This is an optimization exercise on Yosys and OpenROAD, whose aim is small area and a short achievable clock period, not a production implementation. At most, simulation tests tie the RTL to the original design; equivalence was not proved. The series may have gaps, and a smaller design here may also do less where the tests do not look. Function not checked in runs 2, 3, 8 and 9: the RTL went through the layout flow alone.

### Full-chip view from the flow's report step, run 1

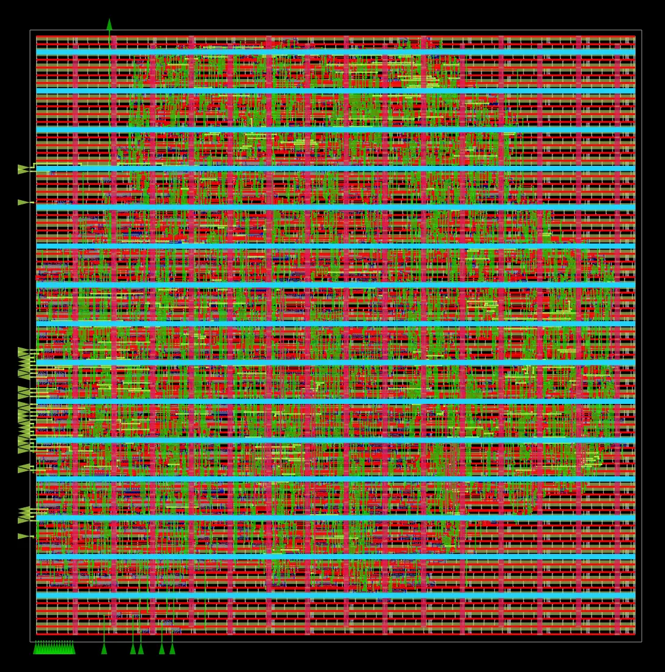
### Sequential cells grouped by signal name, run 1

Scale: 3 px per um. Other sequential cells in the stronger grey, the rest of the logic in the fainter grey.
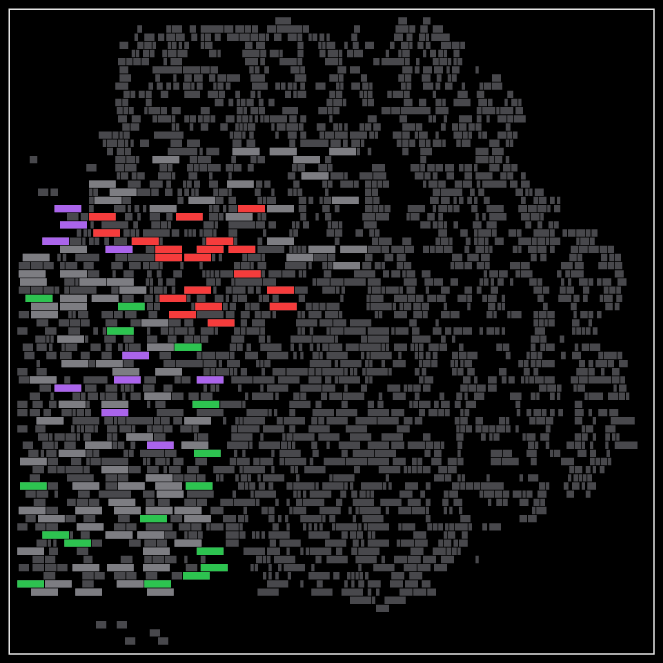
### Sizing map, run 1

Scale: 2 px per um.
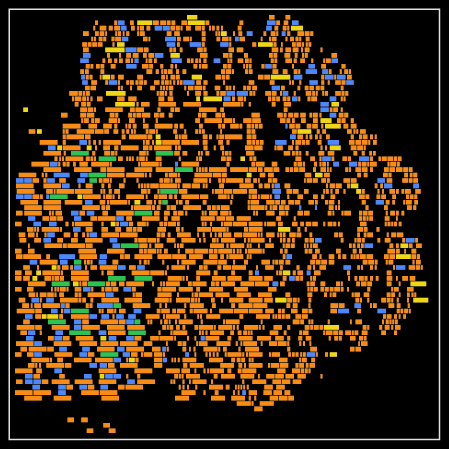
**flow/config.mk**
```make
export PLATFORM = sky130hd
export DESIGN_NAME = top
export DESIGN_NICKNAME = top
export VERILOG_FILES = /design/flow/design.v
export SDC_FILE = /design/flow/constraint.sdc
export NUM_CORES = 4
export LEC_CHECK = 0
export CAP_MARGIN = 20
export CORE_MARGIN = 2
export CORE_UTILIZATION = 40
export SLEW_MARGIN = 20
```
**flow/constraint.sdc**
```tcl
create_clock -name core_clock -period 25.0 [get_ports {clk_i}]
set_input_delay 5.0000 -clock core_clock [delete_from_list [all_inputs] [get_ports {clk_i}]]
set_output_delay 5.0000 -clock core_clock [all_outputs]
set_load 0.01 [all_outputs]
```
**flow/design.v**
```verilog
module registor_block(
	input clk_i,
	input rstn_i,
	input acc_en_i,
	input wr_en_i,
	input [2:0] addr_i,
	input [15:0] wdata_i,
	output reg [15:0] rdata_o,
	output [1:0] mode,
	output [9:0] duty_cycle,
	output [1:0] frequency_selection,
	output [3:0] input_selection,
	output [1:0] trigger_selection,
	output out_function,
	output [1:0] capture_selection,
	output [9:0] target_value,
	output [9:0] counter,
	output clear,
	output SW_trigger,
	input [9:0] actual_counter_value,
	input [9:0] captured_value,
	input tm_running
);
reg [15:0] CTRL0;
always @(posedge clk_i or negedge rstn_i) begin
	if(!rstn_i)
		CTRL0<=16'd0;
	else if(acc_en_i==1 && wr_en_i==1 && addr_i==3'b000)
		CTRL0<=wdata_i;
end
assign mode=CTRL0[1:0];
reg [15:0] PWM_MODE;
always @(posedge clk_i or negedge rstn_i) begin
	if(!rstn_i)
		PWM_MODE<=0;
	else if(acc_en_i==1 && wr_en_i==1 && addr_i==3'b001)
		PWM_MODE<=wdata_i;
end
assign duty_cycle=PWM_MODE[9:0];
assign frequency_selection=PWM_MODE[13:12];
reg [15:0] CNT_TIMER_MODE0;
always @(posedge clk_i or negedge rstn_i) begin
	if(!rstn_i)
		CNT_TIMER_MODE0<=0;
	else if(acc_en_i==1 && wr_en_i==1 && addr_i==3'b010)
		CNT_TIMER_MODE0<=wdata_i;
end
assign input_selection=CNT_TIMER_MODE0[3:0];
assign trigger_selection=CNT_TIMER_MODE0[5:4];
assign out_function=CNT_TIMER_MODE0[8];
assign capture_selection=CNT_TIMER_MODE0[13:12];
reg[15:0] CNT_TIMER_MODE1;
always @(posedge clk_i or negedge rstn_i) begin
	if(!rstn_i)
		CNT_TIMER_MODE1<=0;
	else if(acc_en_i==1 && wr_en_i==1 && addr_i==3'b011)
		CNT_TIMER_MODE1<=wdata_i;
end
assign target_value=CNT_TIMER_MODE1[9:0];
assign clear=wdata_i[0] && wr_en_i==1 && acc_en_i==1 && addr_i==3'b101;
assign SW_trigger=wdata_i[4] && wr_en_i==1 && acc_en_i==1 && addr_i==3'b101;
always @(*) begin
	rdata_o=0;
	if(acc_en_i==1 && wr_en_i==0) begin  
		case(addr_i)
			3'b000: rdata_o=CTRL0;
			3'b001: rdata_o=PWM_MODE;
			3'b010: rdata_o=CNT_TIMER_MODE0;
			3'b011: rdata_o=CNT_TIMER_MODE1;
			3'b100: rdata_o={6'b000000, actual_counter_value};
			3'b110: rdata_o={3'b000, tm_running, 2'b00, captured_value};
		endcase
	end
end
endmodule
`timescale 1ns / 1ps
module PWM(
    input clk_i,
	input rstn_i,
	input acc_en_i,
	input [9:0] duty_cycle,
	input [1:0] frequency_selection,
	input [1:0] trigger_selection,
	input out_function,
	input [1:0] capture_selection,
	input [9:0] target_value,
	input clear,
	input SW_trigger,
	output reg [9:0] actual_counter_value,
	output reg [9:0] captured_value,
	output reg tm_running,
	output reg pwm_out
);
reg [18:0] pwm_counter;
reg [18:0] duty_counter;
reg [18:0] frequency_divisor;
always @(*) begin
    case(frequency_selection)
        2'b00:  frequency_divisor=40*(10**6)/100;
        2'b01:  frequency_divisor=40*(10**6)/200;
        2'b10:  frequency_divisor=40*(10**6)/320;
        2'b11:  frequency_divisor=40*(10**6)/400;
    endcase
end
always @(posedge clk_i or negedge rstn_i) begin
    if(!rstn_i) begin
        pwm_counter<=10'd0;
        duty_counter<=10'd0;
        pwm_out<=1'b0;
        actual_counter_value<=10'd0;
        captured_value<=10'd0;
        tm_running<=1'b0;
    end
    else if(acc_en_i) begin
        if(duty_counter<(duty_cycle*frequency_divisor/1023)) begin
            pwm_out<=1'b1;
            duty_counter<=duty_counter+1;
        end
        else begin
            pwm_out<=1'b0;
        end
        if(pwm_counter < frequency_divisor) begin
            pwm_counter<=pwm_counter+1;
        end
        else begin
            pwm_counter<=19'd0;
            duty_counter<=19'd0;
            tm_running<=1'b0;
        end
        actual_counter_value<=pwm_counter[9:0];
        if(clear) begin
            captured_value<=10'd0;
        end else if(pwm_counter==target_value) begin
            captured_value<=pwm_counter[9:0];
        end
        if(SW_trigger || (trigger_selection==2'b01 && pwm_counter==target_value)) begin
            tm_running<=1'b1;
        end
    end
end
endmodule
module top(
	input clk_i,
	input rstn_i,
	input acc_en_i,
	input wr_en_i,
	input [2:0] addr_i,
	input [15:0] wdata_i,
	input input1_i,
	input input2_i,
	input input3_i,
	input input4_i,
	input input5_i,
	input input6_i,
	input input7_i,
	input input8_i,
	input input9_i,
	input input10_i,
	input input11_i,
	input input12_i,
	input input13_i,
	input input14_i,
	input input15_i,
	output [15:0] rdata_o,
	output output_o
);
	wire [1:0] mode_w;
	wire [9:0] duty_cycle_w;
	wire [1:0] frequency_selection_w;
	wire [3:0] input_selection_w;
	wire [1:0] trigger_selection_w;
	wire out_function_w;
	wire [1:0] capture_selection_w;
	wire [9:0] target_value_w;
	wire [9:0] counter_w;
	wire clear_w;
	wire SW_trigger_w;
	wire [9:0] actual_counter_value_w;
	wire [9:0] captured_value_w;
    wire tm_running_w;
registor_block registor_block(
	.clk_i(clk_i),
	.rstn_i(rstn_i),
	.acc_en_i(acc_en_i),
	.wr_en_i(wr_en_i),
	.wdata_i(wdata_i),
	.rdata_o(rdata_o),
	.addr_i(addr_i),
	.mode(mode_w),
	.duty_cycle(duty_cycle_w),
	.frequency_selection(frequency_selection_w),
	.input_selection(input_selection_w),
	.trigger_selection(trigger_selection_w),
	.out_function(out_function_w),
	.capture_selection(capture_selection_w),
	.target_value(target_value_w),
	.counter(counter_w),
	.clear(clear_w),
	.SW_trigger(SW_trigger_w),
	.actual_counter_value(actual_counter_value_w),
	.captured_value(captured_value_w),
	.tm_running(tm_running_w)
);
PWM PWM(
    .clk_i(clk_i),
	.rstn_i(rstn_i),
	.acc_en_i(acc_en_i),
	.duty_cycle(duty_cycle_w),
	.out_function(out_function_w),
	.frequency_selection(frequency_selection_w),
	.trigger_selection(trigger_selection_w),
    .target_value(target_value_w),
	.clear(clear_w),
	.SW_trigger(SW_trigger_w),
	.actual_counter_value(actual_counter_value_w),
	.captured_value(captured_value_w),
    .tm_running(tm_running_w),
	.pwm_out(output_o)
);
endmodule
```
**flow/run.sh**
```bash
#!/bin/bash
# synth_recipe.tcl (not shown) runs the flow's synth.tcl, then flattens the netlist and writes it again
# the make line also repeats each setting of config.mk as NAME=value (left out here)
make -C /OpenROAD-flow-scripts/flow DESIGN_CONFIG=/design/flow/config.mk WORK_HOME=/design/flow/orfs CLKGATE_MAP_FILE= SYNTH_SCRIPT=/design/flow/synth_recipe.tcl finish
```
==> impl_metrics.csv, run 1 <==
group,metric,value,unit
timing,clock.fmax,0.0436,GHz
synthesis,ys_seq_area_frac,0.175,
synthesis,muxShareOfSynthArea,0.0843,
setup_path,cp.depth,65,
timing,hold_slack,504,ps
global_route,grt.total_usage,0.214,
routing,viasPerCell,5.91,
global_route,grt_max_degree,79,
cells_and_area,final_cell_mix,"nand2_1 (182), nor2_1 (160), inv_1 (144)",
global_route,met3_usage,0.0169,
floorplanning,core_area,43900,um^2
setup_path,rr_worst_depth,65,
setup_path,cp-end-kind,"flip-flop",
placed_design,io_buffers,39,
placed_design,hpwl,39.1,mm
run_status,status,"complete, no violations",
synthesis,synthAdderAreaFrac,0.188,
synthesis,synth-async-reset-ratio,1.00,
global_route,met2_usage,0.368,
routing,drtIter0Drc,1229,
flow_run,drv_cap,0,
floorplanning,fp-row-count,77,
synthesis,avgSynthCellArea,8.56,um^2
clock_tree,cts_resized,0,
clock_tree,cts_buffer_depth,2,
synthesis,synth_simple_gate_area_frac,0.229,
routing,drtAntennaViolNets,0,
setup_path,crit_buf_inv,4,
placed_design,gp_congestion,0.886,
synthesis,synth_area_leaders,"dfrtp_1 (18%), fa_1 (11%), ha_1 (7.4%)",
global_route,use_met1,0.293,
clock_tree,root_buffer,"clkbuf_16",
setup_path,endpoint,"PWM.duty_counter[6]",
Back to the opening pictures, 'Full-chip view from the flow's report step':
# IOs: 55
DIE WIDTH: 214 um
final wirelength: 49.9 mm
design area: 19200 um^2

Back to the opening pictures, 'Sequential cells grouped by signal name':
red -> PWM.pwm_counter  # sequential cells 19
green -> registor_block.PWM_MODE  # sequential cells 16
purple -> PWM.actual_counter_value  # sequential cells 10, where left middle

Back to the opening pictures, 'Sizing map':
green -> drive 6 and up  # cells 23, share 1.1%
yellow -> drive 3 to 4  # cells 53, share 2.6%
blue -> drive 2  # cells 168, share 8.1%
orange -> drive 1 or less  # cells 1826, share 88%
buffers outside the clock class: 51
setup ws final: 2070 ps
area delta synth->final: 8.19%

## run 1: registers in the layout, indices dropped and copies added (netlist names)
| register | cells |
|---|---|
| PWM.actual_counter_value | 10 |
| PWM.pwm_counter | 19 |
| PWM.pwm_out | 1 |
| registor_block.PWM_MODE | 16 |
| registor_block.CNT_TIMER_MODE0 | 16 |
| PWM.duty_counter | 19 |
| PWM.captured_value | 10 |
| registor_block.CNT_TIMER_MODE1 | 16 |
| PWM.tm_running | 1 |
| registor_block.CTRL0 | 16 |
## run 1: cell type report
| class | count | area, um^2 |
|---|---|---|
| Clock inverter | 15 | 143 |
| Multi-Input combinational cell | 1714 | 13700 |
| Sequential cell | 124 | 3100 |
| Tap cell | 592 | 741 |
| Fill cell | 4372 | 24800 |
| Timing Repair Buffer | 51 | 485 |
| Inverter | 149 | 562 |
| Clock buffer | 17 | 425 |
## run 1: cells in the mapped netlist, types with 32 or more instances
master / instances
and2_1: 69
nand4_1: 35
dfrtp_1: 124
ha_1: 105
inv_1: 144
mux2i_1: 45
nand3_1: 59
clkbuf_1: 44
nor3_1: 48
o21ai_0: 62
xnor2_1: 59
fa_1: 101
a21oi_1: 104
mux2_2: 79
nand2b_1: 32
nor2_1: 161
nand2_1: 182
==> run 2: a larger rewrite; changed files in full <==
==> flow/design.v <==
module registor_block(
	input clk_i,
	input rstn_i,
	input acc_en_i,
	input wr_en_i,
	input [2:0] addr_i,
	input [15:0] wdata_i,
	output reg [15:0] rdata_o,
	output [9:0] duty_cycle,
	output [1:0] frequency_selection,
	output [1:0] trigger_selection,
	output [9:0] target_value,
	output clear,
	output SW_trigger,
	input [9:0] actual_counter_value,
	input [9:0] captured_value,
	input tm_running
);
reg [15:0] CTRL0;
reg [15:0] PWM_MODE;
reg [15:0] CNT_TIMER_MODE0;
reg [15:0] CNT_TIMER_MODE1;
wire wr = acc_en_i & wr_en_i;
always @(posedge clk_i or negedge rstn_i) begin
	if(!rstn_i) begin
		CTRL0<=16'd0;
		PWM_MODE<=16'd0;
		CNT_TIMER_MODE0<=16'd0;
		CNT_TIMER_MODE1<=16'd0;
	end else if(wr) begin
		if(addr_i==3'd0) CTRL0<=wdata_i;
		if(addr_i==3'd1) PWM_MODE<=wdata_i;
		if(addr_i==3'd2) CNT_TIMER_MODE0<=wdata_i;
		if(addr_i==3'd3) CNT_TIMER_MODE1<=wdata_i;
	end
end
assign duty_cycle=PWM_MODE[9:0];
assign frequency_selection=PWM_MODE[13:12];
assign trigger_selection=CNT_TIMER_MODE0[5:4];
assign target_value=CNT_TIMER_MODE1[9:0];
assign clear=wdata_i[0] & wr & (addr_i==3'd5);
assign SW_trigger=wdata_i[4] & wr & (addr_i==3'd5);
always @(*) begin
	rdata_o=16'd0;
	if(acc_en_i & ~wr_en_i) begin
		case(addr_i)
			3'd0: rdata_o=CTRL0;
			3'd1: rdata_o=PWM_MODE;
			3'd2: rdata_o=CNT_TIMER_MODE0;
			3'd3: rdata_o=CNT_TIMER_MODE1;
			3'd4: rdata_o={6'd0, actual_counter_value};
			3'd6: rdata_o={3'd0, tm_running, 2'd0, captured_value};
			default: rdata_o=16'd0;
		endcase
	end
end
endmodule
module PWM(
	input clk_i,
	input rstn_i,
	input acc_en_i,
	input [9:0] duty_cycle,
	input [1:0] frequency_selection,
	input [1:0] trigger_selection,
	input [9:0] target_value,
	input clear,
	input SW_trigger,
	output [9:0] actual_counter_value,
	output reg [9:0] captured_value,
	output reg tm_running,
	output reg pwm_out
);
reg [18:0] P;
reg        Z;
reg [13:0] A;
reg [14:0] B;
wire [18:0] pc = Z ? 19'd0 : P + 19'd1;
reg [18:0] fd_m1;
reg [13:0] T;
always @(*) begin
	case(frequency_selection)
		2'b00: begin fd_m1 = 19'd399999; T = {duty_cycle, 4'b0}; end
		2'b01: begin fd_m1 = 19'd199999; T = {1'b0, duty_cycle, 3'b0}; end
		2'b10: begin fd_m1 = 19'd124999; T = {2'b0, duty_cycle, 2'b0} + {4'b0, duty_cycle}; end
		default: begin fd_m1 = 19'd99999; T = {2'b0, duty_cycle, 2'b0}; end
	endcase
end
wire wrap = ~Z & (P >= fd_m1);
wire hit = (pc == {9'd0, target_value});
wire duty_on = (B == 15'd0) ? (A <= T) : (A < T);
wire [15:0] b_add = {1'b0, B} + 16'd1023;
wire b_carry = (b_add >= 16'd25000);
assign actual_counter_value = P[9:0];
always @(posedge clk_i or negedge rstn_i) begin
	if(!rstn_i) begin
		P <= 19'd0;
		Z <= 1'b1;
		A <= 14'd0;
		B <= 15'd1023;
		pwm_out <= 1'b0;
		captured_value <= 10'd0;
		tm_running <= 1'b0;
	end else if(acc_en_i) begin
		pwm_out <= duty_on;
		P <= pc;
		Z <= wrap;
		if(wrap) begin
			A <= 14'd0;
			B <= 15'd1023;
		end else if(duty_on) begin
			if(b_carry) begin
				A <= A + 14'd1;
				B <= b_add - 16'd25000;
			end else begin
				B <= b_add[14:0];
			end
		end
		if(clear)
			captured_value <= 10'd0;
		else if(hit)
			captured_value <= target_value;
		if(SW_trigger || (trigger_selection==2'b01 && hit))
			tm_running <= 1'b1;
		else if(wrap)
			tm_running <= 1'b0;
	end
end
endmodule
module top(
	input clk_i,
	input rstn_i,
	input acc_en_i,
	input wr_en_i,
	input [2:0] addr_i,
	input [15:0] wdata_i,
	input input1_i,
	input input2_i,
	input input3_i,
	input input4_i,
	input input5_i,
	input input6_i,
	input input7_i,
	input input8_i,
	input input9_i,
	input input10_i,
	input input11_i,
	input input12_i,
	input input13_i,
	input input14_i,
	input input15_i,
	output [15:0] rdata_o,
	output output_o
);
	wire [9:0] duty_cycle_w;
	wire [1:0] frequency_selection_w;
	wire [1:0] trigger_selection_w;
	wire [9:0] target_value_w;
	wire clear_w;
	wire SW_trigger_w;
	wire [9:0] actual_counter_value_w;
	wire [9:0] captured_value_w;
	wire tm_running_w;
registor_block registor_block(
	.clk_i(clk_i),
	.rstn_i(rstn_i),
	.acc_en_i(acc_en_i),
	.wr_en_i(wr_en_i),
	.addr_i(addr_i),
	.wdata_i(wdata_i),
	.rdata_o(rdata_o),
	.duty_cycle(duty_cycle_w),
	.frequency_selection(frequency_selection_w),
	.trigger_selection(trigger_selection_w),
	.target_value(target_value_w),
	.clear(clear_w),
	.SW_trigger(SW_trigger_w),
	.actual_counter_value(actual_counter_value_w),
	.captured_value(captured_value_w),
	.tm_running(tm_running_w)
);
PWM PWM(
	.clk_i(clk_i),
	.rstn_i(rstn_i),
	.acc_en_i(acc_en_i),
	.duty_cycle(duty_cycle_w),
	.frequency_selection(frequency_selection_w),
	.trigger_selection(trigger_selection_w),
	.target_value(target_value_w),
	.clear(clear_w),
	.SW_trigger(SW_trigger_w),
	.actual_counter_value(actual_counter_value_w),
	.captured_value(captured_value_w),
	.tm_running(tm_running_w),
	.pwm_out(output_o)
);
endmodule
==> run 2 against run 1 <==
Net effect: still clean; register-to-register slack gained 18000 ps; via count shrank 54%; hold slack lost 19 ps; critical path depth shrank 56; critical endpoint is now rdata_o[8].
==> impl_metrics.csv, run 2 <==
group,metric,value,unit
run_status,status,"complete, no violations",
synthesis,avgSynthCellArea,9.48,um^2
cells_and_area,fill_cells,2069,
cells_and_area,clock_tree_area_fraction,0.0623,
cells_and_area,clockBufferCount,17,
timing,setup_slack,12120,ps
setup_path,endpoint,"rdata_o[8]",
setup_path,cp-end-kind,"output pin",
synthesis,synth-async-reset-ratio,1.00,
placed_design,gp_congestion,0.866,
routing,drtAntennaViolNets,0,
synthesis,yosysMostFrequentCell,"dfrtp_1",
synthesis,synth_area_leaders,"dfrtp_1 (33%), mux2_2 (8.7%), ha_1 (6.7%)",
cells_and_area,seq_cell_count,125,
placed_design,hpwl,15.7,mm
flow_run,drv_cap,0,
timing,clock.fmax,0.0777,GHz
global_route,grt.total_usage,0.212,
floorplanning,core_area,21600,um^2
floorplanning,die_x,152,um
cells_and_area,largest_reg_flops,19,
floorplanning,io_pins,55,
cells_and_area,multi_input_area_share,0.527,
global_route,met3_usage,0.0503,
floorplanning,tap-cell-count,280,
setup_path,rr_worst_depth,20,
routing,viasPerCell,5.86,
global_route,use_met1,0.277,
global_route,met2_usage,0.352,
timing,hold_slack,485,ps
[run 2: cell count changes in the layout (fill, tap and decap cells not counted), moves of 28 or more]
cell      previous run  this run
fa_1               101         1
a21oi_1            104        40
nand2b_1            32         4
nand2_1            182        80
ha_1               105        47
nor2_1             160        73
nor3_1              45        13
xnor2_1             59        24
inv_1              144        35
nand3_1             59        25
and2_1              69         7
[run 2: worst max-delay path, cell delays in order]
cell             delay, ps
clkdlybuf4s50_1        450
buf_4                  300
clkinv_1               320
nor2_1                 600
a221oi_1               210
a21oi_1                220
a21oi_1                 60
nor2_1                 150
clkdlybuf4s50_1        570
[run 2: cell families after synthesis]
| logic type | synth area share |
|---|---|
| simple gates | 0.173 |
| compound gates | 0.175 |
| flops | 0.361 |
| mux | 0.135 |
| buf+inv | 0.0429 |
| fa+ha+maj | 0.0698 |
| xor+xnor | 0.0432 |
[run 2: metrics by stage]
step	instance area (um^2)
6_report	9920
5_1_grt	9920
4_1_cts	9910
3_5_place_dp	9290
3_3_place_gp	9290
2_1_floorplan	8710
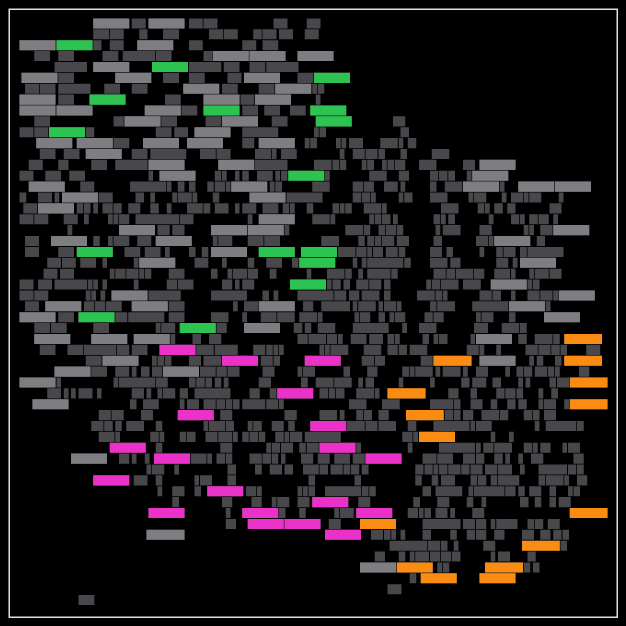
*Sequential cells grouped by signal name, run 2*
Scale: 4 px per um. Other sequential cells in the stronger grey, the rest of the logic in the fainter grey.
orange -> PWM.B  # sequential cells 15
magenta -> PWM.P  # sequential cells 19, where bottom middle
green -> registor_block.PWM_MODE  # sequential cells 16
not coloured = 75
Post-Route Utilization: 0.459
fraction of area in registers: 0.317
register area: 3140 um^2

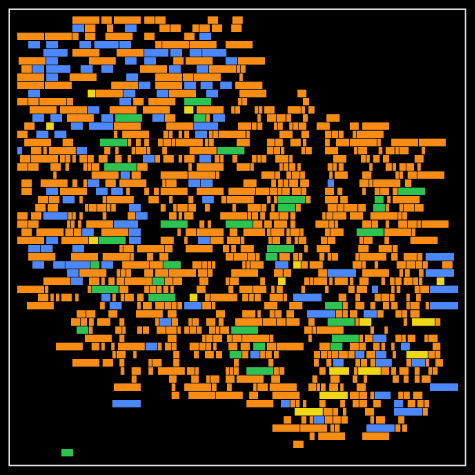
*Sizing map, run 2*
Scale: 3 px per um.
buffers outside the clock class: 46
design area: 9920 um^2
area delta synth->final: 13.8%

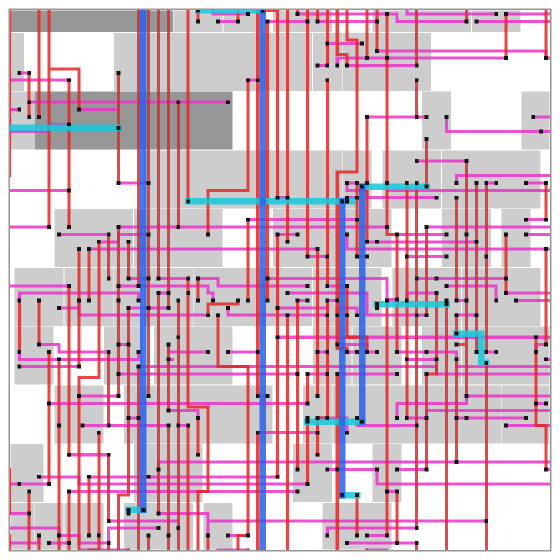
*Zoomed window, run 2*
Region (101, 25) to (126, 50) um. Cells in grey, sequential cells in the stronger grey; small squares are vias.
red -> met2
magenta -> met1
cyan -> met3
blue -> met4
most frequent = nor2_1 (5), nand2_1 (5)
cells with their middle in the window = 47
netlist names of flops here include = PWM.B (1)
sequential cells in the window = 1

==> run 3, diff against run 2 <==
--- a/flow/config.mk
+++ b/flow/config.mk
@@ -9,3 +9,6 @@
 export CORE_MARGIN = 2
-export CORE_UTILIZATION = 40
+export CORE_UTILIZATION = 70
+export CTS_BUF_LIST = sky130_fd_sc_hd__clkbuf_4 sky130_fd_sc_hd__clkbuf_8
+export CTS_CLUSTER_DIAMETER = 60
+export CTS_CLUSTER_SIZE = 30
 export SLEW_MARGIN = 20
==> run 3 against run 2 <==
Net effect: synthesized cell count did not move; die area shrank 42%; sequential share of layout area rose by 1.2 points; still clean on timing, DRC and antenna; critical path depth unchanged; wire length shrank 1.3%; synthesized area did not move; count of clock-buffer cells in the layout is the same; largest cell class unchanged; clock skew is 4.6 ps higher; critical endpoint unchanged; fmax barely moved; sequential cell count stayed put; setup slack improved by 3.5 ps.
==> impl_metrics.csv, run 3 <==
group,metric,value,unit
synthesis,synth_compound_area_frac,0.175,
floorplanning,die_x,116,um
synthesis,synthXorXnorAreaFrac,0.0432,
routing,drtAntennaViolNets,0,
cells_and_area,largest-register,"PWM.P",
floorplanning,fp-row-count,40,
setup_path,endpoint,"rdata_o[8]",
synthesis,ys_seq_area_frac,0.361,
run_status,status,"complete, no violations",
setup_path,rr_worst_depth,20,
synthesis,muxShareOfSynthArea,0.135,
synthesis,synth_top_family_by_area,"compound AO/OA/AOI/OAI gates",
cells_and_area,final_cell_mix,"dfrtp_1 (114), nand2_1 (80), nor2_1 (73)",
global_route,grt_max_degree,71,
setup_path,crit_slowest_cell,"nor2_1",
cells_and_area,area_growth,9.83,%
clock_tree,root_buffer,"clkbuf_8",
setup_path,max_stage_delay,620,ps
timing,setup_slack,12130,ps
synthesis,avgSynthCellArea,9.48,um^2
cells_and_area,fill_cells,758,
synthesis,synthAdderAreaFrac,0.0698,
setup_path,crit_chain,"clkdlybuf4s50_1 -> buf_4 -> clkinv_1 -> nor2_1 -> a221oi_1 -> a21oi_1 -> a21oi_1 -> nor2_1 -> clkdlybuf4s50_1",
clock_tree,cts_resized,0,
cells_and_area,fin_util,0.794,
cells_and_area,largest_reg_flops,19,
floorplanning,core_area,12100,um^2
timing,hold_slack,500,ps
flow_run,drv_cap,0,
cells_and_area,multi_input_area,5220,um^2
synthesis,synthTopCellsByCount,"dfrtp_1 (114), nand2_1 (80), nor2_1 (73)",
floorplanning,io_pins,55,
global_route,grt.total_usage,0.358,
synthesis,synth_area_leaders,"dfrtp_1 (33%), mux2_2 (8.7%), ha_1 (6.7%)",
## run 3: cell counts after synthesis
Identical to the previous run, type by type.
## run 3: cell families (layout without fill, tap and decap cells)
family | after synthesis | count (layout)
adder cells (fa/ha/maj) | 48 | 48
AND/OR/NAND/NOR | 292 | 292
AO/OA/AOI/OAI | 223 | 223
flip-flops | 125 | 125
multiplexers | 97 | 97
buffers and inverters | 91 | 114
XOR/XNOR | 43 | 43
## run 3: critical path: cells and delay by family
family	cells	cell delay [ps]
AO/OA/AOI/OAI	3	520
buffers and inverters	4	1600
AND/OR/NAND/NOR	2	750
## run 3: layout make-up
cell class | count | area share
Multi-Input combinational cell | 703 | 0.545
Sequential cell | 125 | 0.328
Timing Repair Buffer | 46 | 0.0455
Clock buffer | 17 | 0.0244
Tap cell | 168 | 0.0220
Clock inverter | 15 | 0.0209
Inverter | 36 | 0.0141
## run 3: routing by layer
metal | part of all wire | track usage
met5 | 0 | 0
met4 | 0.042 | 0.194
met3 | 0.080 | 0.0847
met2 | 0.49 | 0.593
met1 | 0.39 | 0.436
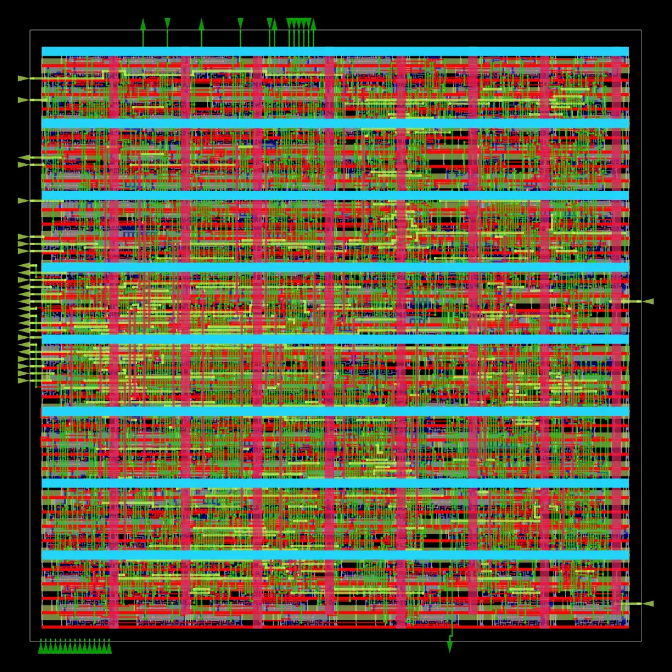
*Full-chip view from the flow's report step, run 3*
post-route insts no fill: 1110
die area: 13400 um^2

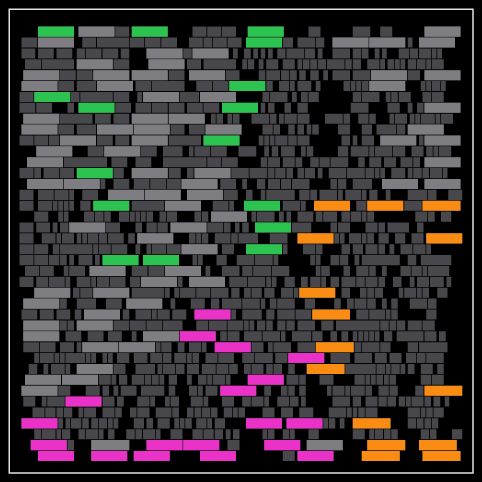
*Sequential cells grouped by signal name, run 3*
Scale: 4 px per um. Other sequential cells in the stronger grey, the rest of the logic in the fainter grey.
green -> registor_block.PWM_MODE  # sequential cells 16
magenta -> PWM.P  # sequential cells 19
orange -> PWM.B  # sequential cells 15

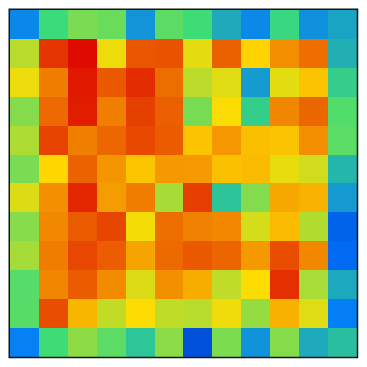
*Cell density map, run 3*
Scale: 3 px per um. The die is cut into 12 by 12 equal tiles; dark blue is low, red is high, 0 to 100% covered.
tiles over 75% full = 50%
fullest tile = 99%
mean over tiles = 70%

==> run 4, diff against run 3 <==
--- a/flow/design.v
+++ b/flow/design.v
@@ -72,3 +72,4 @@
 );
-reg [18:0] P;
+reg [9:0]  P_lo;
+reg [8:0]  P_hi;
 reg        Z;
@@ -76,4 +77,15 @@
 reg [14:0] B;
-wire [18:0] pc = Z ? 19'd0 : P + 19'd1;
-reg [18:0] fd_m1;
+wire [18:0] P = {P_hi, P_lo};
+wire en = acc_en_i;
+wire [18:0] p_inc = P + {18'd0, en};
+wire [18:0] p_next = (Z & en) ? 19'd0 : p_inc;
+wire ge400 = P >= 19'd399999;
+wire ge200 = P >= 19'd199999;
+wire ge125 = P >= 19'd124999;
+wire ge100 = P >= 19'd99999;
+wire ge = frequency_selection[1] ? (frequency_selection[0] ? ge100 : ge125)
+                                 : (frequency_selection[0] ? ge200 : ge400);
+wire wrap = ~Z & ge;
+wire hit = Z ? (target_value == 10'd0) : (p_inc == {9'd0, target_value});
+wire [12:0] dc5 = {1'b0, duty_cycle, 2'b0} + {3'b0, duty_cycle};
 reg [13:0] T;
@@ -81,20 +93,23 @@
 	case(frequency_selection)
-		2'b00: begin fd_m1 = 19'd399999; T = {duty_cycle, 4'b0}; end
-		2'b01: begin fd_m1 = 19'd199999; T = {1'b0, duty_cycle, 3'b0}; end
-		2'b10: begin fd_m1 = 19'd124999; T = {2'b0, duty_cycle, 2'b0} + {4'b0, duty_cycle}; end
-		default: begin fd_m1 = 19'd99999; T = {2'b0, duty_cycle, 2'b0}; end
+		2'b00: T = {duty_cycle, 4'b0};
+		2'b01: T = {1'b0, duty_cycle, 3'b0};
+		2'b10: T = {1'b0, dc5};
+		default: T = {2'b0, duty_cycle, 2'b0};
 	endcase
 end
-wire wrap = ~Z & (P >= fd_m1);
-wire hit = (pc == {9'd0, target_value});
-wire duty_on = (B == 15'd0) ? (A <= T) : (A < T);
-wire [15:0] b_add = {1'b0, B} + 16'd1023;
-wire b_carry = (b_add >= 16'd25000);
-assign actual_counter_value = P[9:0];
+wire bz = (B == 15'd0);
+wire [14:0] lt;
+assign lt[0] = bz;
+genvar i;
+generate for (i = 0; i < 14; i = i + 1) begin : g_lt
+	assign lt[i+1] = (~A[i] & T[i]) | (~A[i] & lt[i]) | (T[i] & lt[i]);
+end endgenerate
+wire duty_on = Z ? (duty_cycle != 10'd0) : lt[14];
+wire b_carry = (B >= 15'd23977);
+wire [14:0] b_next = B + (b_carry ? 15'd8791 : 15'd1023);
+assign actual_counter_value = P_lo;
 always @(posedge clk_i or negedge rstn_i) begin
 	if(!rstn_i) begin
-		P <= 19'd0;
+		P_lo <= 10'd0;
 		Z <= 1'b1;
-		A <= 14'd0;
-		B <= 15'd1023;
 		pwm_out <= 1'b0;
@@ -102,25 +117,29 @@
 		tm_running <= 1'b0;
-	end else if(acc_en_i) begin
-		pwm_out <= duty_on;
-		P <= pc;
-		Z <= wrap;
-		if(wrap) begin
+	end else begin
+		P_lo <= p_next[9:0];
+		if(en) begin
+			Z <= wrap;
+			pwm_out <= duty_on;
+			if(clear)
+				captured_value <= 10'd0;
+			else if(hit)
+				captured_value <= target_value;
+			if(SW_trigger || (trigger_selection==2'b01 && hit))
+				tm_running <= 1'b1;
+			else if(wrap)
+				tm_running <= 1'b0;
+		end
+	end
+end
+always @(posedge clk_i) begin
+	P_hi <= p_next[18:10];
+	if(en) begin
+		if(Z) begin
 			A <= 14'd0;
-			B <= 15'd1023;
+			B <= duty_on ? 15'd2046 : 15'd1023;
 		end else if(duty_on) begin
-			if(b_carry) begin
+			B <= b_next;
+			if(b_carry)
 				A <= A + 14'd1;
-				B <= b_add - 16'd25000;
-			end else begin
-				B <= b_add[14:0];
-			end
 		end
-		if(clear)
-			captured_value <= 10'd0;
-		else if(hit)
-			captured_value <= target_value;
-		if(SW_trigger || (trigger_selection==2'b01 && hit))
-			tm_running <= 1'b1;
-		else if(wrap)
-			tm_running <= 1'b0;
 	end
==> run 4 against run 3 <==
Net effect: setup slack improved by 38 ps; utilization up 0.62 points; hold slack improved by 9.3 ps; still clean on timing, DRC and antenna; final cell count shrank 15%; synthesized area fell by 9.8%; die area down 9.4%; critical path depth fell by 3; fmax rose by 0.29%; via count fell by 15%; sequential cell count unchanged.
==> impl_metrics.csv, run 4 <==
group,metric,value,unit
synthesis,yosysMostFrequentCell,"dfrtp_1",
floorplanning,core_area,10900,um^2
global_route,grt.total_usage,0.340,
setup_path,critical-path-top-delay-family,"buffers and inverters",
placed_design,place_area,8320,um^2
synthesis,synthTopCellsByCount,"dfrtp_1 (86), mux2_2 (76), nor2_1 (70)",
synthesis,synth_top_family_by_area,"simple AND/OR/NAND/NOR gates",
run_status,status,"complete, no violations",
setup_path,crit_slowest_cell,"clkdlybuf4s50_1",
global_route,grt_max_degree,88,
setup_path,cpMostUsedCell,"clkdlybuf4s50_1",
setup_path,crit_buf_inv,3,
routing,top_layer,"met4",
routing,met3_length,1.25,mm
synthesis,synth_simple_gate_area_frac,0.179,
setup_path,rr_worst_depth,11,
timing,clock.fmax,0.0779,GHz
placed_design,gp_congestion,0.908,
routing,wl_met1,7.99,mm
synthesis,ys_seq_area_frac,0.411,
cells_and_area,register_area,3230,um^2
cells_and_area,multi_input_area,4410,um^2
global_route,use_met1,0.436,
placed_design,io_buffers,39,
routing,wl_met2,9.44,mm
global_route,top_usage_layer,"met2",
synthesis,synth_area_leaders,"dfrtp_1 (27%), edfxtp_1 (11%), mux2_2 (11%)",
clock_tree,cts_buffer_depth,2,
floorplanning,dieArea,12100,um^2
-- run 4: cells by family after synthesis --
logic type / count (synthesis)
AND/OR/NAND/NOR: 260
AO/OA/AOI/OAI: 149
flip-flops: 125
adder cells (fa/ha/maj): 23
multiplexers: 99
buffers and inverters: 61
XOR/XNOR: 49
-- run 4: area by class of cell --
class | instances | share of cell area
Tap cell | 140 | 0.0201
Inverter | 17 | 0.00733
Multi-Input combinational cell | 580 | 0.506
Sequential cell | 125 | 0.371
Clock inverter | 9 | 0.0128
Timing Repair Buffer | 47 | 0.0513
Clock buffer | 21 | 0.0318
-- run 4: worst max-delay path by stage --
| stage | slack (ps) | endpoint | cells past startpoint |
|---|---|---|---|
| 3_5_place_dp | 12300 | rdata_o[4] | 6 |
| 4_1_cts | 12270 | rdata_o[4] | 6 |
| 6_report | 12170 | rdata_o[4] | 6 |
| 2_1_floorplan | 13450 | rdata_o[12] | 7 |
| 5_1_grt | 12050 | rdata_o[4] | 6 |
| 3_3_place_gp | 12330 | rdata_o[4] | 6 |
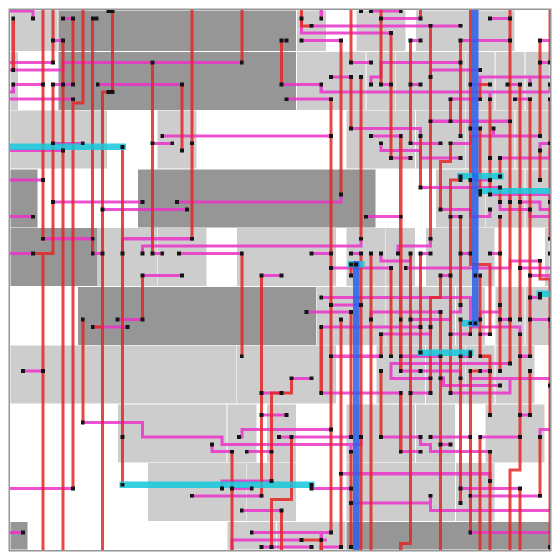
*Zoomed window, run 4*
Region (70, 15) to (95, 40) um. Cells in grey, sequential cells in the stronger grey; small squares are vias.

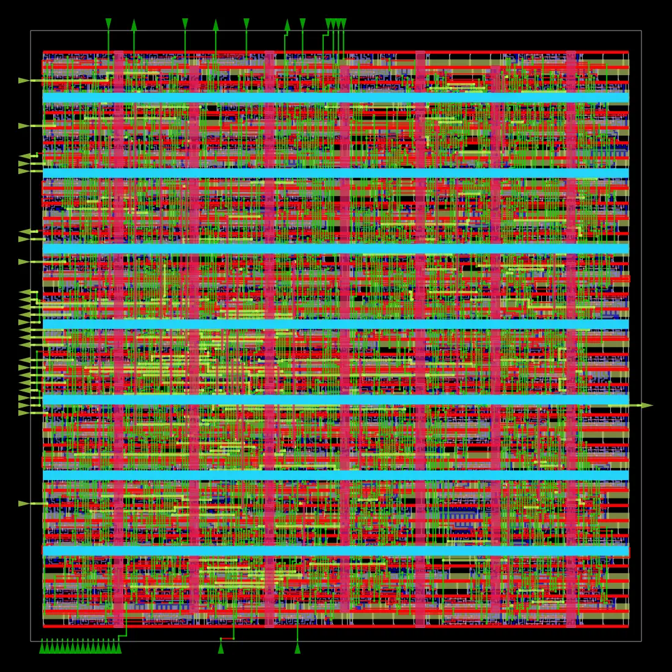
*Full-chip view from the flow's report step, run 4*
design area: 8710 um^2
DIE WIDTH: 110 um

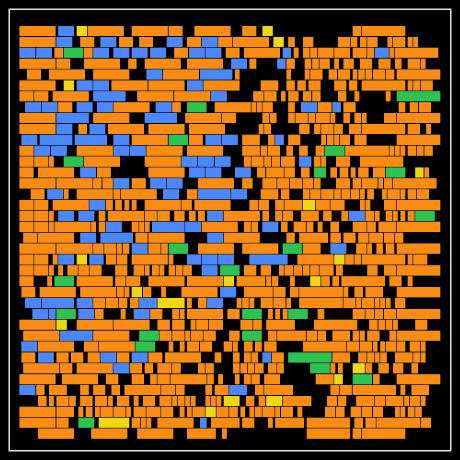
*Sizing map, run 4*
Scale: 4 px per um.
yellow -> drive 3 to 4  # cells 19, share 2.4%
green -> drive 6 and up  # cells 23, share 2.9%
orange -> drive 1 or less  # cells 655, share 82%
blue -> drive 2  # cells 102, share 13%
area delta synth->final: 10.8%
setup ws final: 12170 ps
buffers outside the clock class: 47

==> run 5, diff against run 4 <==
--- a/flow/design.v
+++ b/flow/design.v
@@ -42,15 +42,13 @@
 assign SW_trigger=wdata_i[4] & wr & (addr_i==3'd5);
+wire rd = acc_en_i & ~wr_en_i;
+wire s0 = rd & (addr_i == 3'd0);
+wire s1 = rd & (addr_i == 3'd1);
+wire s2 = rd & (addr_i == 3'd2);
+wire s3 = rd & (addr_i == 3'd3);
+wire s4 = rd & (addr_i == 3'd4);
+wire s6 = rd & (addr_i == 3'd6);
 always @(*) begin
-	rdata_o=16'd0;
-	if(acc_en_i & ~wr_en_i) begin
-		case(addr_i)
-			3'd0: rdata_o=CTRL0;
-			3'd1: rdata_o=PWM_MODE;
-			3'd2: rdata_o=CNT_TIMER_MODE0;
-			3'd3: rdata_o=CNT_TIMER_MODE1;
-			3'd4: rdata_o={6'd0, actual_counter_value};
-			3'd6: rdata_o={3'd0, tm_running, 2'd0, captured_value};
-			default: rdata_o=16'd0;
-		endcase
-	end
+	rdata_o = ({16{s0}} & CTRL0) | ({16{s1}} & PWM_MODE) | ({16{s2}} & CNT_TIMER_MODE0)
+	        | ({16{s3}} & CNT_TIMER_MODE1) | ({16{s4}} & {6'd0, actual_counter_value})
+	        | ({16{s6}} & {3'd0, tm_running, 2'd0, captured_value});
 end
@@ -72,2 +70,44 @@
 );
+function [18:0] inc19(input [18:0] a, input cin);
+	integer i; reg c;
+	begin
+		c = cin;
+		for (i = 0; i < 19; i = i + 1) begin inc19[i] = a[i] ^ c; c = a[i] & c; end
+	end
+endfunction
+function [13:0] inc14(input [13:0] a, input cin);
+	integer i; reg c;
+	begin
+		c = cin;
+		for (i = 0; i < 14; i = i + 1) begin inc14[i] = a[i] ^ c; c = a[i] & c; end
+	end
+endfunction
+function [14:0] add15(input [14:0] a, input [14:0] b);
+	integer i; reg c;
+	begin
+		c = 1'b0;
+		for (i = 0; i < 15; i = i + 1) begin
+			add15[i] = a[i] ^ b[i] ^ c;
+			c = (a[i] & b[i]) | (a[i] & c) | (b[i] & c);
+		end
+	end
+endfunction
+function [12:0] add13(input [12:0] a, input [12:0] b);
+	integer i; reg c;
+	begin
+		c = 1'b0;
+		for (i = 0; i < 13; i = i + 1) begin
+			add13[i] = a[i] ^ b[i] ^ c;
+			c = (a[i] & b[i]) | (a[i] & c) | (b[i] & c);
+		end
+	end
+endfunction
+function lt14(input [13:0] a, input [13:0] b, input cin);
+	integer i; reg c;
+	begin
+		c = cin;
+		for (i = 0; i < 14; i = i + 1) c = (~a[i] & b[i]) | (~a[i] & c) | (b[i] & c);
+		lt14 = c;
+	end
+endfunction
 reg [9:0]  P_lo;
@@ -79,3 +119,3 @@
 wire en = acc_en_i;
-wire [18:0] p_inc = P + {18'd0, en};
+wire [18:0] p_inc = inc19(P, en);
 wire [18:0] p_next = (Z & en) ? 19'd0 : p_inc;
@@ -89,3 +129,3 @@
 wire hit = Z ? (target_value == 10'd0) : (p_inc == {9'd0, target_value});
-wire [12:0] dc5 = {1'b0, duty_cycle, 2'b0} + {3'b0, duty_cycle};
+wire [12:0] dc5 = add13({1'b0, duty_cycle, 2'b0}, {3'b0, duty_cycle});
 reg [13:0] T;
@@ -100,11 +140,9 @@
 wire bz = (B == 15'd0);
-wire [14:0] lt;
-assign lt[0] = bz;
-genvar i;
-generate for (i = 0; i < 14; i = i + 1) begin : g_lt
-	assign lt[i+1] = (~A[i] & T[i]) | (~A[i] & lt[i]) | (T[i] & lt[i]);
-end endgenerate
-wire duty_on = Z ? (duty_cycle != 10'd0) : lt[14];
+wire duty_on = Z ? (duty_cycle != 10'd0) : lt14(A, T, bz);
+wire go = en & ~Z & duty_on;
+wire ld = en & Z;
 wire b_carry = (B >= 15'd23977);
-wire [14:0] b_next = B + (b_carry ? 15'd8791 : 15'd1023);
+wire [14:0] b_step = go ? (b_carry ? 15'd8791 : 15'd1023) : 15'd0;
+wire [14:0] b_sum = add15(B, b_step);
+wire [13:0] a_sum = inc14(A, go & b_carry);
 assign actual_counter_value = P_lo;
@@ -135,12 +173,4 @@
 	P_hi <= p_next[18:10];
-	if(en) begin
-		if(Z) begin
-			A <= 14'd0;
-			B <= duty_on ? 15'd2046 : 15'd1023;
-		end else if(duty_on) begin
-			B <= b_next;
-			if(b_carry)
-				A <= A + 14'd1;
-		end
-	end
+	A <= ld ? 14'd0 : a_sum;
+	B <= ld ? (duty_on ? 15'd2046 : 15'd1023) : b_sum;
 end
==> flow/flow/run.sh (new file) <==
#!/bin/bash
# Layout flow: the standard ORFS flow, with port buffers of a plain buffer
# cell, a clock tree without dummy loads, and timing repair aimed at a larger
# setup margin. Clock period and constraints are the standard flow's own.
set -euo pipefail
W=$(pwd)
bash standard.sh \
  "BUFFER_PORTS_ARGS=-buffer_cell sky130_fd_sc_hd__buf_2" \
  "CTS_ARGS=-sink_clustering_enable -repair_clock_nets -dont_use_dummy_load -sink_clustering_size 30 -sink_clustering_max_diameter 60 -buf_list {sky130_fd_sc_hd__clkbuf_4 sky130_fd_sc_hd__clkbuf_8}" \
  finish > "$W/flow_make.log" 2>&1
==> flow/standard.sh (new file) <==
#!/bin/bash
# synth_recipe.tcl (not shown) runs the flow's synth.tcl, then flattens the netlist and writes it again
# the make line also repeats each setting of config.mk as NAME=value (left out here)
make -C /OpenROAD-flow-scripts/flow DESIGN_CONFIG=/design/flow/config.mk WORK_HOME=/design/flow/orfs CLKGATE_MAP_FILE= SYNTH_SCRIPT=/design/flow/synth_recipe.tcl "${@:-finish}"
removed: flow/run.sh
==> run 5 against run 4 <==
Net effect: still clean; non-clock buffer count is 3 lower; critical path depth grew 1; utilization down 3.5 points; critical endpoint is now rdata_o[1].
==> impl_metrics.csv, run 5 <==
group,metric,value,unit
flow_run,drv_cap,0,
cells_and_area,fin_cells,788,
floorplanning,core_area,9640,um^2
routing,wl_met1,6.54,mm
global_route,met3_usage,0.0908,
clock_tree,root_buffer,"clkbuf_8",
routing,drtAntennaViolNets,0,
setup_path,crit_buf_inv,3,
cells_and_area,area_growth,7.97,%
placed_design,place_area,7120,um^2
routing,wl_met2,7.68,mm
floorplanning,fp-row-count,36,
run_status,status,"complete, no violations",
cells_and_area,finalInstanceArea,7370,um^2
synthesis,synthTopCellsByCount,"dfrtp_1 (86), mux2_2 (56), a22oi_1 (44)",
setup_path,max_stage_delay,700,ps
routing,met3_length,976,um
clock_tree,cts_resized,0,
cells_and_area,final_cell_mix,"dfrtp_1 (86), mux2_2 (56), a22oi_1 (44)",
synthesis,ys_seq_area_frac,0.430,
routing,drtIter0Drc,393,
cells_and_area,multi_input_area,3690,um^2
routing,viasPerCell,6.52,
placed_design,hpwl,11.0,mm
floorplanning,die_x,103,um
routing,routed_wl,15.6,mm
cells_and_area,fill_cells,701,
-- run 5: changes by cell type after synthesis, moves of 13 or more --
cell	delta
ha_1	+21
fa_1	+15
mux2_2	-20
clkbuf_1	-22
and2_1	+30
xnor2_1	-20
xor2_1	-15
dfxtp_1	+29
a22oi_1	+34
nor2b_1	-13
edfxtp_1	-29
nor2_1	-58
-- run 5: final cells by class --
class / count / area share
repair buffers: 44 / 0.0324
inverters: 27 / 0.0137
well taps: 133 / 0.0226
clock buffers: 17 / 0.0317
flip-flops and latches: 125 / 0.399
multi-input cells: 442 / 0.501
-- run 5: path summary, 6_finish.rpt --
path | to | slack, ps | cells past startpoint
min in group asynchronous | registor_block.CNT_TIMER_MODE1[10] | 4610 | 1
hold / removal | registor_block.CTRL0[10] | 510 | 1
max in group asynchronous | PWM.P_lo[5] | 19840 | 1
hold reg to reg | registor_block.CTRL0[10] | 510 | 1
setup reg to reg | PWM.B[14] | 14940 | 34
setup / recovery | rdata_o[1] | 12560 | 7
-- run 5: kinds of logic after synthesis --
group           synth area share
mux                        0.122
compound gates             0.137
xor+xnor                  0.0180
simple gates               0.137
flops                      0.430
fa+ha+maj                  0.122
buf+inv                   0.0337
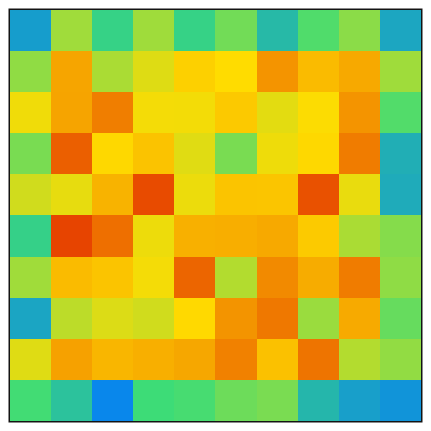
*Cell density map, run 5*
Scale: 4 px per um. The die is cut into 10 by 10 equal tiles; dark blue is low, red is high, 0 to 100% covered.
mean over tiles = 68%
tiles over 75% full = 42%
fullest tile = 92%

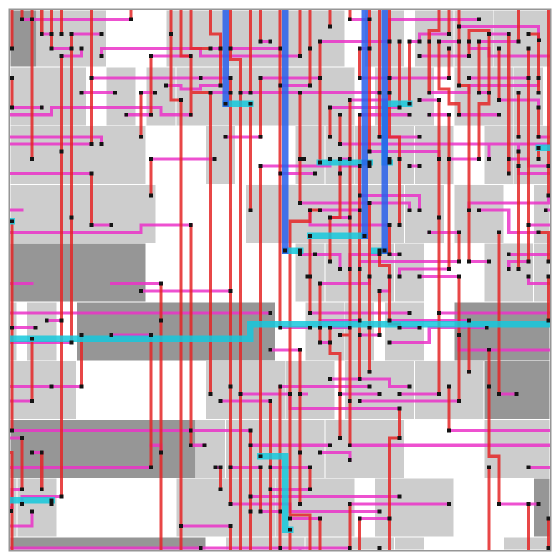
*Zoomed window, run 5*
Region (65, 13) to (90, 38) um. Cells in grey, sequential cells in the stronger grey; small squares are vias.
blue -> met4
cyan -> met3
magenta -> met1
red -> met2
netlist names of flops here include = registor_block.PWM_MODE (3), PWM.A (1)
sequential cells in the window = 4
most frequent = inv_1 (8), mux2i_1 (4), o21ai_0 (4)
cells with their middle in the window = 50

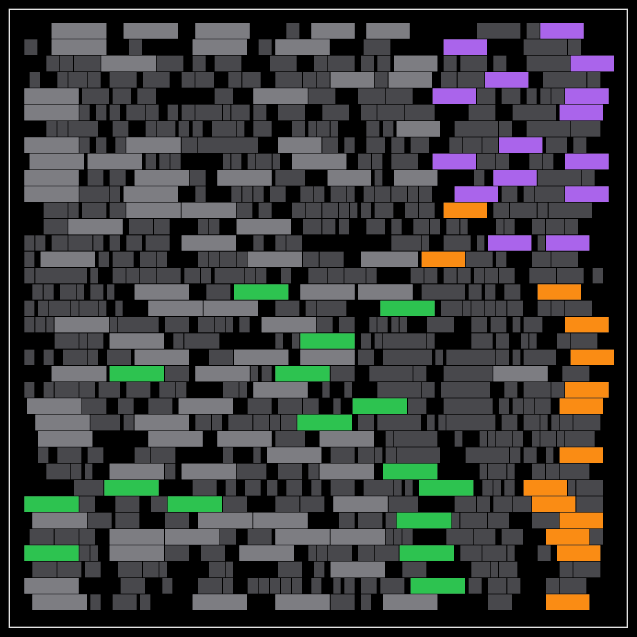
*Sequential cells grouped by signal name, run 5*
Scale: 6 px per um. Other sequential cells in the stronger grey, the rest of the logic in the fainter grey.
register area: 2940 um^2
Post-Route Utilization: 0.765
fraction of area in registers: 0.399

==> run 6, diff against run 5 <==
--- a/flow/flow/run.sh
+++ b/flow/flow/run.sh
@@ -8,3 +8,4 @@
   "BUFFER_PORTS_ARGS=-buffer_cell sky130_fd_sc_hd__buf_2" \
-  "CTS_ARGS=-sink_clustering_enable -repair_clock_nets -dont_use_dummy_load -sink_clustering_size 30 -sink_clustering_max_diameter 60 -buf_list {sky130_fd_sc_hd__clkbuf_4 sky130_fd_sc_hd__clkbuf_8}" \
+  "SETUP_SLACK_MARGIN=14" \
+  "CTS_ARGS=-sink_clustering_enable -repair_clock_nets -dont_use_dummy_load -sink_clustering_size 50 -sink_clustering_max_diameter 200 -buf_list {sky130_fd_sc_hd__clkbuf_4 sky130_fd_sc_hd__clkbuf_8}" \
   finish > "$W/flow_make.log" 2>&1
==> run 6 against run 5 <==
Net effect: non-clock buffer count grew 16; sequential share of layout area down 2.5 points; wire length is 10% higher; critical path depth up 2; largest cell class unchanged; synthesized cell count unchanged; critical path type unchanged.
==> impl_metrics.csv, run 6 <==
group,metric,value,unit
setup_path,crit_slowest_cell,"nor3b_2",
setup_path,crit_chain,"buf_8 -> buf_4 -> nor2_2 -> nand2_2 -> nor3b_2 -> clkbuf_4 -> a22oi_1 -> nand3_2 -> buf_6",
worst_hold_path,holdPathStages,1,
setup_path,rr_worst_depth,34,
timing,hold_slack,513,ps
global_route,top_usage_layer,"met2",
floorplanning,die_x,103,um
setup_path,crit_buf_inv,4,
synthesis,synthXorXnorAreaFrac,0.0180,
routing,viasPerCell,6.55,
clock_tree,cts_made_buffers,17,
clock_tree,cts_buffer_depth,2,
setup_path,critPathMaxFanout,5,
global_route,use_met1,0.419,
timing,skew,23.6,ps
synthesis,synth-async-reset-ratio,0.696,
synthesis,synth_top_family_by_area,"compound AO/OA/AOI/OAI gates",
setup_path,r2r_slack,15090,ps
routing,met3_length,1.24,mm
cells_and_area,area_growth,15.1,%
clock_tree,root_buffer,"clkbuf_8",
setup_path,r2r-end,"PWM.B[14]",
routing,wl_met2,8.50,mm
placed_design,place_area,7200,um^2
run_status,status,"complete, no violations",
synthesis,synth_flop_cell,"dfrtp_1",
flow_run,drv_cap,0,
synthesis,yosysMostFrequentCell,"dfrtp_1",
setup_path,critical-path-top-delay-family,"simple AND/OR/NAND/NOR gates",
floorplanning,io_pins,55,
cells_and_area,final_cell_mix,"dfrtp_1 (86), mux2_2 (56), ha_1 (40)",
synthesis,ys_seq_area_frac,0.430,
clock_tree,cts_resized,33,
setup_path,max_stage_delay,300,ps
global_route,met2_usage,0.568,
synthesis,muxShareOfSynthArea,0.122,
timing,clock.fmax,0.0877,GHz
routing,wl_met1,6.86,mm
routing,drtAntennaViolNets,0,
cells_and_area,drive_gt1_frac,0.280,
floorplanning,core_area,9640,um^2
setup_path,cp-end-kind,"output pin",
synthesis,synthAdderAreaFrac,0.122,
placed_design,io_buffers,39,
synthesis,synth_compound_area_frac,0.137,
routing,top_layer,"met4",
## run 6: changes by cell type in the layout (fill, tap and decap cells not counted), moves of 2 or more
cell	before	now
buf_2	38	29
a22oi_2	0	18
buf_6	1	9
a22oi_1	44	26
buf_16	0	2
nor2_1	12	10
buf_12	0	5
nand3_1	24	17
buf_8	0	2
nand3_2	0	7
buf_4	5	11
## run 6: worst max-delay path by stage
stage / from / endpoint / slack (ps) / depth (start not counted)
6_report: wr_en_i / rdata_o[0] / 13590 / 9
5_1_grt: wr_en_i / rdata_o[0] / 13570 / 9
4_1_cts: wr_en_i / rdata_o[9] / 13650 / 8
3_5_place_dp: acc_en_i / rdata_o[12] / 12650 / 7
3_3_place_gp: acc_en_i / rdata_o[12] / 12730 / 7
2_1_floorplan: addr_i[2] / rdata_o[1] / 13820 / 6
## run 6: final cells by class
class / count / area [um^2]
inverters: 27 / 114
fillers: 598 / 1780
repair buffers: 60 / 554
clock buffers: 17 / 234
multi-input cells: 442 / 3850
flip-flops and latches: 125 / 2940
well taps: 133 / 166
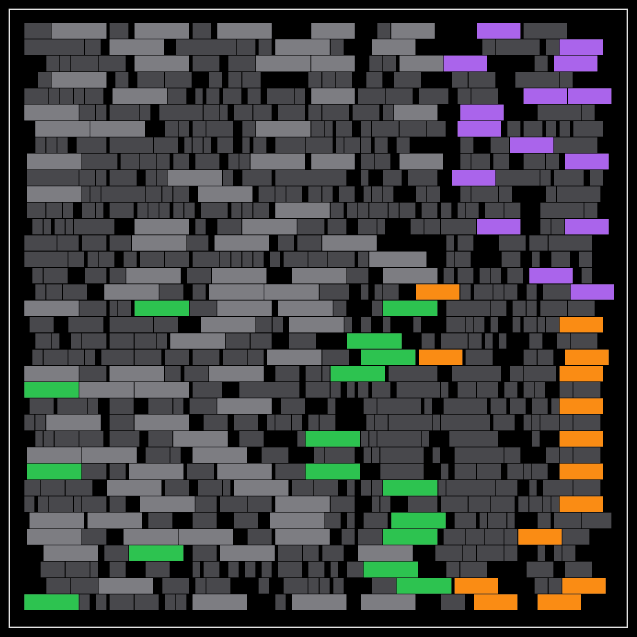
*Sequential cells grouped by signal name, run 6*
Scale: 6 px per um. Other sequential cells in the stronger grey, the rest of the logic in the fainter grey.
green -> registor_block.PWM_MODE  # sequential cells 16
purple -> PWM.B  # sequential cells 15, where top right
orange -> PWM.A  # sequential cells 14
not coloured = 80
Post-Route Utilization: 0.815
fraction of area in registers: 0.374

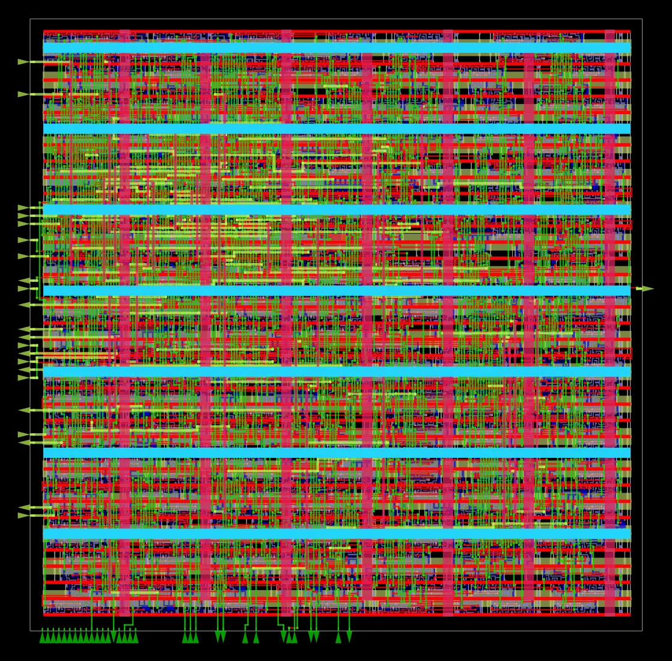
*Full-chip view from the flow's report step, run 6*
post-route insts no fill: 804
die area: 10600 um^2
final wirelength: 17.2 mm
row count: 36
design area: 7860 um^2

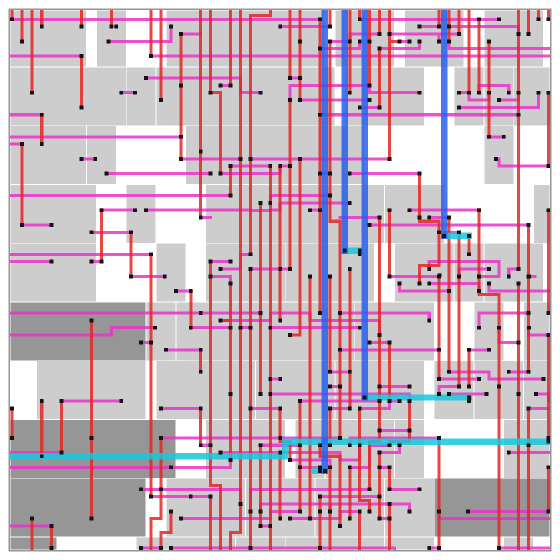
*Zoomed window, run 6*
Region (65, 13) to (90, 38) um. Cells in grey, sequential cells in the stronger grey; small squares are vias.
blue -> met4
red -> met2
cyan -> met3
magenta -> met1
netlist names of flops here include = registor_block.PWM_MODE (3), PWM.A (1)
cells with their middle in the window = 50
most frequent = inv_1 (8), mux2i_1 (6)
sequential cells in the window = 4

==> run 7, diff against run 6 <==
==> flow/run.sh (new file) <==
#!/bin/bash
# synth_recipe.tcl (not shown) runs the flow's synth.tcl, then flattens the netlist and writes it again
# the make line also repeats each setting of config.mk as NAME=value (left out here)
make -C /OpenROAD-flow-scripts/flow DESIGN_CONFIG=/design/flow/config.mk WORK_HOME=/design/flow/orfs CLKGATE_MAP_FILE= SYNTH_SCRIPT=/design/flow/synth_recipe.tcl finish
removed: flow/flow/run.sh
removed: flow/standard.sh
==> run 7 against run 6 <==
Net effect: setup slack lost 1700 ps; register-to-register slack worse by 110 ps; synthesized cell count unchanged; hold slack lost 2.6 ps; design area down 1.1%; via count down 1.5%; critical path type unchanged.
==> impl_metrics.csv, run 7 <==
group,metric,value,unit
cells_and_area,register_area,2940,um^2
synthesis,synthXorXnorAreaFrac,0.0180,
synthesis,synth_flop_cell,"dfrtp_1",
routing,drtIter0Drc,348,
clock_tree,cts_made_buffers,17,
routing,drtAntennaViolNets,0,
cells_and_area,drive_gt1_frac,0.176,
clock_tree,cts_buffer_depth,2,
setup_path,critPathLaunch,"acc_en_i",
run_status,status,"complete, no violations",
setup_path,cp-end-kind,"output pin",
synthesis,synthAdderAreaFrac,0.122,
flow_run,drv_cap,0,
cells_and_area,area_growth,13.8,%
synthesis,muxShareOfSynthArea,0.122,
routing,viasPerCell,6.46,
placed_design,gp_congestion,0.893,
setup_path,critPathMaxFanout,22,
routing,top_layer,"met4",
global_route,grt.total_usage,0.327,
setup_path,r2r-end,"PWM.B[14]",
synthesis,synth_top_family_by_area,"compound AO/OA/AOI/OAI gates",
routing,met3_length,877,um
placed_design,hpwl,11.3,mm
cells_and_area,multi_input_area,3700,um^2
global_route,met3_usage,0.0786,
global_route,use_met1,0.417,
floorplanning,die_x,103,um
cells_and_area,fill_cells,635,
synthesis,synth_area_leaders,"dfrtp_1 (32%), dfxtp_1 (11%), mux2_2 (9.2%)",
clock_tree,cts_resized,0,
setup_path,endpoint,"rdata_o[12]",
floorplanning,dieArea,10600,um^2
synthesis,yosysMostFrequentCell,"dfrtp_1",
floorplanning,core_area,9640,um^2
synthesis,synthTopCellsByCount,"dfrtp_1 (86), mux2_2 (56), a22oi_1 (44)",
routing,wl_met1,6.59,mm
synthesis,avgSynthCellArea,11.0,um^2
clock_tree,root_buffer,"clkbuf_8",
timing,clock.fmax,0.0763,GHz
[run 7: cell count changes in the layout (fill, tap and decap cells not counted), sizes merged]
cell,delta
buf,-52
clkbuf,+2
bufbuf,-1
bufinv,+3
clkinvlp,+6
clkinv,+2
clkdlybuf4s50,+38
inv,+1
[run 7: metrics by stage]
step	hold slack, ps	instances	utilization
floorplan	479	621	-
global placement	488	771	0.758
detailed placement	494	771	0.759
CTS	511	803	0.804
global route	517	803	0.806
finish	511	803	0.806
[run 7: area by class of cell]
type,instances,area share
inverters,27,0.0130
flip-flops and latches,125,0.378
multi-input cells,442,0.476
clock buffers,20,0.0354
repair buffers,44,0.0552
clock inverters,12,0.0208
well taps,133,0.0214
[run 7: critical path, cell delays in order]
cell	delay, ps
clkdlybuf4s50_1	450
buf_4	280
inv_2	190
or3_1	510
nor3b_4	690
a22oi_1	250
nand3_1	160
clkdlybuf4s50_1	550
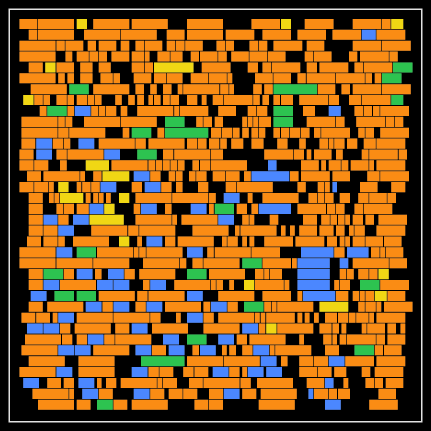
*Sizing map, run 7*
Scale: 4 px per um.
setup ws final: 11890 ps
design area: 7770 um^2
buffers outside the clock class: 44

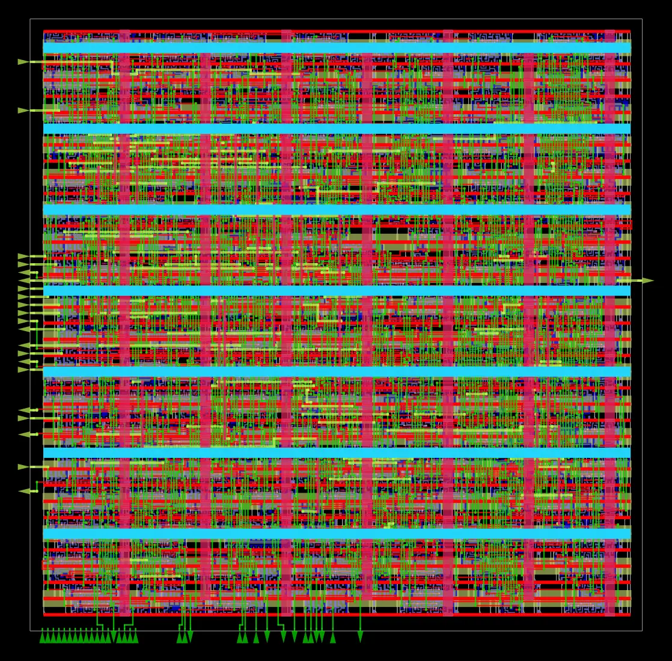
*Full-chip view from the flow's report step, run 7*
Chip Height: 103 um
post-route insts no fill: 803
final wirelength: 16.0 mm

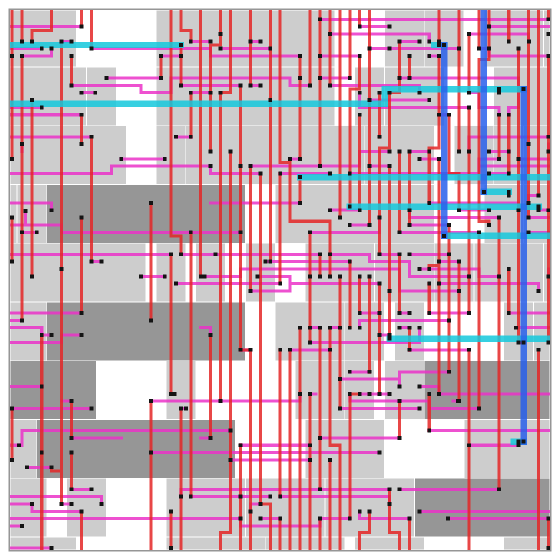
*Zoomed window, run 7*
Region (65, 13) to (90, 38) um. Cells in grey, sequential cells in the stronger grey; small squares are vias.
magenta -> met1
red -> met2
blue -> met4
cyan -> met3
sequential cells in the window = 5
netlist names of flops here include = registor_block.PWM_MODE (3), PWM.A (2)
cells with their middle in the window = 49
most frequent = inv_1 (9), o21ai_0 (4)

--- run 8 (changed files replaced; the others as in run 7) ---
removed: flow/run.sh
==> flow/design.v <==
module registor_block(
	input clk_i,
	input rstn_i,
	input acc_en_i,
	input wr_en_i,
	input [2:0] addr_i,
	input [15:0] wdata_i,
	output reg [15:0] rdata_o,
	output duty_valid,
	output [9:0] duty_cycle,
	output [1:0] frequency_selection,
	output trigger_on_hit,
	output target_valid,
	output [9:0] target_value,
	output clear,
	output SW_trigger,
	input [9:0] actual_counter_value,
	input [9:0] captured_value,
	input tm_running
);
reg [15:0] CTRL0;
reg [15:0] PWM_MODE;
reg [15:0] CNT_TIMER_MODE0;
reg [15:0] CNT_TIMER_MODE1;
reg [3:0] valid;
wire wr = acc_en_i & wr_en_i;
wire we0 = wr & (addr_i == 3'd0);
wire we1 = wr & (addr_i == 3'd1);
wire we2 = wr & (addr_i == 3'd2);
wire we3 = wr & (addr_i == 3'd3);
always @(posedge clk_i or negedge rstn_i) begin
	if(!rstn_i)
		valid <= 4'd0;
	else
		valid <= valid | {we3, we2, we1, we0};
end
always @(posedge clk_i) begin
	if(we0) CTRL0 <= wdata_i;
	if(we1) PWM_MODE <= wdata_i;
	if(we2) CNT_TIMER_MODE0 <= wdata_i;
	if(we3) CNT_TIMER_MODE1 <= wdata_i;
end
assign duty_valid = valid[1];
assign duty_cycle = PWM_MODE[9:0];
assign frequency_selection = PWM_MODE[13:12] & {2{valid[1]}};
assign trigger_on_hit = valid[2] & (CNT_TIMER_MODE0[5:4] == 2'b01);
assign target_valid = valid[3];
assign target_value = CNT_TIMER_MODE1[9:0];
assign clear = wdata_i[0] & wr & (addr_i == 3'd5);
assign SW_trigger = wdata_i[4] & wr & (addr_i == 3'd5);
wire rd = acc_en_i & ~wr_en_i;
wire s0 = rd & (addr_i == 3'd0) & valid[0];
wire s1 = rd & (addr_i == 3'd1) & valid[1];
wire s2 = rd & (addr_i == 3'd2) & valid[2];
wire s3 = rd & (addr_i == 3'd3) & valid[3];
wire s4 = rd & (addr_i == 3'd4);
wire s6 = rd & (addr_i == 3'd6);
wire [15:0] ya, yb;
genvar i;
generate
	for (i = 0; i < 16; i = i + 1) begin : g_rd
		if (i < 10) begin : g6
			rd_aoi222 ua(.a0(CTRL0[i]), .s0(s0), .a1(PWM_MODE[i]), .s1(s1), .a2(CNT_TIMER_MODE0[i]), .s2(s2), .y(ya[i]));
			rd_aoi222 ub(.a0(CNT_TIMER_MODE1[i]), .s0(s3), .a1(actual_counter_value[i]), .s1(s4), .a2(captured_value[i]), .s2(s6), .y(yb[i]));
		end else if (i == 12) begin : g5
			rd_aoi222 ua(.a0(CTRL0[i]), .s0(s0), .a1(PWM_MODE[i]), .s1(s1), .a2(CNT_TIMER_MODE0[i]), .s2(s2), .y(ya[i]));
			rd_aoi22 ub(.a0(CNT_TIMER_MODE1[i]), .s0(s3), .a1(tm_running), .s1(s6), .y(yb[i]));
		end else begin : g4
			rd_aoi22 ua(.a0(CTRL0[i]), .s0(s0), .a1(PWM_MODE[i]), .s1(s1), .y(ya[i]));
			rd_aoi22 ub(.a0(CNT_TIMER_MODE0[i]), .s0(s2), .a1(CNT_TIMER_MODE1[i]), .s1(s3), .y(yb[i]));
		end
	end
endgenerate
always @(*) rdata_o = ~(ya & yb);
endmodule
module rd_aoi222(input a0, input s0, input a1, input s1, input a2, input s2, output y);
assign y = ~((a0 & s0) | (a1 & s1) | (a2 & s2));
endmodule
module rd_aoi22(input a0, input s0, input a1, input s1, output y);
assign y = ~((a0 & s0) | (a1 & s1));
endmodule
module PWM(
	input clk_i,
	input rstn_i,
	input acc_en_i,
	input [9:0] duty_cycle,
	input [1:0] frequency_selection,
	input duty_valid,
	input trigger_on_hit,
	input target_valid,
	input [9:0] target_value,
	input clear,
	input SW_trigger,
	output [9:0] actual_counter_value,
	output reg [9:0] captured_value,
	output reg tm_running,
	output reg pwm_out
);
function [18:0] inc19(input [18:0] a, input cin);
	integer i; reg c;
	begin
		c = cin;
		for (i = 0; i < 19; i = i + 1) begin inc19[i] = a[i] ^ c; c = a[i] & c; end
	end
endfunction
function [13:0] inc14(input [13:0] a, input cin);
	integer i; reg c;
	begin
		c = cin;
		for (i = 0; i < 14; i = i + 1) begin inc14[i] = a[i] ^ c; c = a[i] & c; end
	end
endfunction
function [14:0] add15(input [14:0] a, input [14:0] b);
	integer i; reg c;
	begin
		c = 1'b0;
		for (i = 0; i < 15; i = i + 1) begin
			add15[i] = a[i] ^ b[i] ^ c;
			c = (a[i] & b[i]) | (a[i] & c) | (b[i] & c);
		end
	end
endfunction
function [12:0] add13(input [12:0] a, input [12:0] b);
	integer i; reg c;
	begin
		c = 1'b0;
		for (i = 0; i < 13; i = i + 1) begin
			add13[i] = a[i] ^ b[i] ^ c;
			c = (a[i] & b[i]) | (a[i] & c) | (b[i] & c);
		end
	end
endfunction
function lt14(input [13:0] a, input [13:0] b, input cin);
	integer i; reg c;
	begin
		c = cin;
		for (i = 0; i < 14; i = i + 1) c = (~a[i] & b[i]) | (~a[i] & c) | (b[i] & c);
		lt14 = c;
	end
endfunction
reg [9:0]  P_lo;
reg [8:0]  P_hi;
reg        Z;
reg [13:0] A;
reg [14:0] B;
wire [18:0] P = {P_hi, P_lo};
wire en = acc_en_i;
wire [18:0] p_inc = inc19(P, en);
wire [18:0] p_next = (Z & en) ? 19'd0 : p_inc;
wire ge400 = P >= 19'd399999;
wire ge200 = P >= 19'd199999;
wire ge125 = P >= 19'd124999;
wire ge100 = P >= 19'd99999;
wire ge = frequency_selection[1] ? (frequency_selection[0] ? ge100 : ge125)
                                 : (frequency_selection[0] ? ge200 : ge400);
wire wrap = ~Z & ge;
wire hit_tv = Z ? (target_value == 10'd0) : (p_inc == {9'd0, target_value});
wire hit = target_valid ? hit_tv : Z;
wire [12:0] dc5 = add13({1'b0, duty_cycle, 2'b0}, {3'b0, duty_cycle});
reg [13:0] T;
always @(*) begin
	case(frequency_selection)
		2'b00: T = {duty_cycle, 4'b0};
		2'b01: T = {1'b0, duty_cycle, 3'b0};
		2'b10: T = {1'b0, dc5};
		default: T = {2'b0, duty_cycle, 2'b0};
	endcase
end
wire bz = (B == 15'd0);
wire duty_on = duty_valid & (Z ? (duty_cycle != 10'd0) : lt14(A, T, bz));
wire go = en & ~Z & duty_on;
wire ld = en & Z;
wire b_carry = (B >= 15'd23977);
wire [14:0] b_step = go ? (b_carry ? 15'd8791 : 15'd1023) : 15'd0;
wire [14:0] b_sum = add15(B, b_step);
wire [13:0] a_sum = inc14(A, go & b_carry);
assign actual_counter_value = P_lo;
always @(posedge clk_i or negedge rstn_i) begin
	if(!rstn_i) begin
		P_lo <= 10'd0;
		Z <= 1'b1;
		pwm_out <= 1'b0;
		captured_value <= 10'd0;
		tm_running <= 1'b0;
	end else begin
		P_lo <= p_next[9:0];
		if(en) begin
			Z <= wrap;
			pwm_out <= duty_on;
			if(clear | (hit & ~target_valid))
				captured_value <= 10'd0;
			else if(hit)
				captured_value <= target_value;
			if(SW_trigger || (trigger_on_hit && hit))
				tm_running <= 1'b1;
			else if(wrap)
				tm_running <= 1'b0;
		end
	end
end
always @(posedge clk_i) begin
	P_hi <= p_next[18:10];
	A <= ld ? 14'd0 : a_sum;
	B <= ld ? (duty_on ? 15'd2046 : 15'd1023) : b_sum;
end
endmodule
module top(
	input clk_i,
	input rstn_i,
	input acc_en_i,
	input wr_en_i,
	input [2:0] addr_i,
	input [15:0] wdata_i,
	input input1_i,
	input input2_i,
	input input3_i,
	input input4_i,
	input input5_i,
	input input6_i,
	input input7_i,
	input input8_i,
	input input9_i,
	input input10_i,
	input input11_i,
	input input12_i,
	input input13_i,
	input input14_i,
	input input15_i,
	output [15:0] rdata_o,
	output output_o
);
	wire [9:0] duty_cycle_w;
	wire [1:0] frequency_selection_w;
	wire duty_valid_w;
	wire trigger_on_hit_w;
	wire target_valid_w;
	wire [9:0] target_value_w;
	wire clear_w;
	wire SW_trigger_w;
	wire [9:0] actual_counter_value_w;
	wire [9:0] captured_value_w;
	wire tm_running_w;
registor_block registor_block(
	.clk_i(clk_i),
	.rstn_i(rstn_i),
	.acc_en_i(acc_en_i),
	.wr_en_i(wr_en_i),
	.addr_i(addr_i),
	.wdata_i(wdata_i),
	.rdata_o(rdata_o),
	.duty_cycle(duty_cycle_w),
	.frequency_selection(frequency_selection_w),
	.duty_valid(duty_valid_w),
	.trigger_on_hit(trigger_on_hit_w),
	.target_valid(target_valid_w),
	.target_value(target_value_w),
	.clear(clear_w),
	.SW_trigger(SW_trigger_w),
	.actual_counter_value(actual_counter_value_w),
	.captured_value(captured_value_w),
	.tm_running(tm_running_w)
);
PWM PWM(
	.clk_i(clk_i),
	.rstn_i(rstn_i),
	.acc_en_i(acc_en_i),
	.duty_cycle(duty_cycle_w),
	.frequency_selection(frequency_selection_w),
	.duty_valid(duty_valid_w),
	.trigger_on_hit(trigger_on_hit_w),
	.target_valid(target_valid_w),
	.target_value(target_value_w),
	.clear(clear_w),
	.SW_trigger(SW_trigger_w),
	.actual_counter_value(actual_counter_value_w),
	.captured_value(captured_value_w),
	.tm_running(tm_running_w),
	.pwm_out(output_o)
);
endmodule
==> flow/flow/run.sh <==
#!/bin/bash
# Layout flow: the standard ORFS flow, with port buffers of a plain buffer
# cell, a clock tree without dummy loads, and timing repair aimed at a larger
# setup margin. Clock period and constraints are the standard flow's own.
set -euo pipefail
W=$(pwd)
bash standard.sh \
  "BUFFER_PORTS_ARGS=-buffer_cell sky130_fd_sc_hd__buf_2" \
  "CTS_ARGS=-sink_clustering_enable -repair_clock_nets -dont_use_dummy_load -sink_clustering_size 30 -sink_clustering_max_diameter 60 -buf_list {sky130_fd_sc_hd__clkbuf_4 sky130_fd_sc_hd__clkbuf_8}" \
  finish > "$W/flow_make.log" 2>&1
==> flow/standard.sh <==
#!/bin/bash
# synth_recipe.tcl (not shown) runs the flow's synth.tcl, then flattens the netlist and writes it again
# the make line also repeats each setting of config.mk as NAME=value (left out here)
make -C /OpenROAD-flow-scripts/flow DESIGN_CONFIG=/design/flow/config.mk WORK_HOME=/design/flow/orfs CLKGATE_MAP_FILE= SYNTH_SCRIPT=/design/flow/synth_recipe.tcl "${@:-finish}"
==> flow/config.mk <==
export PLATFORM = sky130hd
export DESIGN_NAME = top
export DESIGN_NICKNAME = top
export VERILOG_FILES = /design/flow/design.v
export SDC_FILE = /design/flow/constraint.sdc
export NUM_CORES = 4
export LEC_CHECK = 0
export CAP_MARGIN = 20
export CORE_MARGIN = 2
export CORE_UTILIZATION = 70
export CTS_BUF_LIST = sky130_fd_sc_hd__clkbuf_4 sky130_fd_sc_hd__clkbuf_8
export CTS_CLUSTER_DIAMETER = 60
export CTS_CLUSTER_SIZE = 30
export SLEW_MARGIN = 20
export SYNTH_HIERARCHICAL = 1
export SYNTH_MINIMUM_KEEP_SIZE = 0
==> run 8 against run 7 <==
Net effect: still clean; hold slack got worse by 46 ps; final cell count fell by 12%; non-clock buffer count rose by 5; wire length fell by 13%.
==> impl_metrics.csv, run 8 <==
group,metric,value,unit
run_status,status,"complete, no violations",
routing,wl_met2,6.99,mm
setup_path,rr_worst_depth,35,
routing,top_layer,"met4",
timing,clock.fmax,0.0848,GHz
synthesis,synth_compound_area_frac,0.128,
synthesis,yosysMostFrequentCell,"edfxtp_1",
setup_path,crit_chain,"buf_2 -> nand3b_1 -> nor2_1 -> a222oi_1 -> nand2_1 -> buf_2",
floorplanning,tap-cell-count,129,
floorplanning,die_x,102,um
placed_design,gp_congestion,0.817,
setup_path,max_stage_delay,710,ps
cells_and_area,multi_input_gates,361,
clock_tree,cts_resized,0,
setup_path,crit_buf_inv,2,
cells_and_area,fin_util,0.773,
global_route,use_met1,0.369,
floorplanning,core_area,9280,um^2
cells_and_area,final_cell_mix,"edfxtp_1 (64), nand2_1 (51), ha_1 (40)",
routing,drtAntennaViolNets,0,
setup_path,crit_slowest_cell,"nor2_1",
setup_path,r2r_slack,14690,ps
cells_and_area,clockBufferCount,17,
flow_run,drv_cap,0,
synthesis,synthTopCellsByCount,"edfxtp_1 (64), nand2_1 (51), ha_1 (40)",
synthesis,synth_area_leaders,"edfxtp_1 (28%), dfxtp_1 (11%), dfrtp_1 (9.6%)",
synthesis,synthAdderAreaFrac,0.121,
synthesis,synth_top_family_by_area,"simple AND/OR/NAND/NOR gates",
clock_tree,cts_made_buffers,17,
synthesis,synth_flop_cell,"edfxtp_1",
setup_path,cp-end-kind,"output pin",
global_route,top_usage_layer,"met2",
setup_path,critPathMaxFanout,16,
cells_and_area,sh_seq_area,0.468,
timing,setup_slack,13210,ps
floorplanning,die_y,102,um
floorplanning,io_pins,55,
cells_and_area,multi_input_area,3040,um^2
worst_hold_path,holdPathStages,2,
cells_and_area,n_all_buffers,49,
setup_path,critPathLaunch,"acc_en_i",
cells_and_area,inv_count,24,
cells_and_area,largest_class,"sequential cells",
global_route,grt_max_degree,28,
synthesis,synth_simple_gate_area_frac,0.146,
timing,hold_slack,464,ps
placed_design,io_buffers,39,
setup_path,r2r-end,"PWM.B[14]",
worst_hold_path,min_to,"registor_block.valid[0]",
synthesis,ys_seq_area_frac,0.497,
routing,met3_length,890,um
floorplanning,dieArea,10500,um^2
[run 8: worst max-delay path by stage]
stage,end,cells past startpoint
2_1_floorplan,rdata_o[0],4
3_3_place_gp,rdata_o[6],6
3_5_place_dp,rdata_o[6],6
4_1_cts,rdata_o[6],6
5_1_grt,rdata_o[7],6
6_report,rdata_o[6],6
[run 8: per-stage QoR]
step / area, um^2 / instances
after floorplan: 6760 / 557
after global placement: 6900 / 691
after detailed placement: 6930 / 692
after CTS: 7170 / 709
after global routing: 7180 / 709
final: 7180 / 709
[run 8: modules after synthesis (local to each module, per instance), a selection]
module / cells inside / flops+latches / cell area, um^2 / times used
PWM: 388 / 61 / 3930 / 1
registor_block: 137 / 68 / 2490 / 1
rd_aoi22: 1 / 0 / 12.5 / 11
rd_aoi222: 1 / 0 / 10.0 / 21
[run 8: worst min-delay path, cell delays in order, from the launching register on]
cell     delay (ps)
dfrtp_1         330
inv_1            60
o41ai_2          50
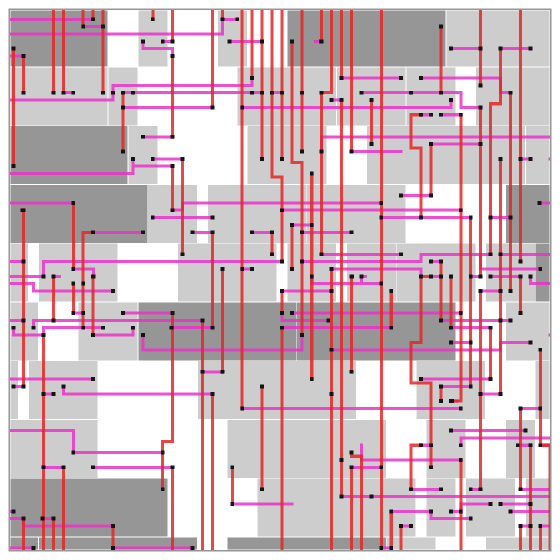
*Zoomed window, run 8*
Region (64, 13) to (89, 38) um. Cells in grey, sequential cells in the stronger grey; small squares are vias.
magenta -> met1
red -> met2
most frequent = dfxtp_1 (5)
netlist names of flops here include = PWM.B (3), PWM.P_hi (2)
cells with their middle in the window = 40
sequential cells in the window = 6

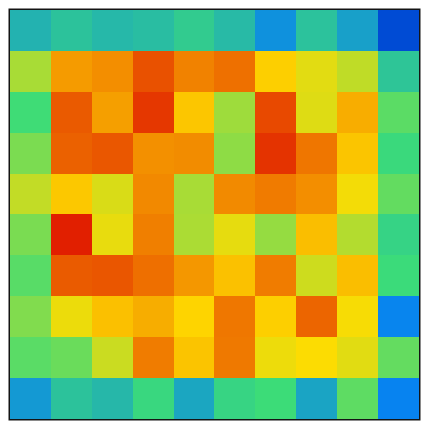
*Cell density map, run 8*
Scale: 4 px per um. The die is cut into 10 by 10 equal tiles; dark blue is low, red is high, 0 to 100% covered.
tiles over 75% full = 43%
fullest tile = 97%
mean over tiles = 67%

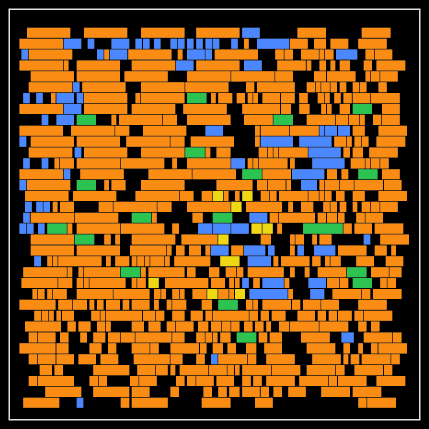
*Sizing map, run 8*
Scale: 4 px per um.
orange -> drive 1 or less  # cells 477, share 82%
blue -> drive 2  # cells 75, share 13%
green -> drive 6 and up  # cells 18, share 3.1%
yellow -> drive 3 to 4  # cells 10, share 1.7%

==> run 9, diff against run 8 <==
==> flow/flow/run.sh (replaced) <==
#!/bin/bash
# Layout flow: the standard ORFS flow, with port buffers of a plain buffer
# cell, a clock tree of small clock buffers without dummy loads, and timing
# repair aimed at a larger setup margin. Clock period and constraints are
# the standard flow's own.
set -euo pipefail
W=$(pwd)
bash standard.sh \
  "BUFFER_PORTS_ARGS=-buffer_cell sky130_fd_sc_hd__buf_2" \
  "SETUP_SLACK_MARGIN=13.8" \
  "CTS_ARGS=-sink_clustering_enable -repair_clock_nets -dont_use_dummy_load -buf_list {sky130_fd_sc_hd__clkbuf_4}" \
  finish > "$W/flow_make.log" 2>&1
==> run 9 against run 8 <==
Net effect: clock skew rose by 5.7 ps; sequential cell count did not move; via count rose by 4.1%; final cell count rose by 3.7%; hold slack improved by 29 ps; largest cell class unchanged.
==> impl_metrics.csv, run 9 <==
group,metric,value,unit
worst_hold_path,min_to,"PWM.captured_value[5]",
clock_tree,cts_buffer_depth,2,
synthesis,synth_flop_cell,"edfxtp_1",
flow_run,drv_cap,0,
synthesis,yosysMostFrequentCell,"edfxtp_1",
timing,clock.fmax,0.0889,GHz
floorplanning,io_pins,55,
global_route,grt_max_degree,46,
setup_path,cp-end-kind,"output pin",
floorplanning,core_area,9280,um^2
setup_path,max_stage_delay,420,ps
setup_path,crit_slowest_cell,"a222oi_1",
clock_tree,cts_made_buffers,17,
synthesis,synthTopCellsByCount,"edfxtp_1 (64), nand2_1 (51), ha_1 (40)",
placed_design,io_buffers,39,
routing,drtIter0Drc,579,
timing,hold_slack,494,ps
cells_and_area,drive_gt1_frac,0.218,
cells_and_area,fin_cells,735,
synthesis,synth_area_leaders,"edfxtp_1 (28%), dfxtp_1 (11%), dfrtp_1 (9.6%)",
cells_and_area,final_cell_mix,"edfxtp_1 (64), nand2_1 (50), ha_1 (40)",
placed_design,gp_congestion,0.844,
synthesis,avgSynthCellArea,12.1,um^2
placed_design,hpwl,9.91,mm
run_status,status,"complete, no violations",
floorplanning,fp-row-count,35,
setup_path,critPathLaunch,"acc_en_i",
setup_path,endpoint,"rdata_o[4]",
==> run 9: cells by family (layout without fill, tap and decap cells) <==
kind of cell,after synthesis,after routing,share of synthesized area
and+or+nand+nor,175,175,0.146
muxes,11,11,0.0324
AOI/OAI and AO/OA,105,105,0.128
DFF,129,129,0.497
xor gates and xnor gates,14,14,0.0181
buffers and inverters,67,116,0.0572
adders and majority gates,56,56,0.121
==> run 9: area by class of cell <==
class	instances	area, um^2
Sequential cell	129	3360
Fill cell	550	1810
Clock buffer	17	128
Tap cell	129	161
Timing Repair Buffer	75	649
Multi-Input combinational cell	361	3090
Inverter	24	90.1
==> run 9: metal layers <==
layer  vias up  wire [um]  global-route usage
li1       2178          -                   -
met1      2349       5990               0.382
met5         -          0                   0
met3        40       1060              0.0739
met4         0        412               0.141
met2       213       7640               0.492
==> run 9: modules after synthesis, one instance, submodules excluded, a selection <==
module,flip-flops and latches,times used,area (um^2),cells
PWM,61,1,3930,388
rd_aoi22,0,11,12.5,1
rd_aoi222,0,21,10.0,1
registor_block,68,1,2490,137
==> run 9: worst max-delay path, delay by kind of cell <==
kind	cells	cell delay [ps]
buffers and inverters	3	420
AO/OA/AOI/OAI	1	420
AND/OR/NAND/NOR	3	410
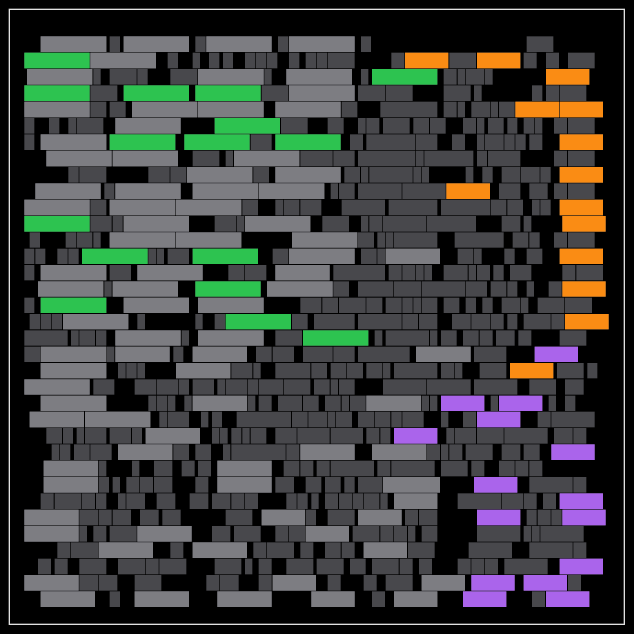
*Sequential cells grouped by signal name, run 9*
Scale: 6 px per um. Other sequential cells in the stronger grey, the rest of the logic in the fainter grey.
purple -> PWM.B  # sequential cells 15, where bottom right
green -> registor_block.PWM_MODE  # sequential cells 16
orange -> PWM.A  # sequential cells 14
register area: 3360 um^2
Post-Route Utilization: 0.805

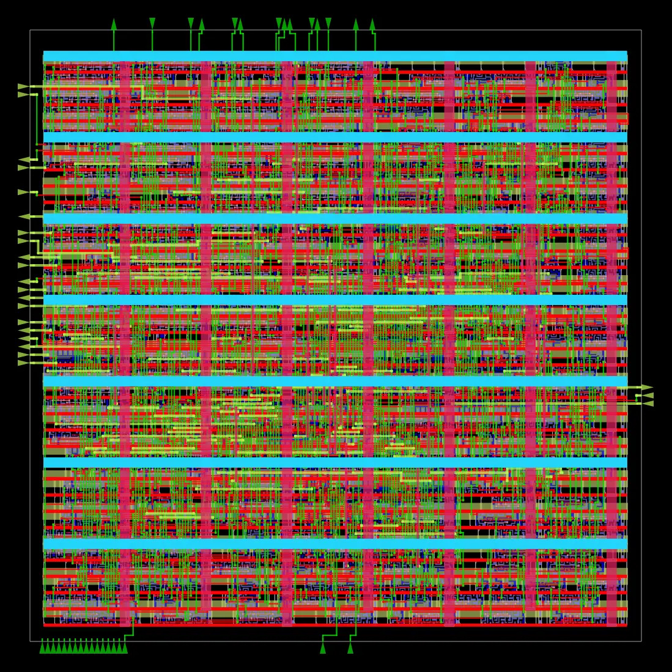
*Full-chip view from the flow's report step, run 9*
design area: 7480 um^2
DIE WIDTH: 102 um

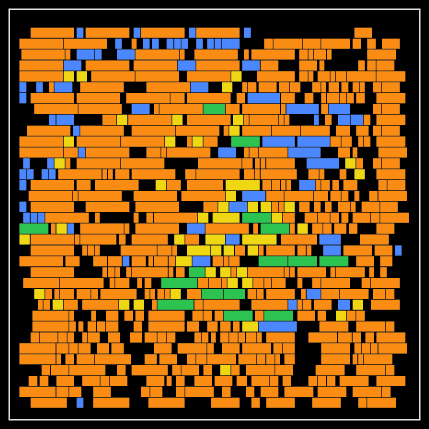
*Sizing map, run 9*
Scale: 4 px per um.
green -> drive 6 and up  # cells 15, share 2.5%
orange -> drive 1 or less  # cells 474, share 78%
blue -> drive 2  # cells 68, share 11%
yellow -> drive 3 to 4  # cells 49, share 8.1%

==> run 10, diff against run 9 <==
--- a/flow/design.v
+++ b/flow/design.v
@@ -18,2 +18,3 @@
 	input [9:0] captured_value,
+	input cap_valid,
 	input tm_running
@@ -57,2 +58,3 @@
 wire s6 = rd & (addr_i == 3'd6);
+wire s6c = s6 & cap_valid;
 wire [15:0] ya, yb;
@@ -63,3 +65,3 @@
 			rd_aoi222 ua(.a0(CTRL0[i]), .s0(s0), .a1(PWM_MODE[i]), .s1(s1), .a2(CNT_TIMER_MODE0[i]), .s2(s2), .y(ya[i]));
-			rd_aoi222 ub(.a0(CNT_TIMER_MODE1[i]), .s0(s3), .a1(actual_counter_value[i]), .s1(s4), .a2(captured_value[i]), .s2(s6), .y(yb[i]));
+			rd_aoi222 ub(.a0(CNT_TIMER_MODE1[i]), .s0(s3), .a1(actual_counter_value[i]), .s1(s4), .a2(captured_value[i]), .s2(s6c), .y(yb[i]));
 		end else if (i == 12) begin : g5
@@ -95,2 +97,3 @@
 	output reg [9:0] captured_value,
+	output reg cap_valid,
 	output reg tm_running,
@@ -182,3 +185,3 @@
 		pwm_out <= 1'b0;
-		captured_value <= 10'd0;
+		cap_valid <= 1'b0;
 		tm_running <= 1'b0;
@@ -189,6 +192,6 @@
 			pwm_out <= duty_on;
-			if(clear | (hit & ~target_valid))
-				captured_value <= 10'd0;
+			if(clear)
+				cap_valid <= 1'b0;
 			else if(hit)
-				captured_value <= target_value;
+				cap_valid <= target_valid;
 			if(SW_trigger || (trigger_on_hit && hit))
@@ -201,2 +204,4 @@
 always @(posedge clk_i) begin
+	if(en & hit)
+		captured_value <= target_value;
 	P_hi <= p_next[18:10];
@@ -241,2 +246,3 @@
 	wire [9:0] captured_value_w;
+	wire cap_valid_w;
 	wire tm_running_w;
@@ -260,2 +266,3 @@
 	.captured_value(captured_value_w),
+	.cap_valid(cap_valid_w),
 	.tm_running(tm_running_w)
@@ -276,2 +283,3 @@
 	.captured_value(captured_value_w),
+	.cap_valid(cap_valid_w),
 	.tm_running(tm_running_w),
==> flow/flow/run.sh (replaced) <==
#!/bin/bash
# Layout flow: the standard ORFS flow, with port buffers of a plain buffer
# cell, a clock tree without dummy loads, and timing repair aimed at a larger
# setup margin. Clock period and constraints are the standard flow's own.
set -euo pipefail
W=$(pwd)
bash standard.sh \
  "BUFFER_PORTS_ARGS=-buffer_cell sky130_fd_sc_hd__buf_2" \
  "CTS_ARGS=-sink_clustering_enable -repair_clock_nets -dont_use_dummy_load -sink_clustering_size 30 -sink_clustering_max_diameter 60 -buf_list {sky130_fd_sc_hd__clkbuf_4 sky130_fd_sc_hd__clkbuf_8}" \
  finish > "$W/flow_make.log" 2>&1
==> run 10 against run 9 <==
Net effect: still clean on timing, DRC and antenna; synthesized cell count fell by 5.2%; hold slack improved by 0.91 ps; via count fell by 9.8%; synthesized area fell by 0.72%; critical path depth fell by 1; highest routed layer unchanged.
==> impl_metrics.csv, run 10 <==
group,metric,value,unit
cells_and_area,drive_gt1_frac,0.177,
routing,drtAntennaViolNets,0,
placed_design,gp_congestion,0.901,
floorplanning,fp-row-count,35,
synthesis,ys_seq_area_frac,0.512,
synthesis,avgSynthCellArea,12.7,um^2
setup_path,cp-end-kind,"output pin",
synthesis,yosysMostFrequentCell,"edfxtp_1",
worst_hold_path,holdPathStages,2,
setup_path,r2r-end,"PWM.B[14]",
synthesis,synth-async-reset-ratio,0.138,
setup_path,critPathMaxFanout,16,
setup_path,r2r_slack,14730,ps
floorplanning,tap-cell-count,129,
clock_tree,cts_buffer_depth,2,
cells_and_area,fill_cells,607,
cells_and_area,multi_input_area_share,0.408,
global_route,use_met1,0.361,
cells_and_area,final_cell_mix,"edfxtp_1 (74), ha_1 (40), buf_2 (39)",
global_route,top_usage_layer,"met2",
setup_path,max_stage_delay,750,ps
global_route,met2_usage,0.466,
cells_and_area,buf_share,0.0340,
setup_path,crit_chain,"buf_2 -> nor2b_4 -> and4b_1 -> a222oi_1 -> nand2_1 -> buf_2",
routing,wl_met1,5.46,mm
setup_path,rr_worst_depth,33,
timing,clock.fmax,0.0840,GHz
run_status,status,"complete, no violations",
synthesis,synth_flop_cell,"edfxtp_1",
routing,drtIter0Drc,478,
setup_path,critPathLaunch,"acc_en_i",
cells_and_area,clock_tree_area_fraction,0.0332,
cells_and_area,register_area,3430,um^2
flow_run,drv_cap,0,
cells_and_area,largest_class,"sequential cells",
floorplanning,io_pins,55,
setup_path,cpMostUsedCell,"buf_2",
==> run 10: cells by family (layout without fill, tap and decap cells) <==
group,Yosys count,in the layout,share of synthesized area
compound gates,91,91,0.119
xor+xnor,14,14,0.0183
fa+ha+maj,57,57,0.124
buf+inv,71,91,0.0617
flops,130,130,0.512
mux,11,11,0.0323
simple gates,154,154,0.133
==> run 10: metrics by stage <==
stage | setup WS, ps | cells | util | instance area, um^2
after floorplan | 13440 | 528 | - | 6710
after global placement | 13140 | 660 | 0.735 | 6820
after detailed placement | 13140 | 660 | 0.735 | 6820
after CTS | 13120 | 677 | 0.760 | 7060
after global routing | 13030 | 677 | 0.760 | 7060
final | 13090 | 677 | 0.760 | 7060
==> run 10: per-module statistics from Yosys, one instance, submodules excluded, a selection <==
module | cells inside | flip-flops and latches | times used
PWM | 357 | 62 | 1
rd_aoi22 | 1 | 0 | 11
rd_aoi222 | 1 | 0 | 21
registor_block | 139 | 68 | 1
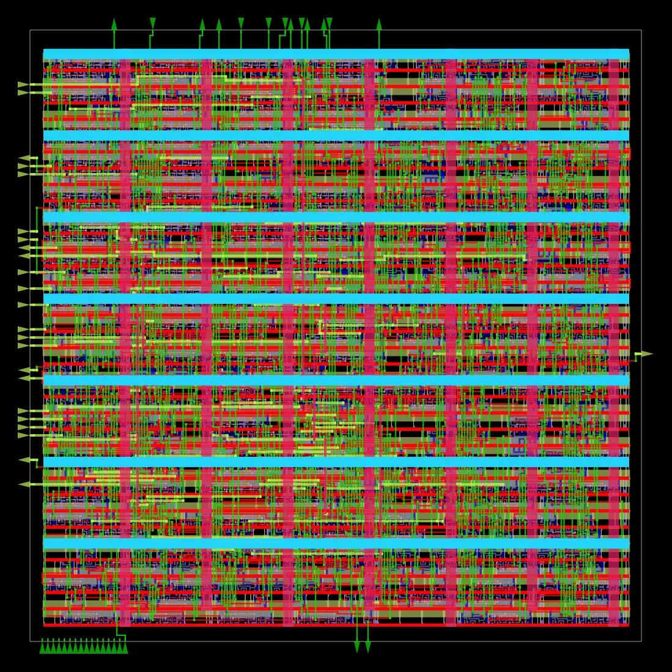
*Full-chip view from the flow's report step, run 10*
DIE WIDTH: 102 um
die area: 10400 um^2
Post-Route Utilization: 0.760

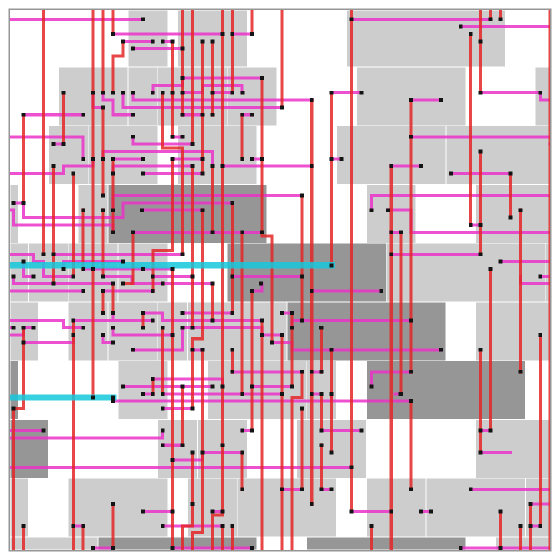
*Zoomed window, run 10*
Region (64, 13) to (89, 38) um. Cells in grey, sequential cells in the stronger grey; small squares are vias.
cyan -> met3
magenta -> met1
red -> met2
most frequent = ha_1 (5), dfxtp_1 (4)
cells with their middle in the window = 39
sequential cells in the window = 4
netlist names of flops here include = PWM.P_hi (3), PWM.B (1)

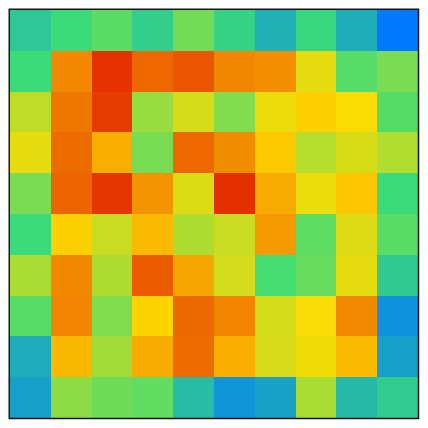
*Cell density map, run 10*
Scale: 4 px per um. The die is cut into 10 by 10 equal tiles; dark blue is low, red is high, 0 to 100% covered.
tiles over 75% full = 36%
fullest tile = 95%
mean over tiles = 66%
Core Region: 9280 um^2
Starting Density: 0.723

==> run 11, diff against run 10 <==
==> flow/flow/run.sh (replaced) <==
#!/bin/bash
# Layout flow: the standard ORFS flow, with port buffers of a plain buffer
# cell, a clock tree without dummy loads, and timing repair tuned (sizing
# only, power recovery on). Clock period and constraints are the standard flow's own.
set -euo pipefail
W=$(pwd)
bash standard.sh \
  "BUFFER_PORTS_ARGS=-buffer_cell sky130_fd_sc_hd__buf_2" \
  "CTS_ARGS=-sink_clustering_enable -repair_clock_nets -dont_use_dummy_load -buf_list {sky130_fd_sc_hd__clkbuf_8}" \
  "RECOVER_POWER=100"  \
  finish > "$W/flow_make.log" 2>&1
==> run 11 against run 10 <==
Net effect: critical path type unchanged; utilization decreased by 1.2 points; largest cell class unchanged; non-clock buffer count did not move; first-iteration DRC count shrank 0.42%; synthesized cell count unchanged; setup slack got worse by 380 ps; design area shrank 1.6%; fmax fell by 3.1%; synthesized area unchanged.
==> impl_metrics.csv, run 11 <==
group,metric,value,unit
setup_path,r2r_slack,14740,ps
cells_and_area,inv_count,29,
setup_path,cp.depth,6,
global_route,grt.total_usage,0.279,
clock_tree,cts_resized,0,
floorplanning,fp-row-count,35,
floorplanning,dieArea,10400,um^2
flow_run,drv_cap,0,
cells_and_area,largest_class,"sequential cells",
routing,wl_met1,5.54,mm
synthesis,synth_flop_cell,"edfxtp_1",
timing,clock.fmax,0.0814,GHz
cells_and_area,multi_input_area_share,0.406,
synthesis,synth-async-reset-ratio,0.138,
setup_path,cp-end-kind,"output pin",
timing,hold_slack,480,ps
floorplanning,core_area,9280,um^2
global_route,use_met1,0.361,
global_route,met3_usage,0.0698,
clock_tree,cts_made_buffers,17,
floorplanning,die_x,102,um
placed_design,dp_slack,13140,ps
placed_design,place_area,6820,um^2
routing,top_layer,"met4",
cells_and_area,seq_cell_count,130,
cells_and_area,fill_cells,645,
floorplanning,initial_core_util,0.723,
routing,drtAntennaViolNets,0,
synthesis,avgSynthCellArea,12.7,um^2
routing,viasPerCell,6.42,
clock_tree,root_buffer,"clkbuf_8",
placed_design,io_buffers,39,
timing,skew,32.9,ps
synthesis,synth_area_leaders,"edfxtp_1 (33%), dfxtp_1 (11%), ha_1 (7.5%)",
placed_design,dpl.cell_count,660,
synthesis,synthTopCellsByCount,"edfxtp_1 (74), ha_1 (40), dfxtp_1 (38)",
run_status,status,"complete, no violations",
floorplanning,die_y,102,um
routing,wl_met2,6.81,mm
cells_and_area,final_cell_mix,"edfxtp_1 (74), ha_1 (40), dfxtp_1 (38)",
global_route,grt_max_degree,45,
routing,met3_length,813,um
setup_path,max_stage_delay,760,ps
setup_path,crit_chain,"clkbuf_1 -> nor2b_1 -> and4b_1 -> a222oi_1 -> nand2_1 -> clkbuf_1",
setup_path,critPathMaxFanout,16,
synthesis,yosysMostFrequentCell,"edfxtp_1",
synthesis,ys_seq_area_frac,0.512,
-- run 11: cell counts after synthesis --
Identical to the previous run, type by type.
-- run 11: worst register-to-register path, delay by kind of cell, from the launching register on --
family | cells | cell delay (ps)
compound gates | 3 | 660
xor+xnor | 1 | 180
fa+ha+maj | 22 | 7580
buf+inv | 3 | 200
flops | 1 | 530
mux | 1 | 460
simple gates | 3 | 510
-- run 11: cells by family (layout without fill, tap and decap cells) --
group                    count (synthesis)  after routing  synth area share
buffers and inverters                   71             91            0.0617
multiplexers                            11             11            0.0323
XOR/XNOR                                14             14            0.0183
AND/OR/NAND/NOR                        154            154             0.133
flip-flops                             130            130             0.512
adder cells (fa/ha/maj)                 57             57             0.124
AO/OA/AOI/OAI                           91             91             0.119
-- run 11: how the worst min path moves through the flow --
stage	to	slack [ps]	cells after the start
global placement	registor_block.valid[0]	440	2
finish	registor_block.valid[0]	480	2
global route	registor_block.valid[0]	510	2
floorplan	registor_block.valid[0]	420	2
CTS	registor_block.valid[0]	470	2
detailed placement	registor_block.valid[0]	450	2
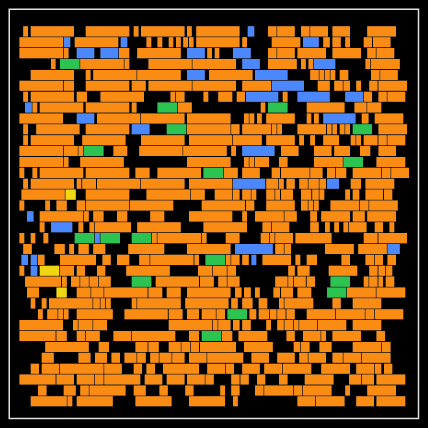
*Sizing map, run 11*
Scale: 4 px per um.
green -> drive 6 and up  # cells 17, share 3.1%
blue -> drive 2  # cells 32, share 5.8%
yellow -> drive 3 to 4  # cells 3, share 0.55%
orange -> drive 1 or less  # cells 496, share 91%
setup ws final: 12710 ps
buffers outside the clock class: 45
design area: 6940 um^2
area delta synth->final: 3.45%

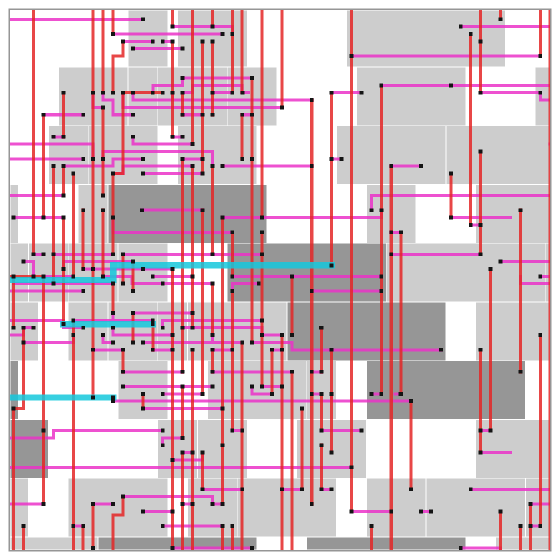
*Zoomed window, run 11*
Region (64, 13) to (89, 38) um. Cells in grey, sequential cells in the stronger grey; small squares are vias.
magenta -> met1
red -> met2
cyan -> met3
netlist names of flops here include = PWM.P_hi (3), PWM.B (1)
cells with their middle in the window = 39
most frequent = ha_1 (5), dfxtp_1 (4)
sequential cells in the window = 4

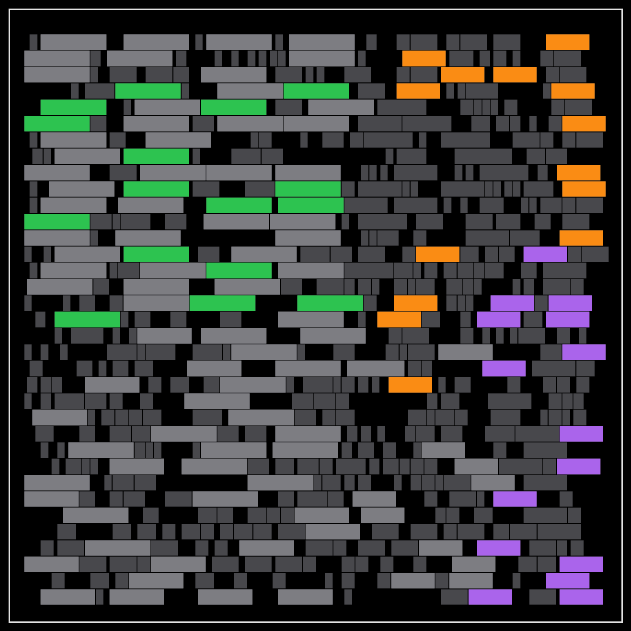
*Sequential cells grouped by signal name, run 11*
Scale: 6 px per um. Other sequential cells in the stronger grey, the rest of the logic in the fainter grey.
orange -> PWM.A  # sequential cells 14
green -> registor_block.PWM_MODE  # sequential cells 16
purple -> PWM.B  # sequential cells 15
not coloured = 85
Post-Route Utilization: 0.748
register area: 3430 um^2
fraction of area in registers: 0.495

==> run 12, diff against run 11 <==
--- a/flow/flow/run.sh
+++ b/flow/flow/run.sh
@@ -9,3 +9,3 @@
   "CTS_ARGS=-sink_clustering_enable -repair_clock_nets -dont_use_dummy_load -buf_list {sky130_fd_sc_hd__clkbuf_8}" \
-  "RECOVER_POWER=100"  \
+  "RECOVER_POWER=100" "SETUP_SLACK_MARGIN=13.8" "SETUP_MOVE_SEQUENCE=sizeup,swap" \
   finish > "$W/flow_make.log" 2>&1
==> run 12 against run 11 <==
Net effect: now fails the layout checks on max-capacitance violations, max-slew violations; critical endpoint is now rdata_o[10]; via count increased by 0.78%; non-clock buffer count decreased by 1; clock skew decreased by 2.0 ps; count of clock-buffer cells in the layout unchanged; final cell count decreased by 0.15%; highest routed layer unchanged; synthesized area unchanged; critical path type unchanged; register-to-register slack got worse by 60 ps; die area unchanged; utilization increased by 0.19 points; critical path depth increased by 1.
==> impl_metrics.csv, run 12 <==
group,metric,value,unit
setup_path,crit_buf_inv,3,
cells_and_area,final_cell_mix,"edfxtp_1 (74), ha_1 (40), dfxtp_1 (38), clkbuf_1 (38), nand2_1 (35)",
synthesis,synth_top_family_by_area,"simple AND/OR/NAND/NOR gates",
cells_and_area,multi_input_area,2830,um^2
floorplanning,die_y,102,um
synthesis,synthAdderAreaFrac,0.124,
global_route,top_usage_layer,"met2",
timing,clock.fmax,0.0738,GHz
global_route,met3_usage,0.0759,
synthesis,muxShareOfSynthArea,0.0323,
cells_and_area,inv_count,29,
setup_path,endpoint,"rdata_o[10]",
floorplanning,die_x,102,um
floorplanning,tap-cell-count,129,
cells_and_area,drive_gt1_frac,0.0969,
synthesis,synth_simple_gate_area_frac,0.133,
floorplanning,core_area,9280,um^2
clock_tree,cts_resized,10,
cells_and_area,multi_input_area_share,0.407,
run_status,status,"failed layout checks",
placed_design,hpwl,9.84,mm
setup_path,critPathLaunch,"acc_en_i",
floorplanning,initial_core_util,0.723,
setup_path,rr_worst_depth,33,
setup_path,crit_chain,"clkbuf_1 -> nor2b_1 -> nor4b_1 -> clkbuf_1 -> a22oi_2 -> nand2_1 -> clkbuf_1",
setup_path,cp.depth,7,
cells_and_area,seq_cell_count,130,
global_route,grt.total_usage,0.290,
setup_path,r2r_slack,14680,ps
clock_tree,cts_buffer_depth,2,
synthesis,synthXorXnorAreaFrac,0.0183,
routing,drtAntennaViolNets,0,
synthesis,synth_flop_cell,"edfxtp_1",
setup_path,max_stage_delay,1840,ps
placed_design,io_buffers,39,
floorplanning,io_pins,55,
cells_and_area,largest_class,"sequential cells",
global_route,grt_max_degree,45,
routing,routed_wl,13.8,mm
timing,skew,30.9,ps
flow_run,drv_cap,2,
cells_and_area,clock_tree_area_fraction,0.0336,
run_status,so.violations,"max-capacitance violations, max-slew violations",
setup_path,critical-path-top-delay-family,"simple AND/OR/NAND/NOR gates",
placed_design,gp_congestion,0.902,
synthesis,avgSynthCellArea,12.7,um^2
floorplanning,fp-row-count,35,
timing,drv_slew,23,
synthesis,yosysMostFrequentCell,"edfxtp_1",
clock_tree,root_buffer,"clkbuf_8",
setup_path,crit_slowest_cell,"nor4b_1",
routing,viasPerCell,6.47,
cells_and_area,register_area,3430,um^2
==> run 12: cell count changes in the layout (fill, tap and decap cells not counted), sizes merged <==
| cell | change |
|---|---|
| buf | -4 |
| clkbuf | +3 |
==> run 12: layer usage <==
metal	vias to the layer above	wire, um
met2	159	6960
li1	2000	-
met5	-	0
met1	2180	5700
met3	38	767
met4	0	352
==> run 12: per-stage QoR <==
step / util / hold slack, ps / instance area [um^2] / instances / setup slack, ps
floorplan: - / 424 / 6730 / 528 / 13800
global placement: 0.733 / 445 / 6810 / 657 / 12980
detailed placement: 0.735 / 472 / 6820 / 658 / 12950
CTS: 0.764 / 484 / 7090 / 675 / 13160
global route: 0.750 / 493 / 6960 / 676 / 11160
finish: 0.750 / 474 / 6960 / 676 / 11450
==> run 12: worst min path at each step <==
stage / depth (start not counted) / end / slack, ps / from
floorplan: 2 / registor_block.valid[0] / 420 / registor_block.valid[0]
global placement: 2 / registor_block.valid[0] / 450 / registor_block.valid[0]
detailed placement: 2 / registor_block.valid[2] / 470 / registor_block.valid[2]
CTS: 2 / registor_block.valid[2] / 480 / registor_block.valid[2]
global route: 2 / registor_block.valid[2] / 490 / registor_block.valid[2]
finish: 2 / registor_block.valid[2] / 470 / registor_block.valid[2]
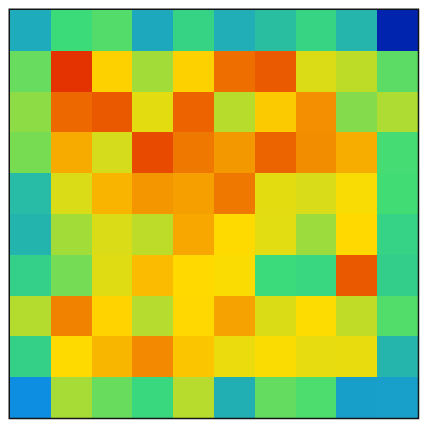
*Cell density map, run 12*
Scale: 4 px per um. The die is cut into 10 by 10 equal tiles; dark blue is low, red is high, 0 to 100% covered.
fullest tile = 94%
mean over tiles = 66%
tiles over 75% full = 35%

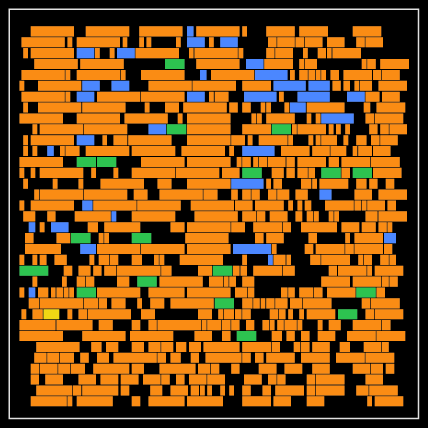
*Sizing map, run 12*
Scale: 4 px per um.
orange -> drive 1 or less  # cells 494, share 90%
yellow -> drive 3 to 4  # cells 1, share 0.18%
blue -> drive 2  # cells 34, share 6.2%
green -> drive 6 and up  # cells 18, share 3.3%
buffers outside the clock class: 44
setup ws final: 11450 ps

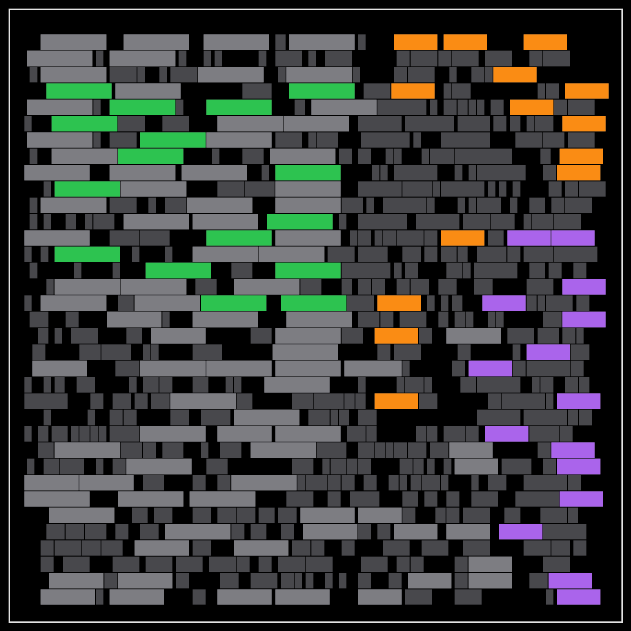
*Sequential cells grouped by signal name, run 12*
Scale: 6 px per um. Other sequential cells in the stronger grey, the rest of the logic in the fainter grey.
green -> registor_block.PWM_MODE  # sequential cells 16
orange -> PWM.A  # sequential cells 14
purple -> PWM.B  # sequential cells 15
not coloured = 85
Post-Route Utilization: 0.750
fraction of area in registers: 0.494

==> run 13, diff against run 12 <==
==> flow/flow/run.sh (replaced) <==
#!/bin/bash
# Layout flow: the standard ORFS flow, with port buffers of a plain buffer
# cell, a clock tree without dummy loads, and timing repair aimed at a larger
# setup margin with a restricted set of moves. Clock period and constraints
# are the standard flow's own.
set -euo pipefail
W=$(pwd)
bash standard.sh \
  "BUFFER_PORTS_ARGS=-buffer_cell sky130_fd_sc_hd__buf_2" \
  "CTS_ARGS=-sink_clustering_enable -repair_clock_nets -dont_use_dummy_load -buf_list {sky130_fd_sc_hd__clkbuf_8}" \
  "SETUP_SLACK_MARGIN=13.8" "SETUP_MOVE_SEQUENCE=sizeup,swap" \
  finish > "$W/flow_make.log" 2>&1
==> run 13 against run 12 <==
Net effect: the run now finishes clean; register-to-register slack got worse by 20 ps; design area increased by 2.1%; wire length decreased by 0.46%.
==> impl_metrics.csv, run 13 <==
group,metric,value,unit
setup_path,r2r-end,"PWM.B[14]",
setup_path,critPathMaxFanout,15,
timing,clock.fmax,0.0867,GHz
synthesis,synthAdderAreaFrac,0.124,
routing,wl_met2,7.05,mm
synthesis,muxShareOfSynthArea,0.0323,
setup_path,crit_slowest_cell,"nor4b_4",
global_route,use_met1,0.369,
floorplanning,initial_core_util,0.723,
setup_path,max_stage_delay,680,ps
setup_path,cp-end-kind,"output pin",
routing,top_layer,"met4",
worst_hold_path,hp-start,"registor_block.valid[2]",
setup_path,endpoint,"rdata_o[14]",
routing,drtIter0Drc,538,
synthesis,synth_compound_area_frac,0.119,
placed_design,io_buffers,39,
routing,met3_length,806,um
floorplanning,dieArea,10400,um^2
placed_design,dpl.cell_count,658,
setup_path,r2r_slack,14660,ps
synthesis,ys_seq_area_frac,0.512,
cells_and_area,drive_gt1_frac,0.181,
floorplanning,core_area,9280,um^2
cells_and_area,fill_cells,641,
clock_tree,root_buffer,"clkbuf_8",
synthesis,synth_simple_gate_area_frac,0.133,
global_route,grt.total_usage,0.290,
clock_tree,cts_buffer_depth,2,
synthesis,yosysMostFrequentCell,"edfxtp_1",
placed_design,hpwl,9.84,mm
synthesis,synth_area_leaders,"edfxtp_1 (33%), dfxtp_1 (11%), ha_1 (7.5%)",
global_route,top_usage_layer,"met2",
floorplanning,die_y,102,um
setup_path,critPathLaunch,"acc_en_i",
clock_tree,cts_made_buffers,17,
placed_design,gp_congestion,0.902,
timing,hold_slack,485,ps
global_route,met2_usage,0.483,
setup_path,crit_buf_inv,3,
routing,drtAntennaViolNets,0,
global_route,grt_max_degree,45,
setup_path,rr_worst_depth,33,
setup_path,critical-path-top-delay-family,"simple AND/OR/NAND/NOR gates",
synthesis,avgSynthCellArea,12.7,um^2
flow_run,drv_cap,0,
cells_and_area,final_cell_mix,"edfxtp_1 (74), ha_1 (40), dfxtp_1 (38)",
setup_path,cp.depth,7,
run_status,status,"complete, no violations",
timing,skew,30.0,ps
global_route,met3_usage,0.0759,
floorplanning,die_x,102,um
[run 13: metrics by stage]
stage	setup slack [ps]	cell area [um^2]
6_report	13470	7110
3_3_place_gp	12980	6810
4_1_cts	13160	7090
3_5_place_dp	12950	6820
2_1_floorplan	13800	6730
5_1_grt	13360	7110
[run 13: cell type report]
type	count	area, um^2	share of cell area
flip-flops and latches	130	3430	0.483
multi-input cells	327	2900	0.407
clock buffers	17	234	0.0329
inverters	29	109	0.0153
well taps	129	161	0.0227
repair buffers	44	273	0.0384
[run 13: worst min-delay path: stages (launching register included)]
cell     delay [ps]
dfrtp_1         330
inv_2            60
o31ai_2          60
[run 13: repair_timing]
item                                    CTS  global route
pin swaps                                 6             8
endpoints found under the setup margin   16            16
resized for setup                        10             3
gates cloned                              0             0
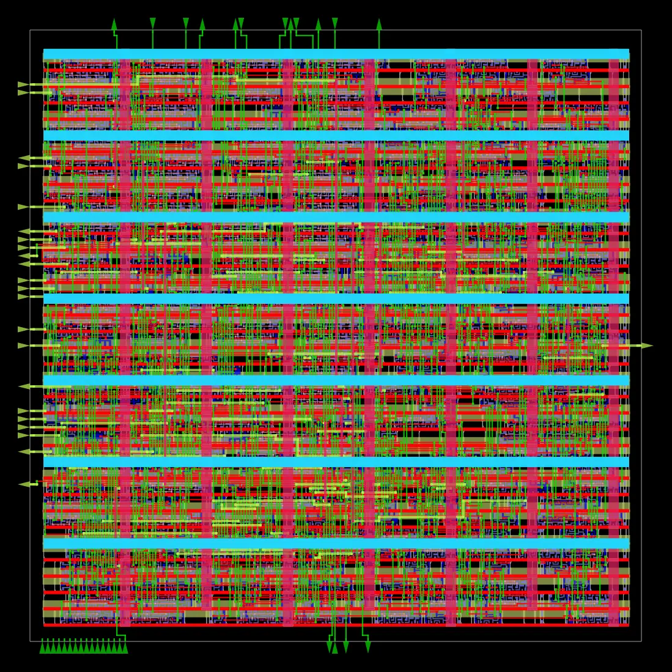
*Full-chip view from the flow's report step, run 13*
Post-Route Utilization: 0.766
design area: 7110 um^2
final wirelength: 13.7 mm

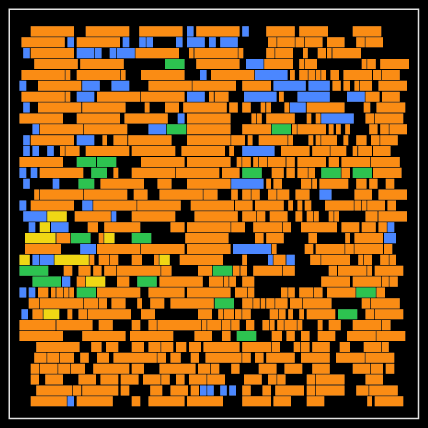
*Sizing map, run 13*
Scale: 4 px per um.
yellow -> drive 3 to 4  # cells 9, share 1.6%
blue -> drive 2  # cells 69, share 13%
green -> drive 6 and up  # cells 21, share 3.8%
orange -> drive 1 or less  # cells 448, share 82%
setup ws final: 13470 ps
area delta synth->final: 5.93%

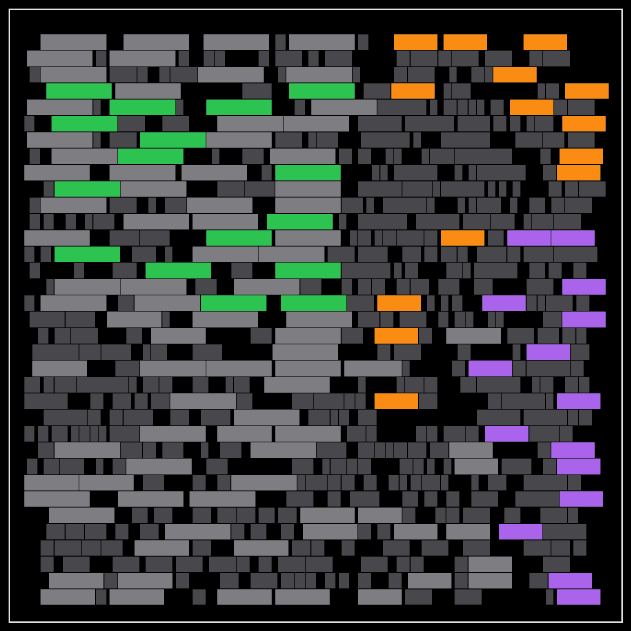
*Sequential cells grouped by signal name, run 13*
Scale: 6 px per um. Other sequential cells in the stronger grey, the rest of the logic in the fainter grey.
fraction of area in registers: 0.483

-- afterwards: timing with drivers on the ports --
In the flow no input, the clock included, has a driving cell. The finished layouts below were timed again as built, in two steps. Step 1 assumes that a clkbuf_16 drives the clock port and a buf_2 every other input. Step 2 moves the port delays by t, midway between the first and last clock arrival at a register: inputs arrive t later, outputs are due t later. That takes back most of the time a late clock gives input paths. Three values: ideal, step 1, step 2; two values: the first two.
| run | t (ns) | setup slack, ns | hold WS [ns] |
|---|---|---|---|
| run 1 | 0.465 | 2.070 / 2.070 / 2.070 | 0.504 / 0.504 / 0.504 |
| run 2 | 0.481 | 12.125 / 12.100 / 12.100 | 0.485 / 0.485 / 0.485 |
| run 3 | 0.493 | 12.128 / 12.105 / 12.105 | 0.500 / 0.500 / 0.500 |
| run 4 | 0.495 | 12.166 / 12.140 / 12.140 | 0.509 / 0.509 / 0.509 |
| run 5 | 0.478 | 12.559 / 12.536 / 12.536 | 0.510 / 0.510 / 0.510 |
| run 6 | 0.468 | 13.591 / 13.484 / 13.484 | 0.513 / 0.513 / 0.513 |
| run 7 | 0.487 | 11.889 / 11.865 / 11.865 | 0.511 / 0.511 / 0.511 |
| run 8 | 0.452 | 13.213 / 13.187 / 13.187 | 0.464 / 0.464 / 0.464 |
| run 9 | 0.542 | 13.754 / 13.666 / 13.666 | 0.494 / 0.494 / 0.494 |
| run 10 | 0.459 | 13.094 / 13.074 / 13.074 | 0.495 / 0.495 / 0.495 |
| run 11 | 0.460 | 12.715 / 12.690 / 12.690 | 0.480 / 0.480 / 0.480 |
| run 12 | 0.457 | 11.453 / 11.426 / 11.426 | 0.474 / 0.474 / 0.474 |
| run 13 | 0.454 | 13.472 / 13.408 / 13.408 | 0.485 / 0.485 / 0.485 |
For run 6, which loses most, drivers alone change the setup slack by -0.107 ns; drivers and shift together by -0.107 ns.
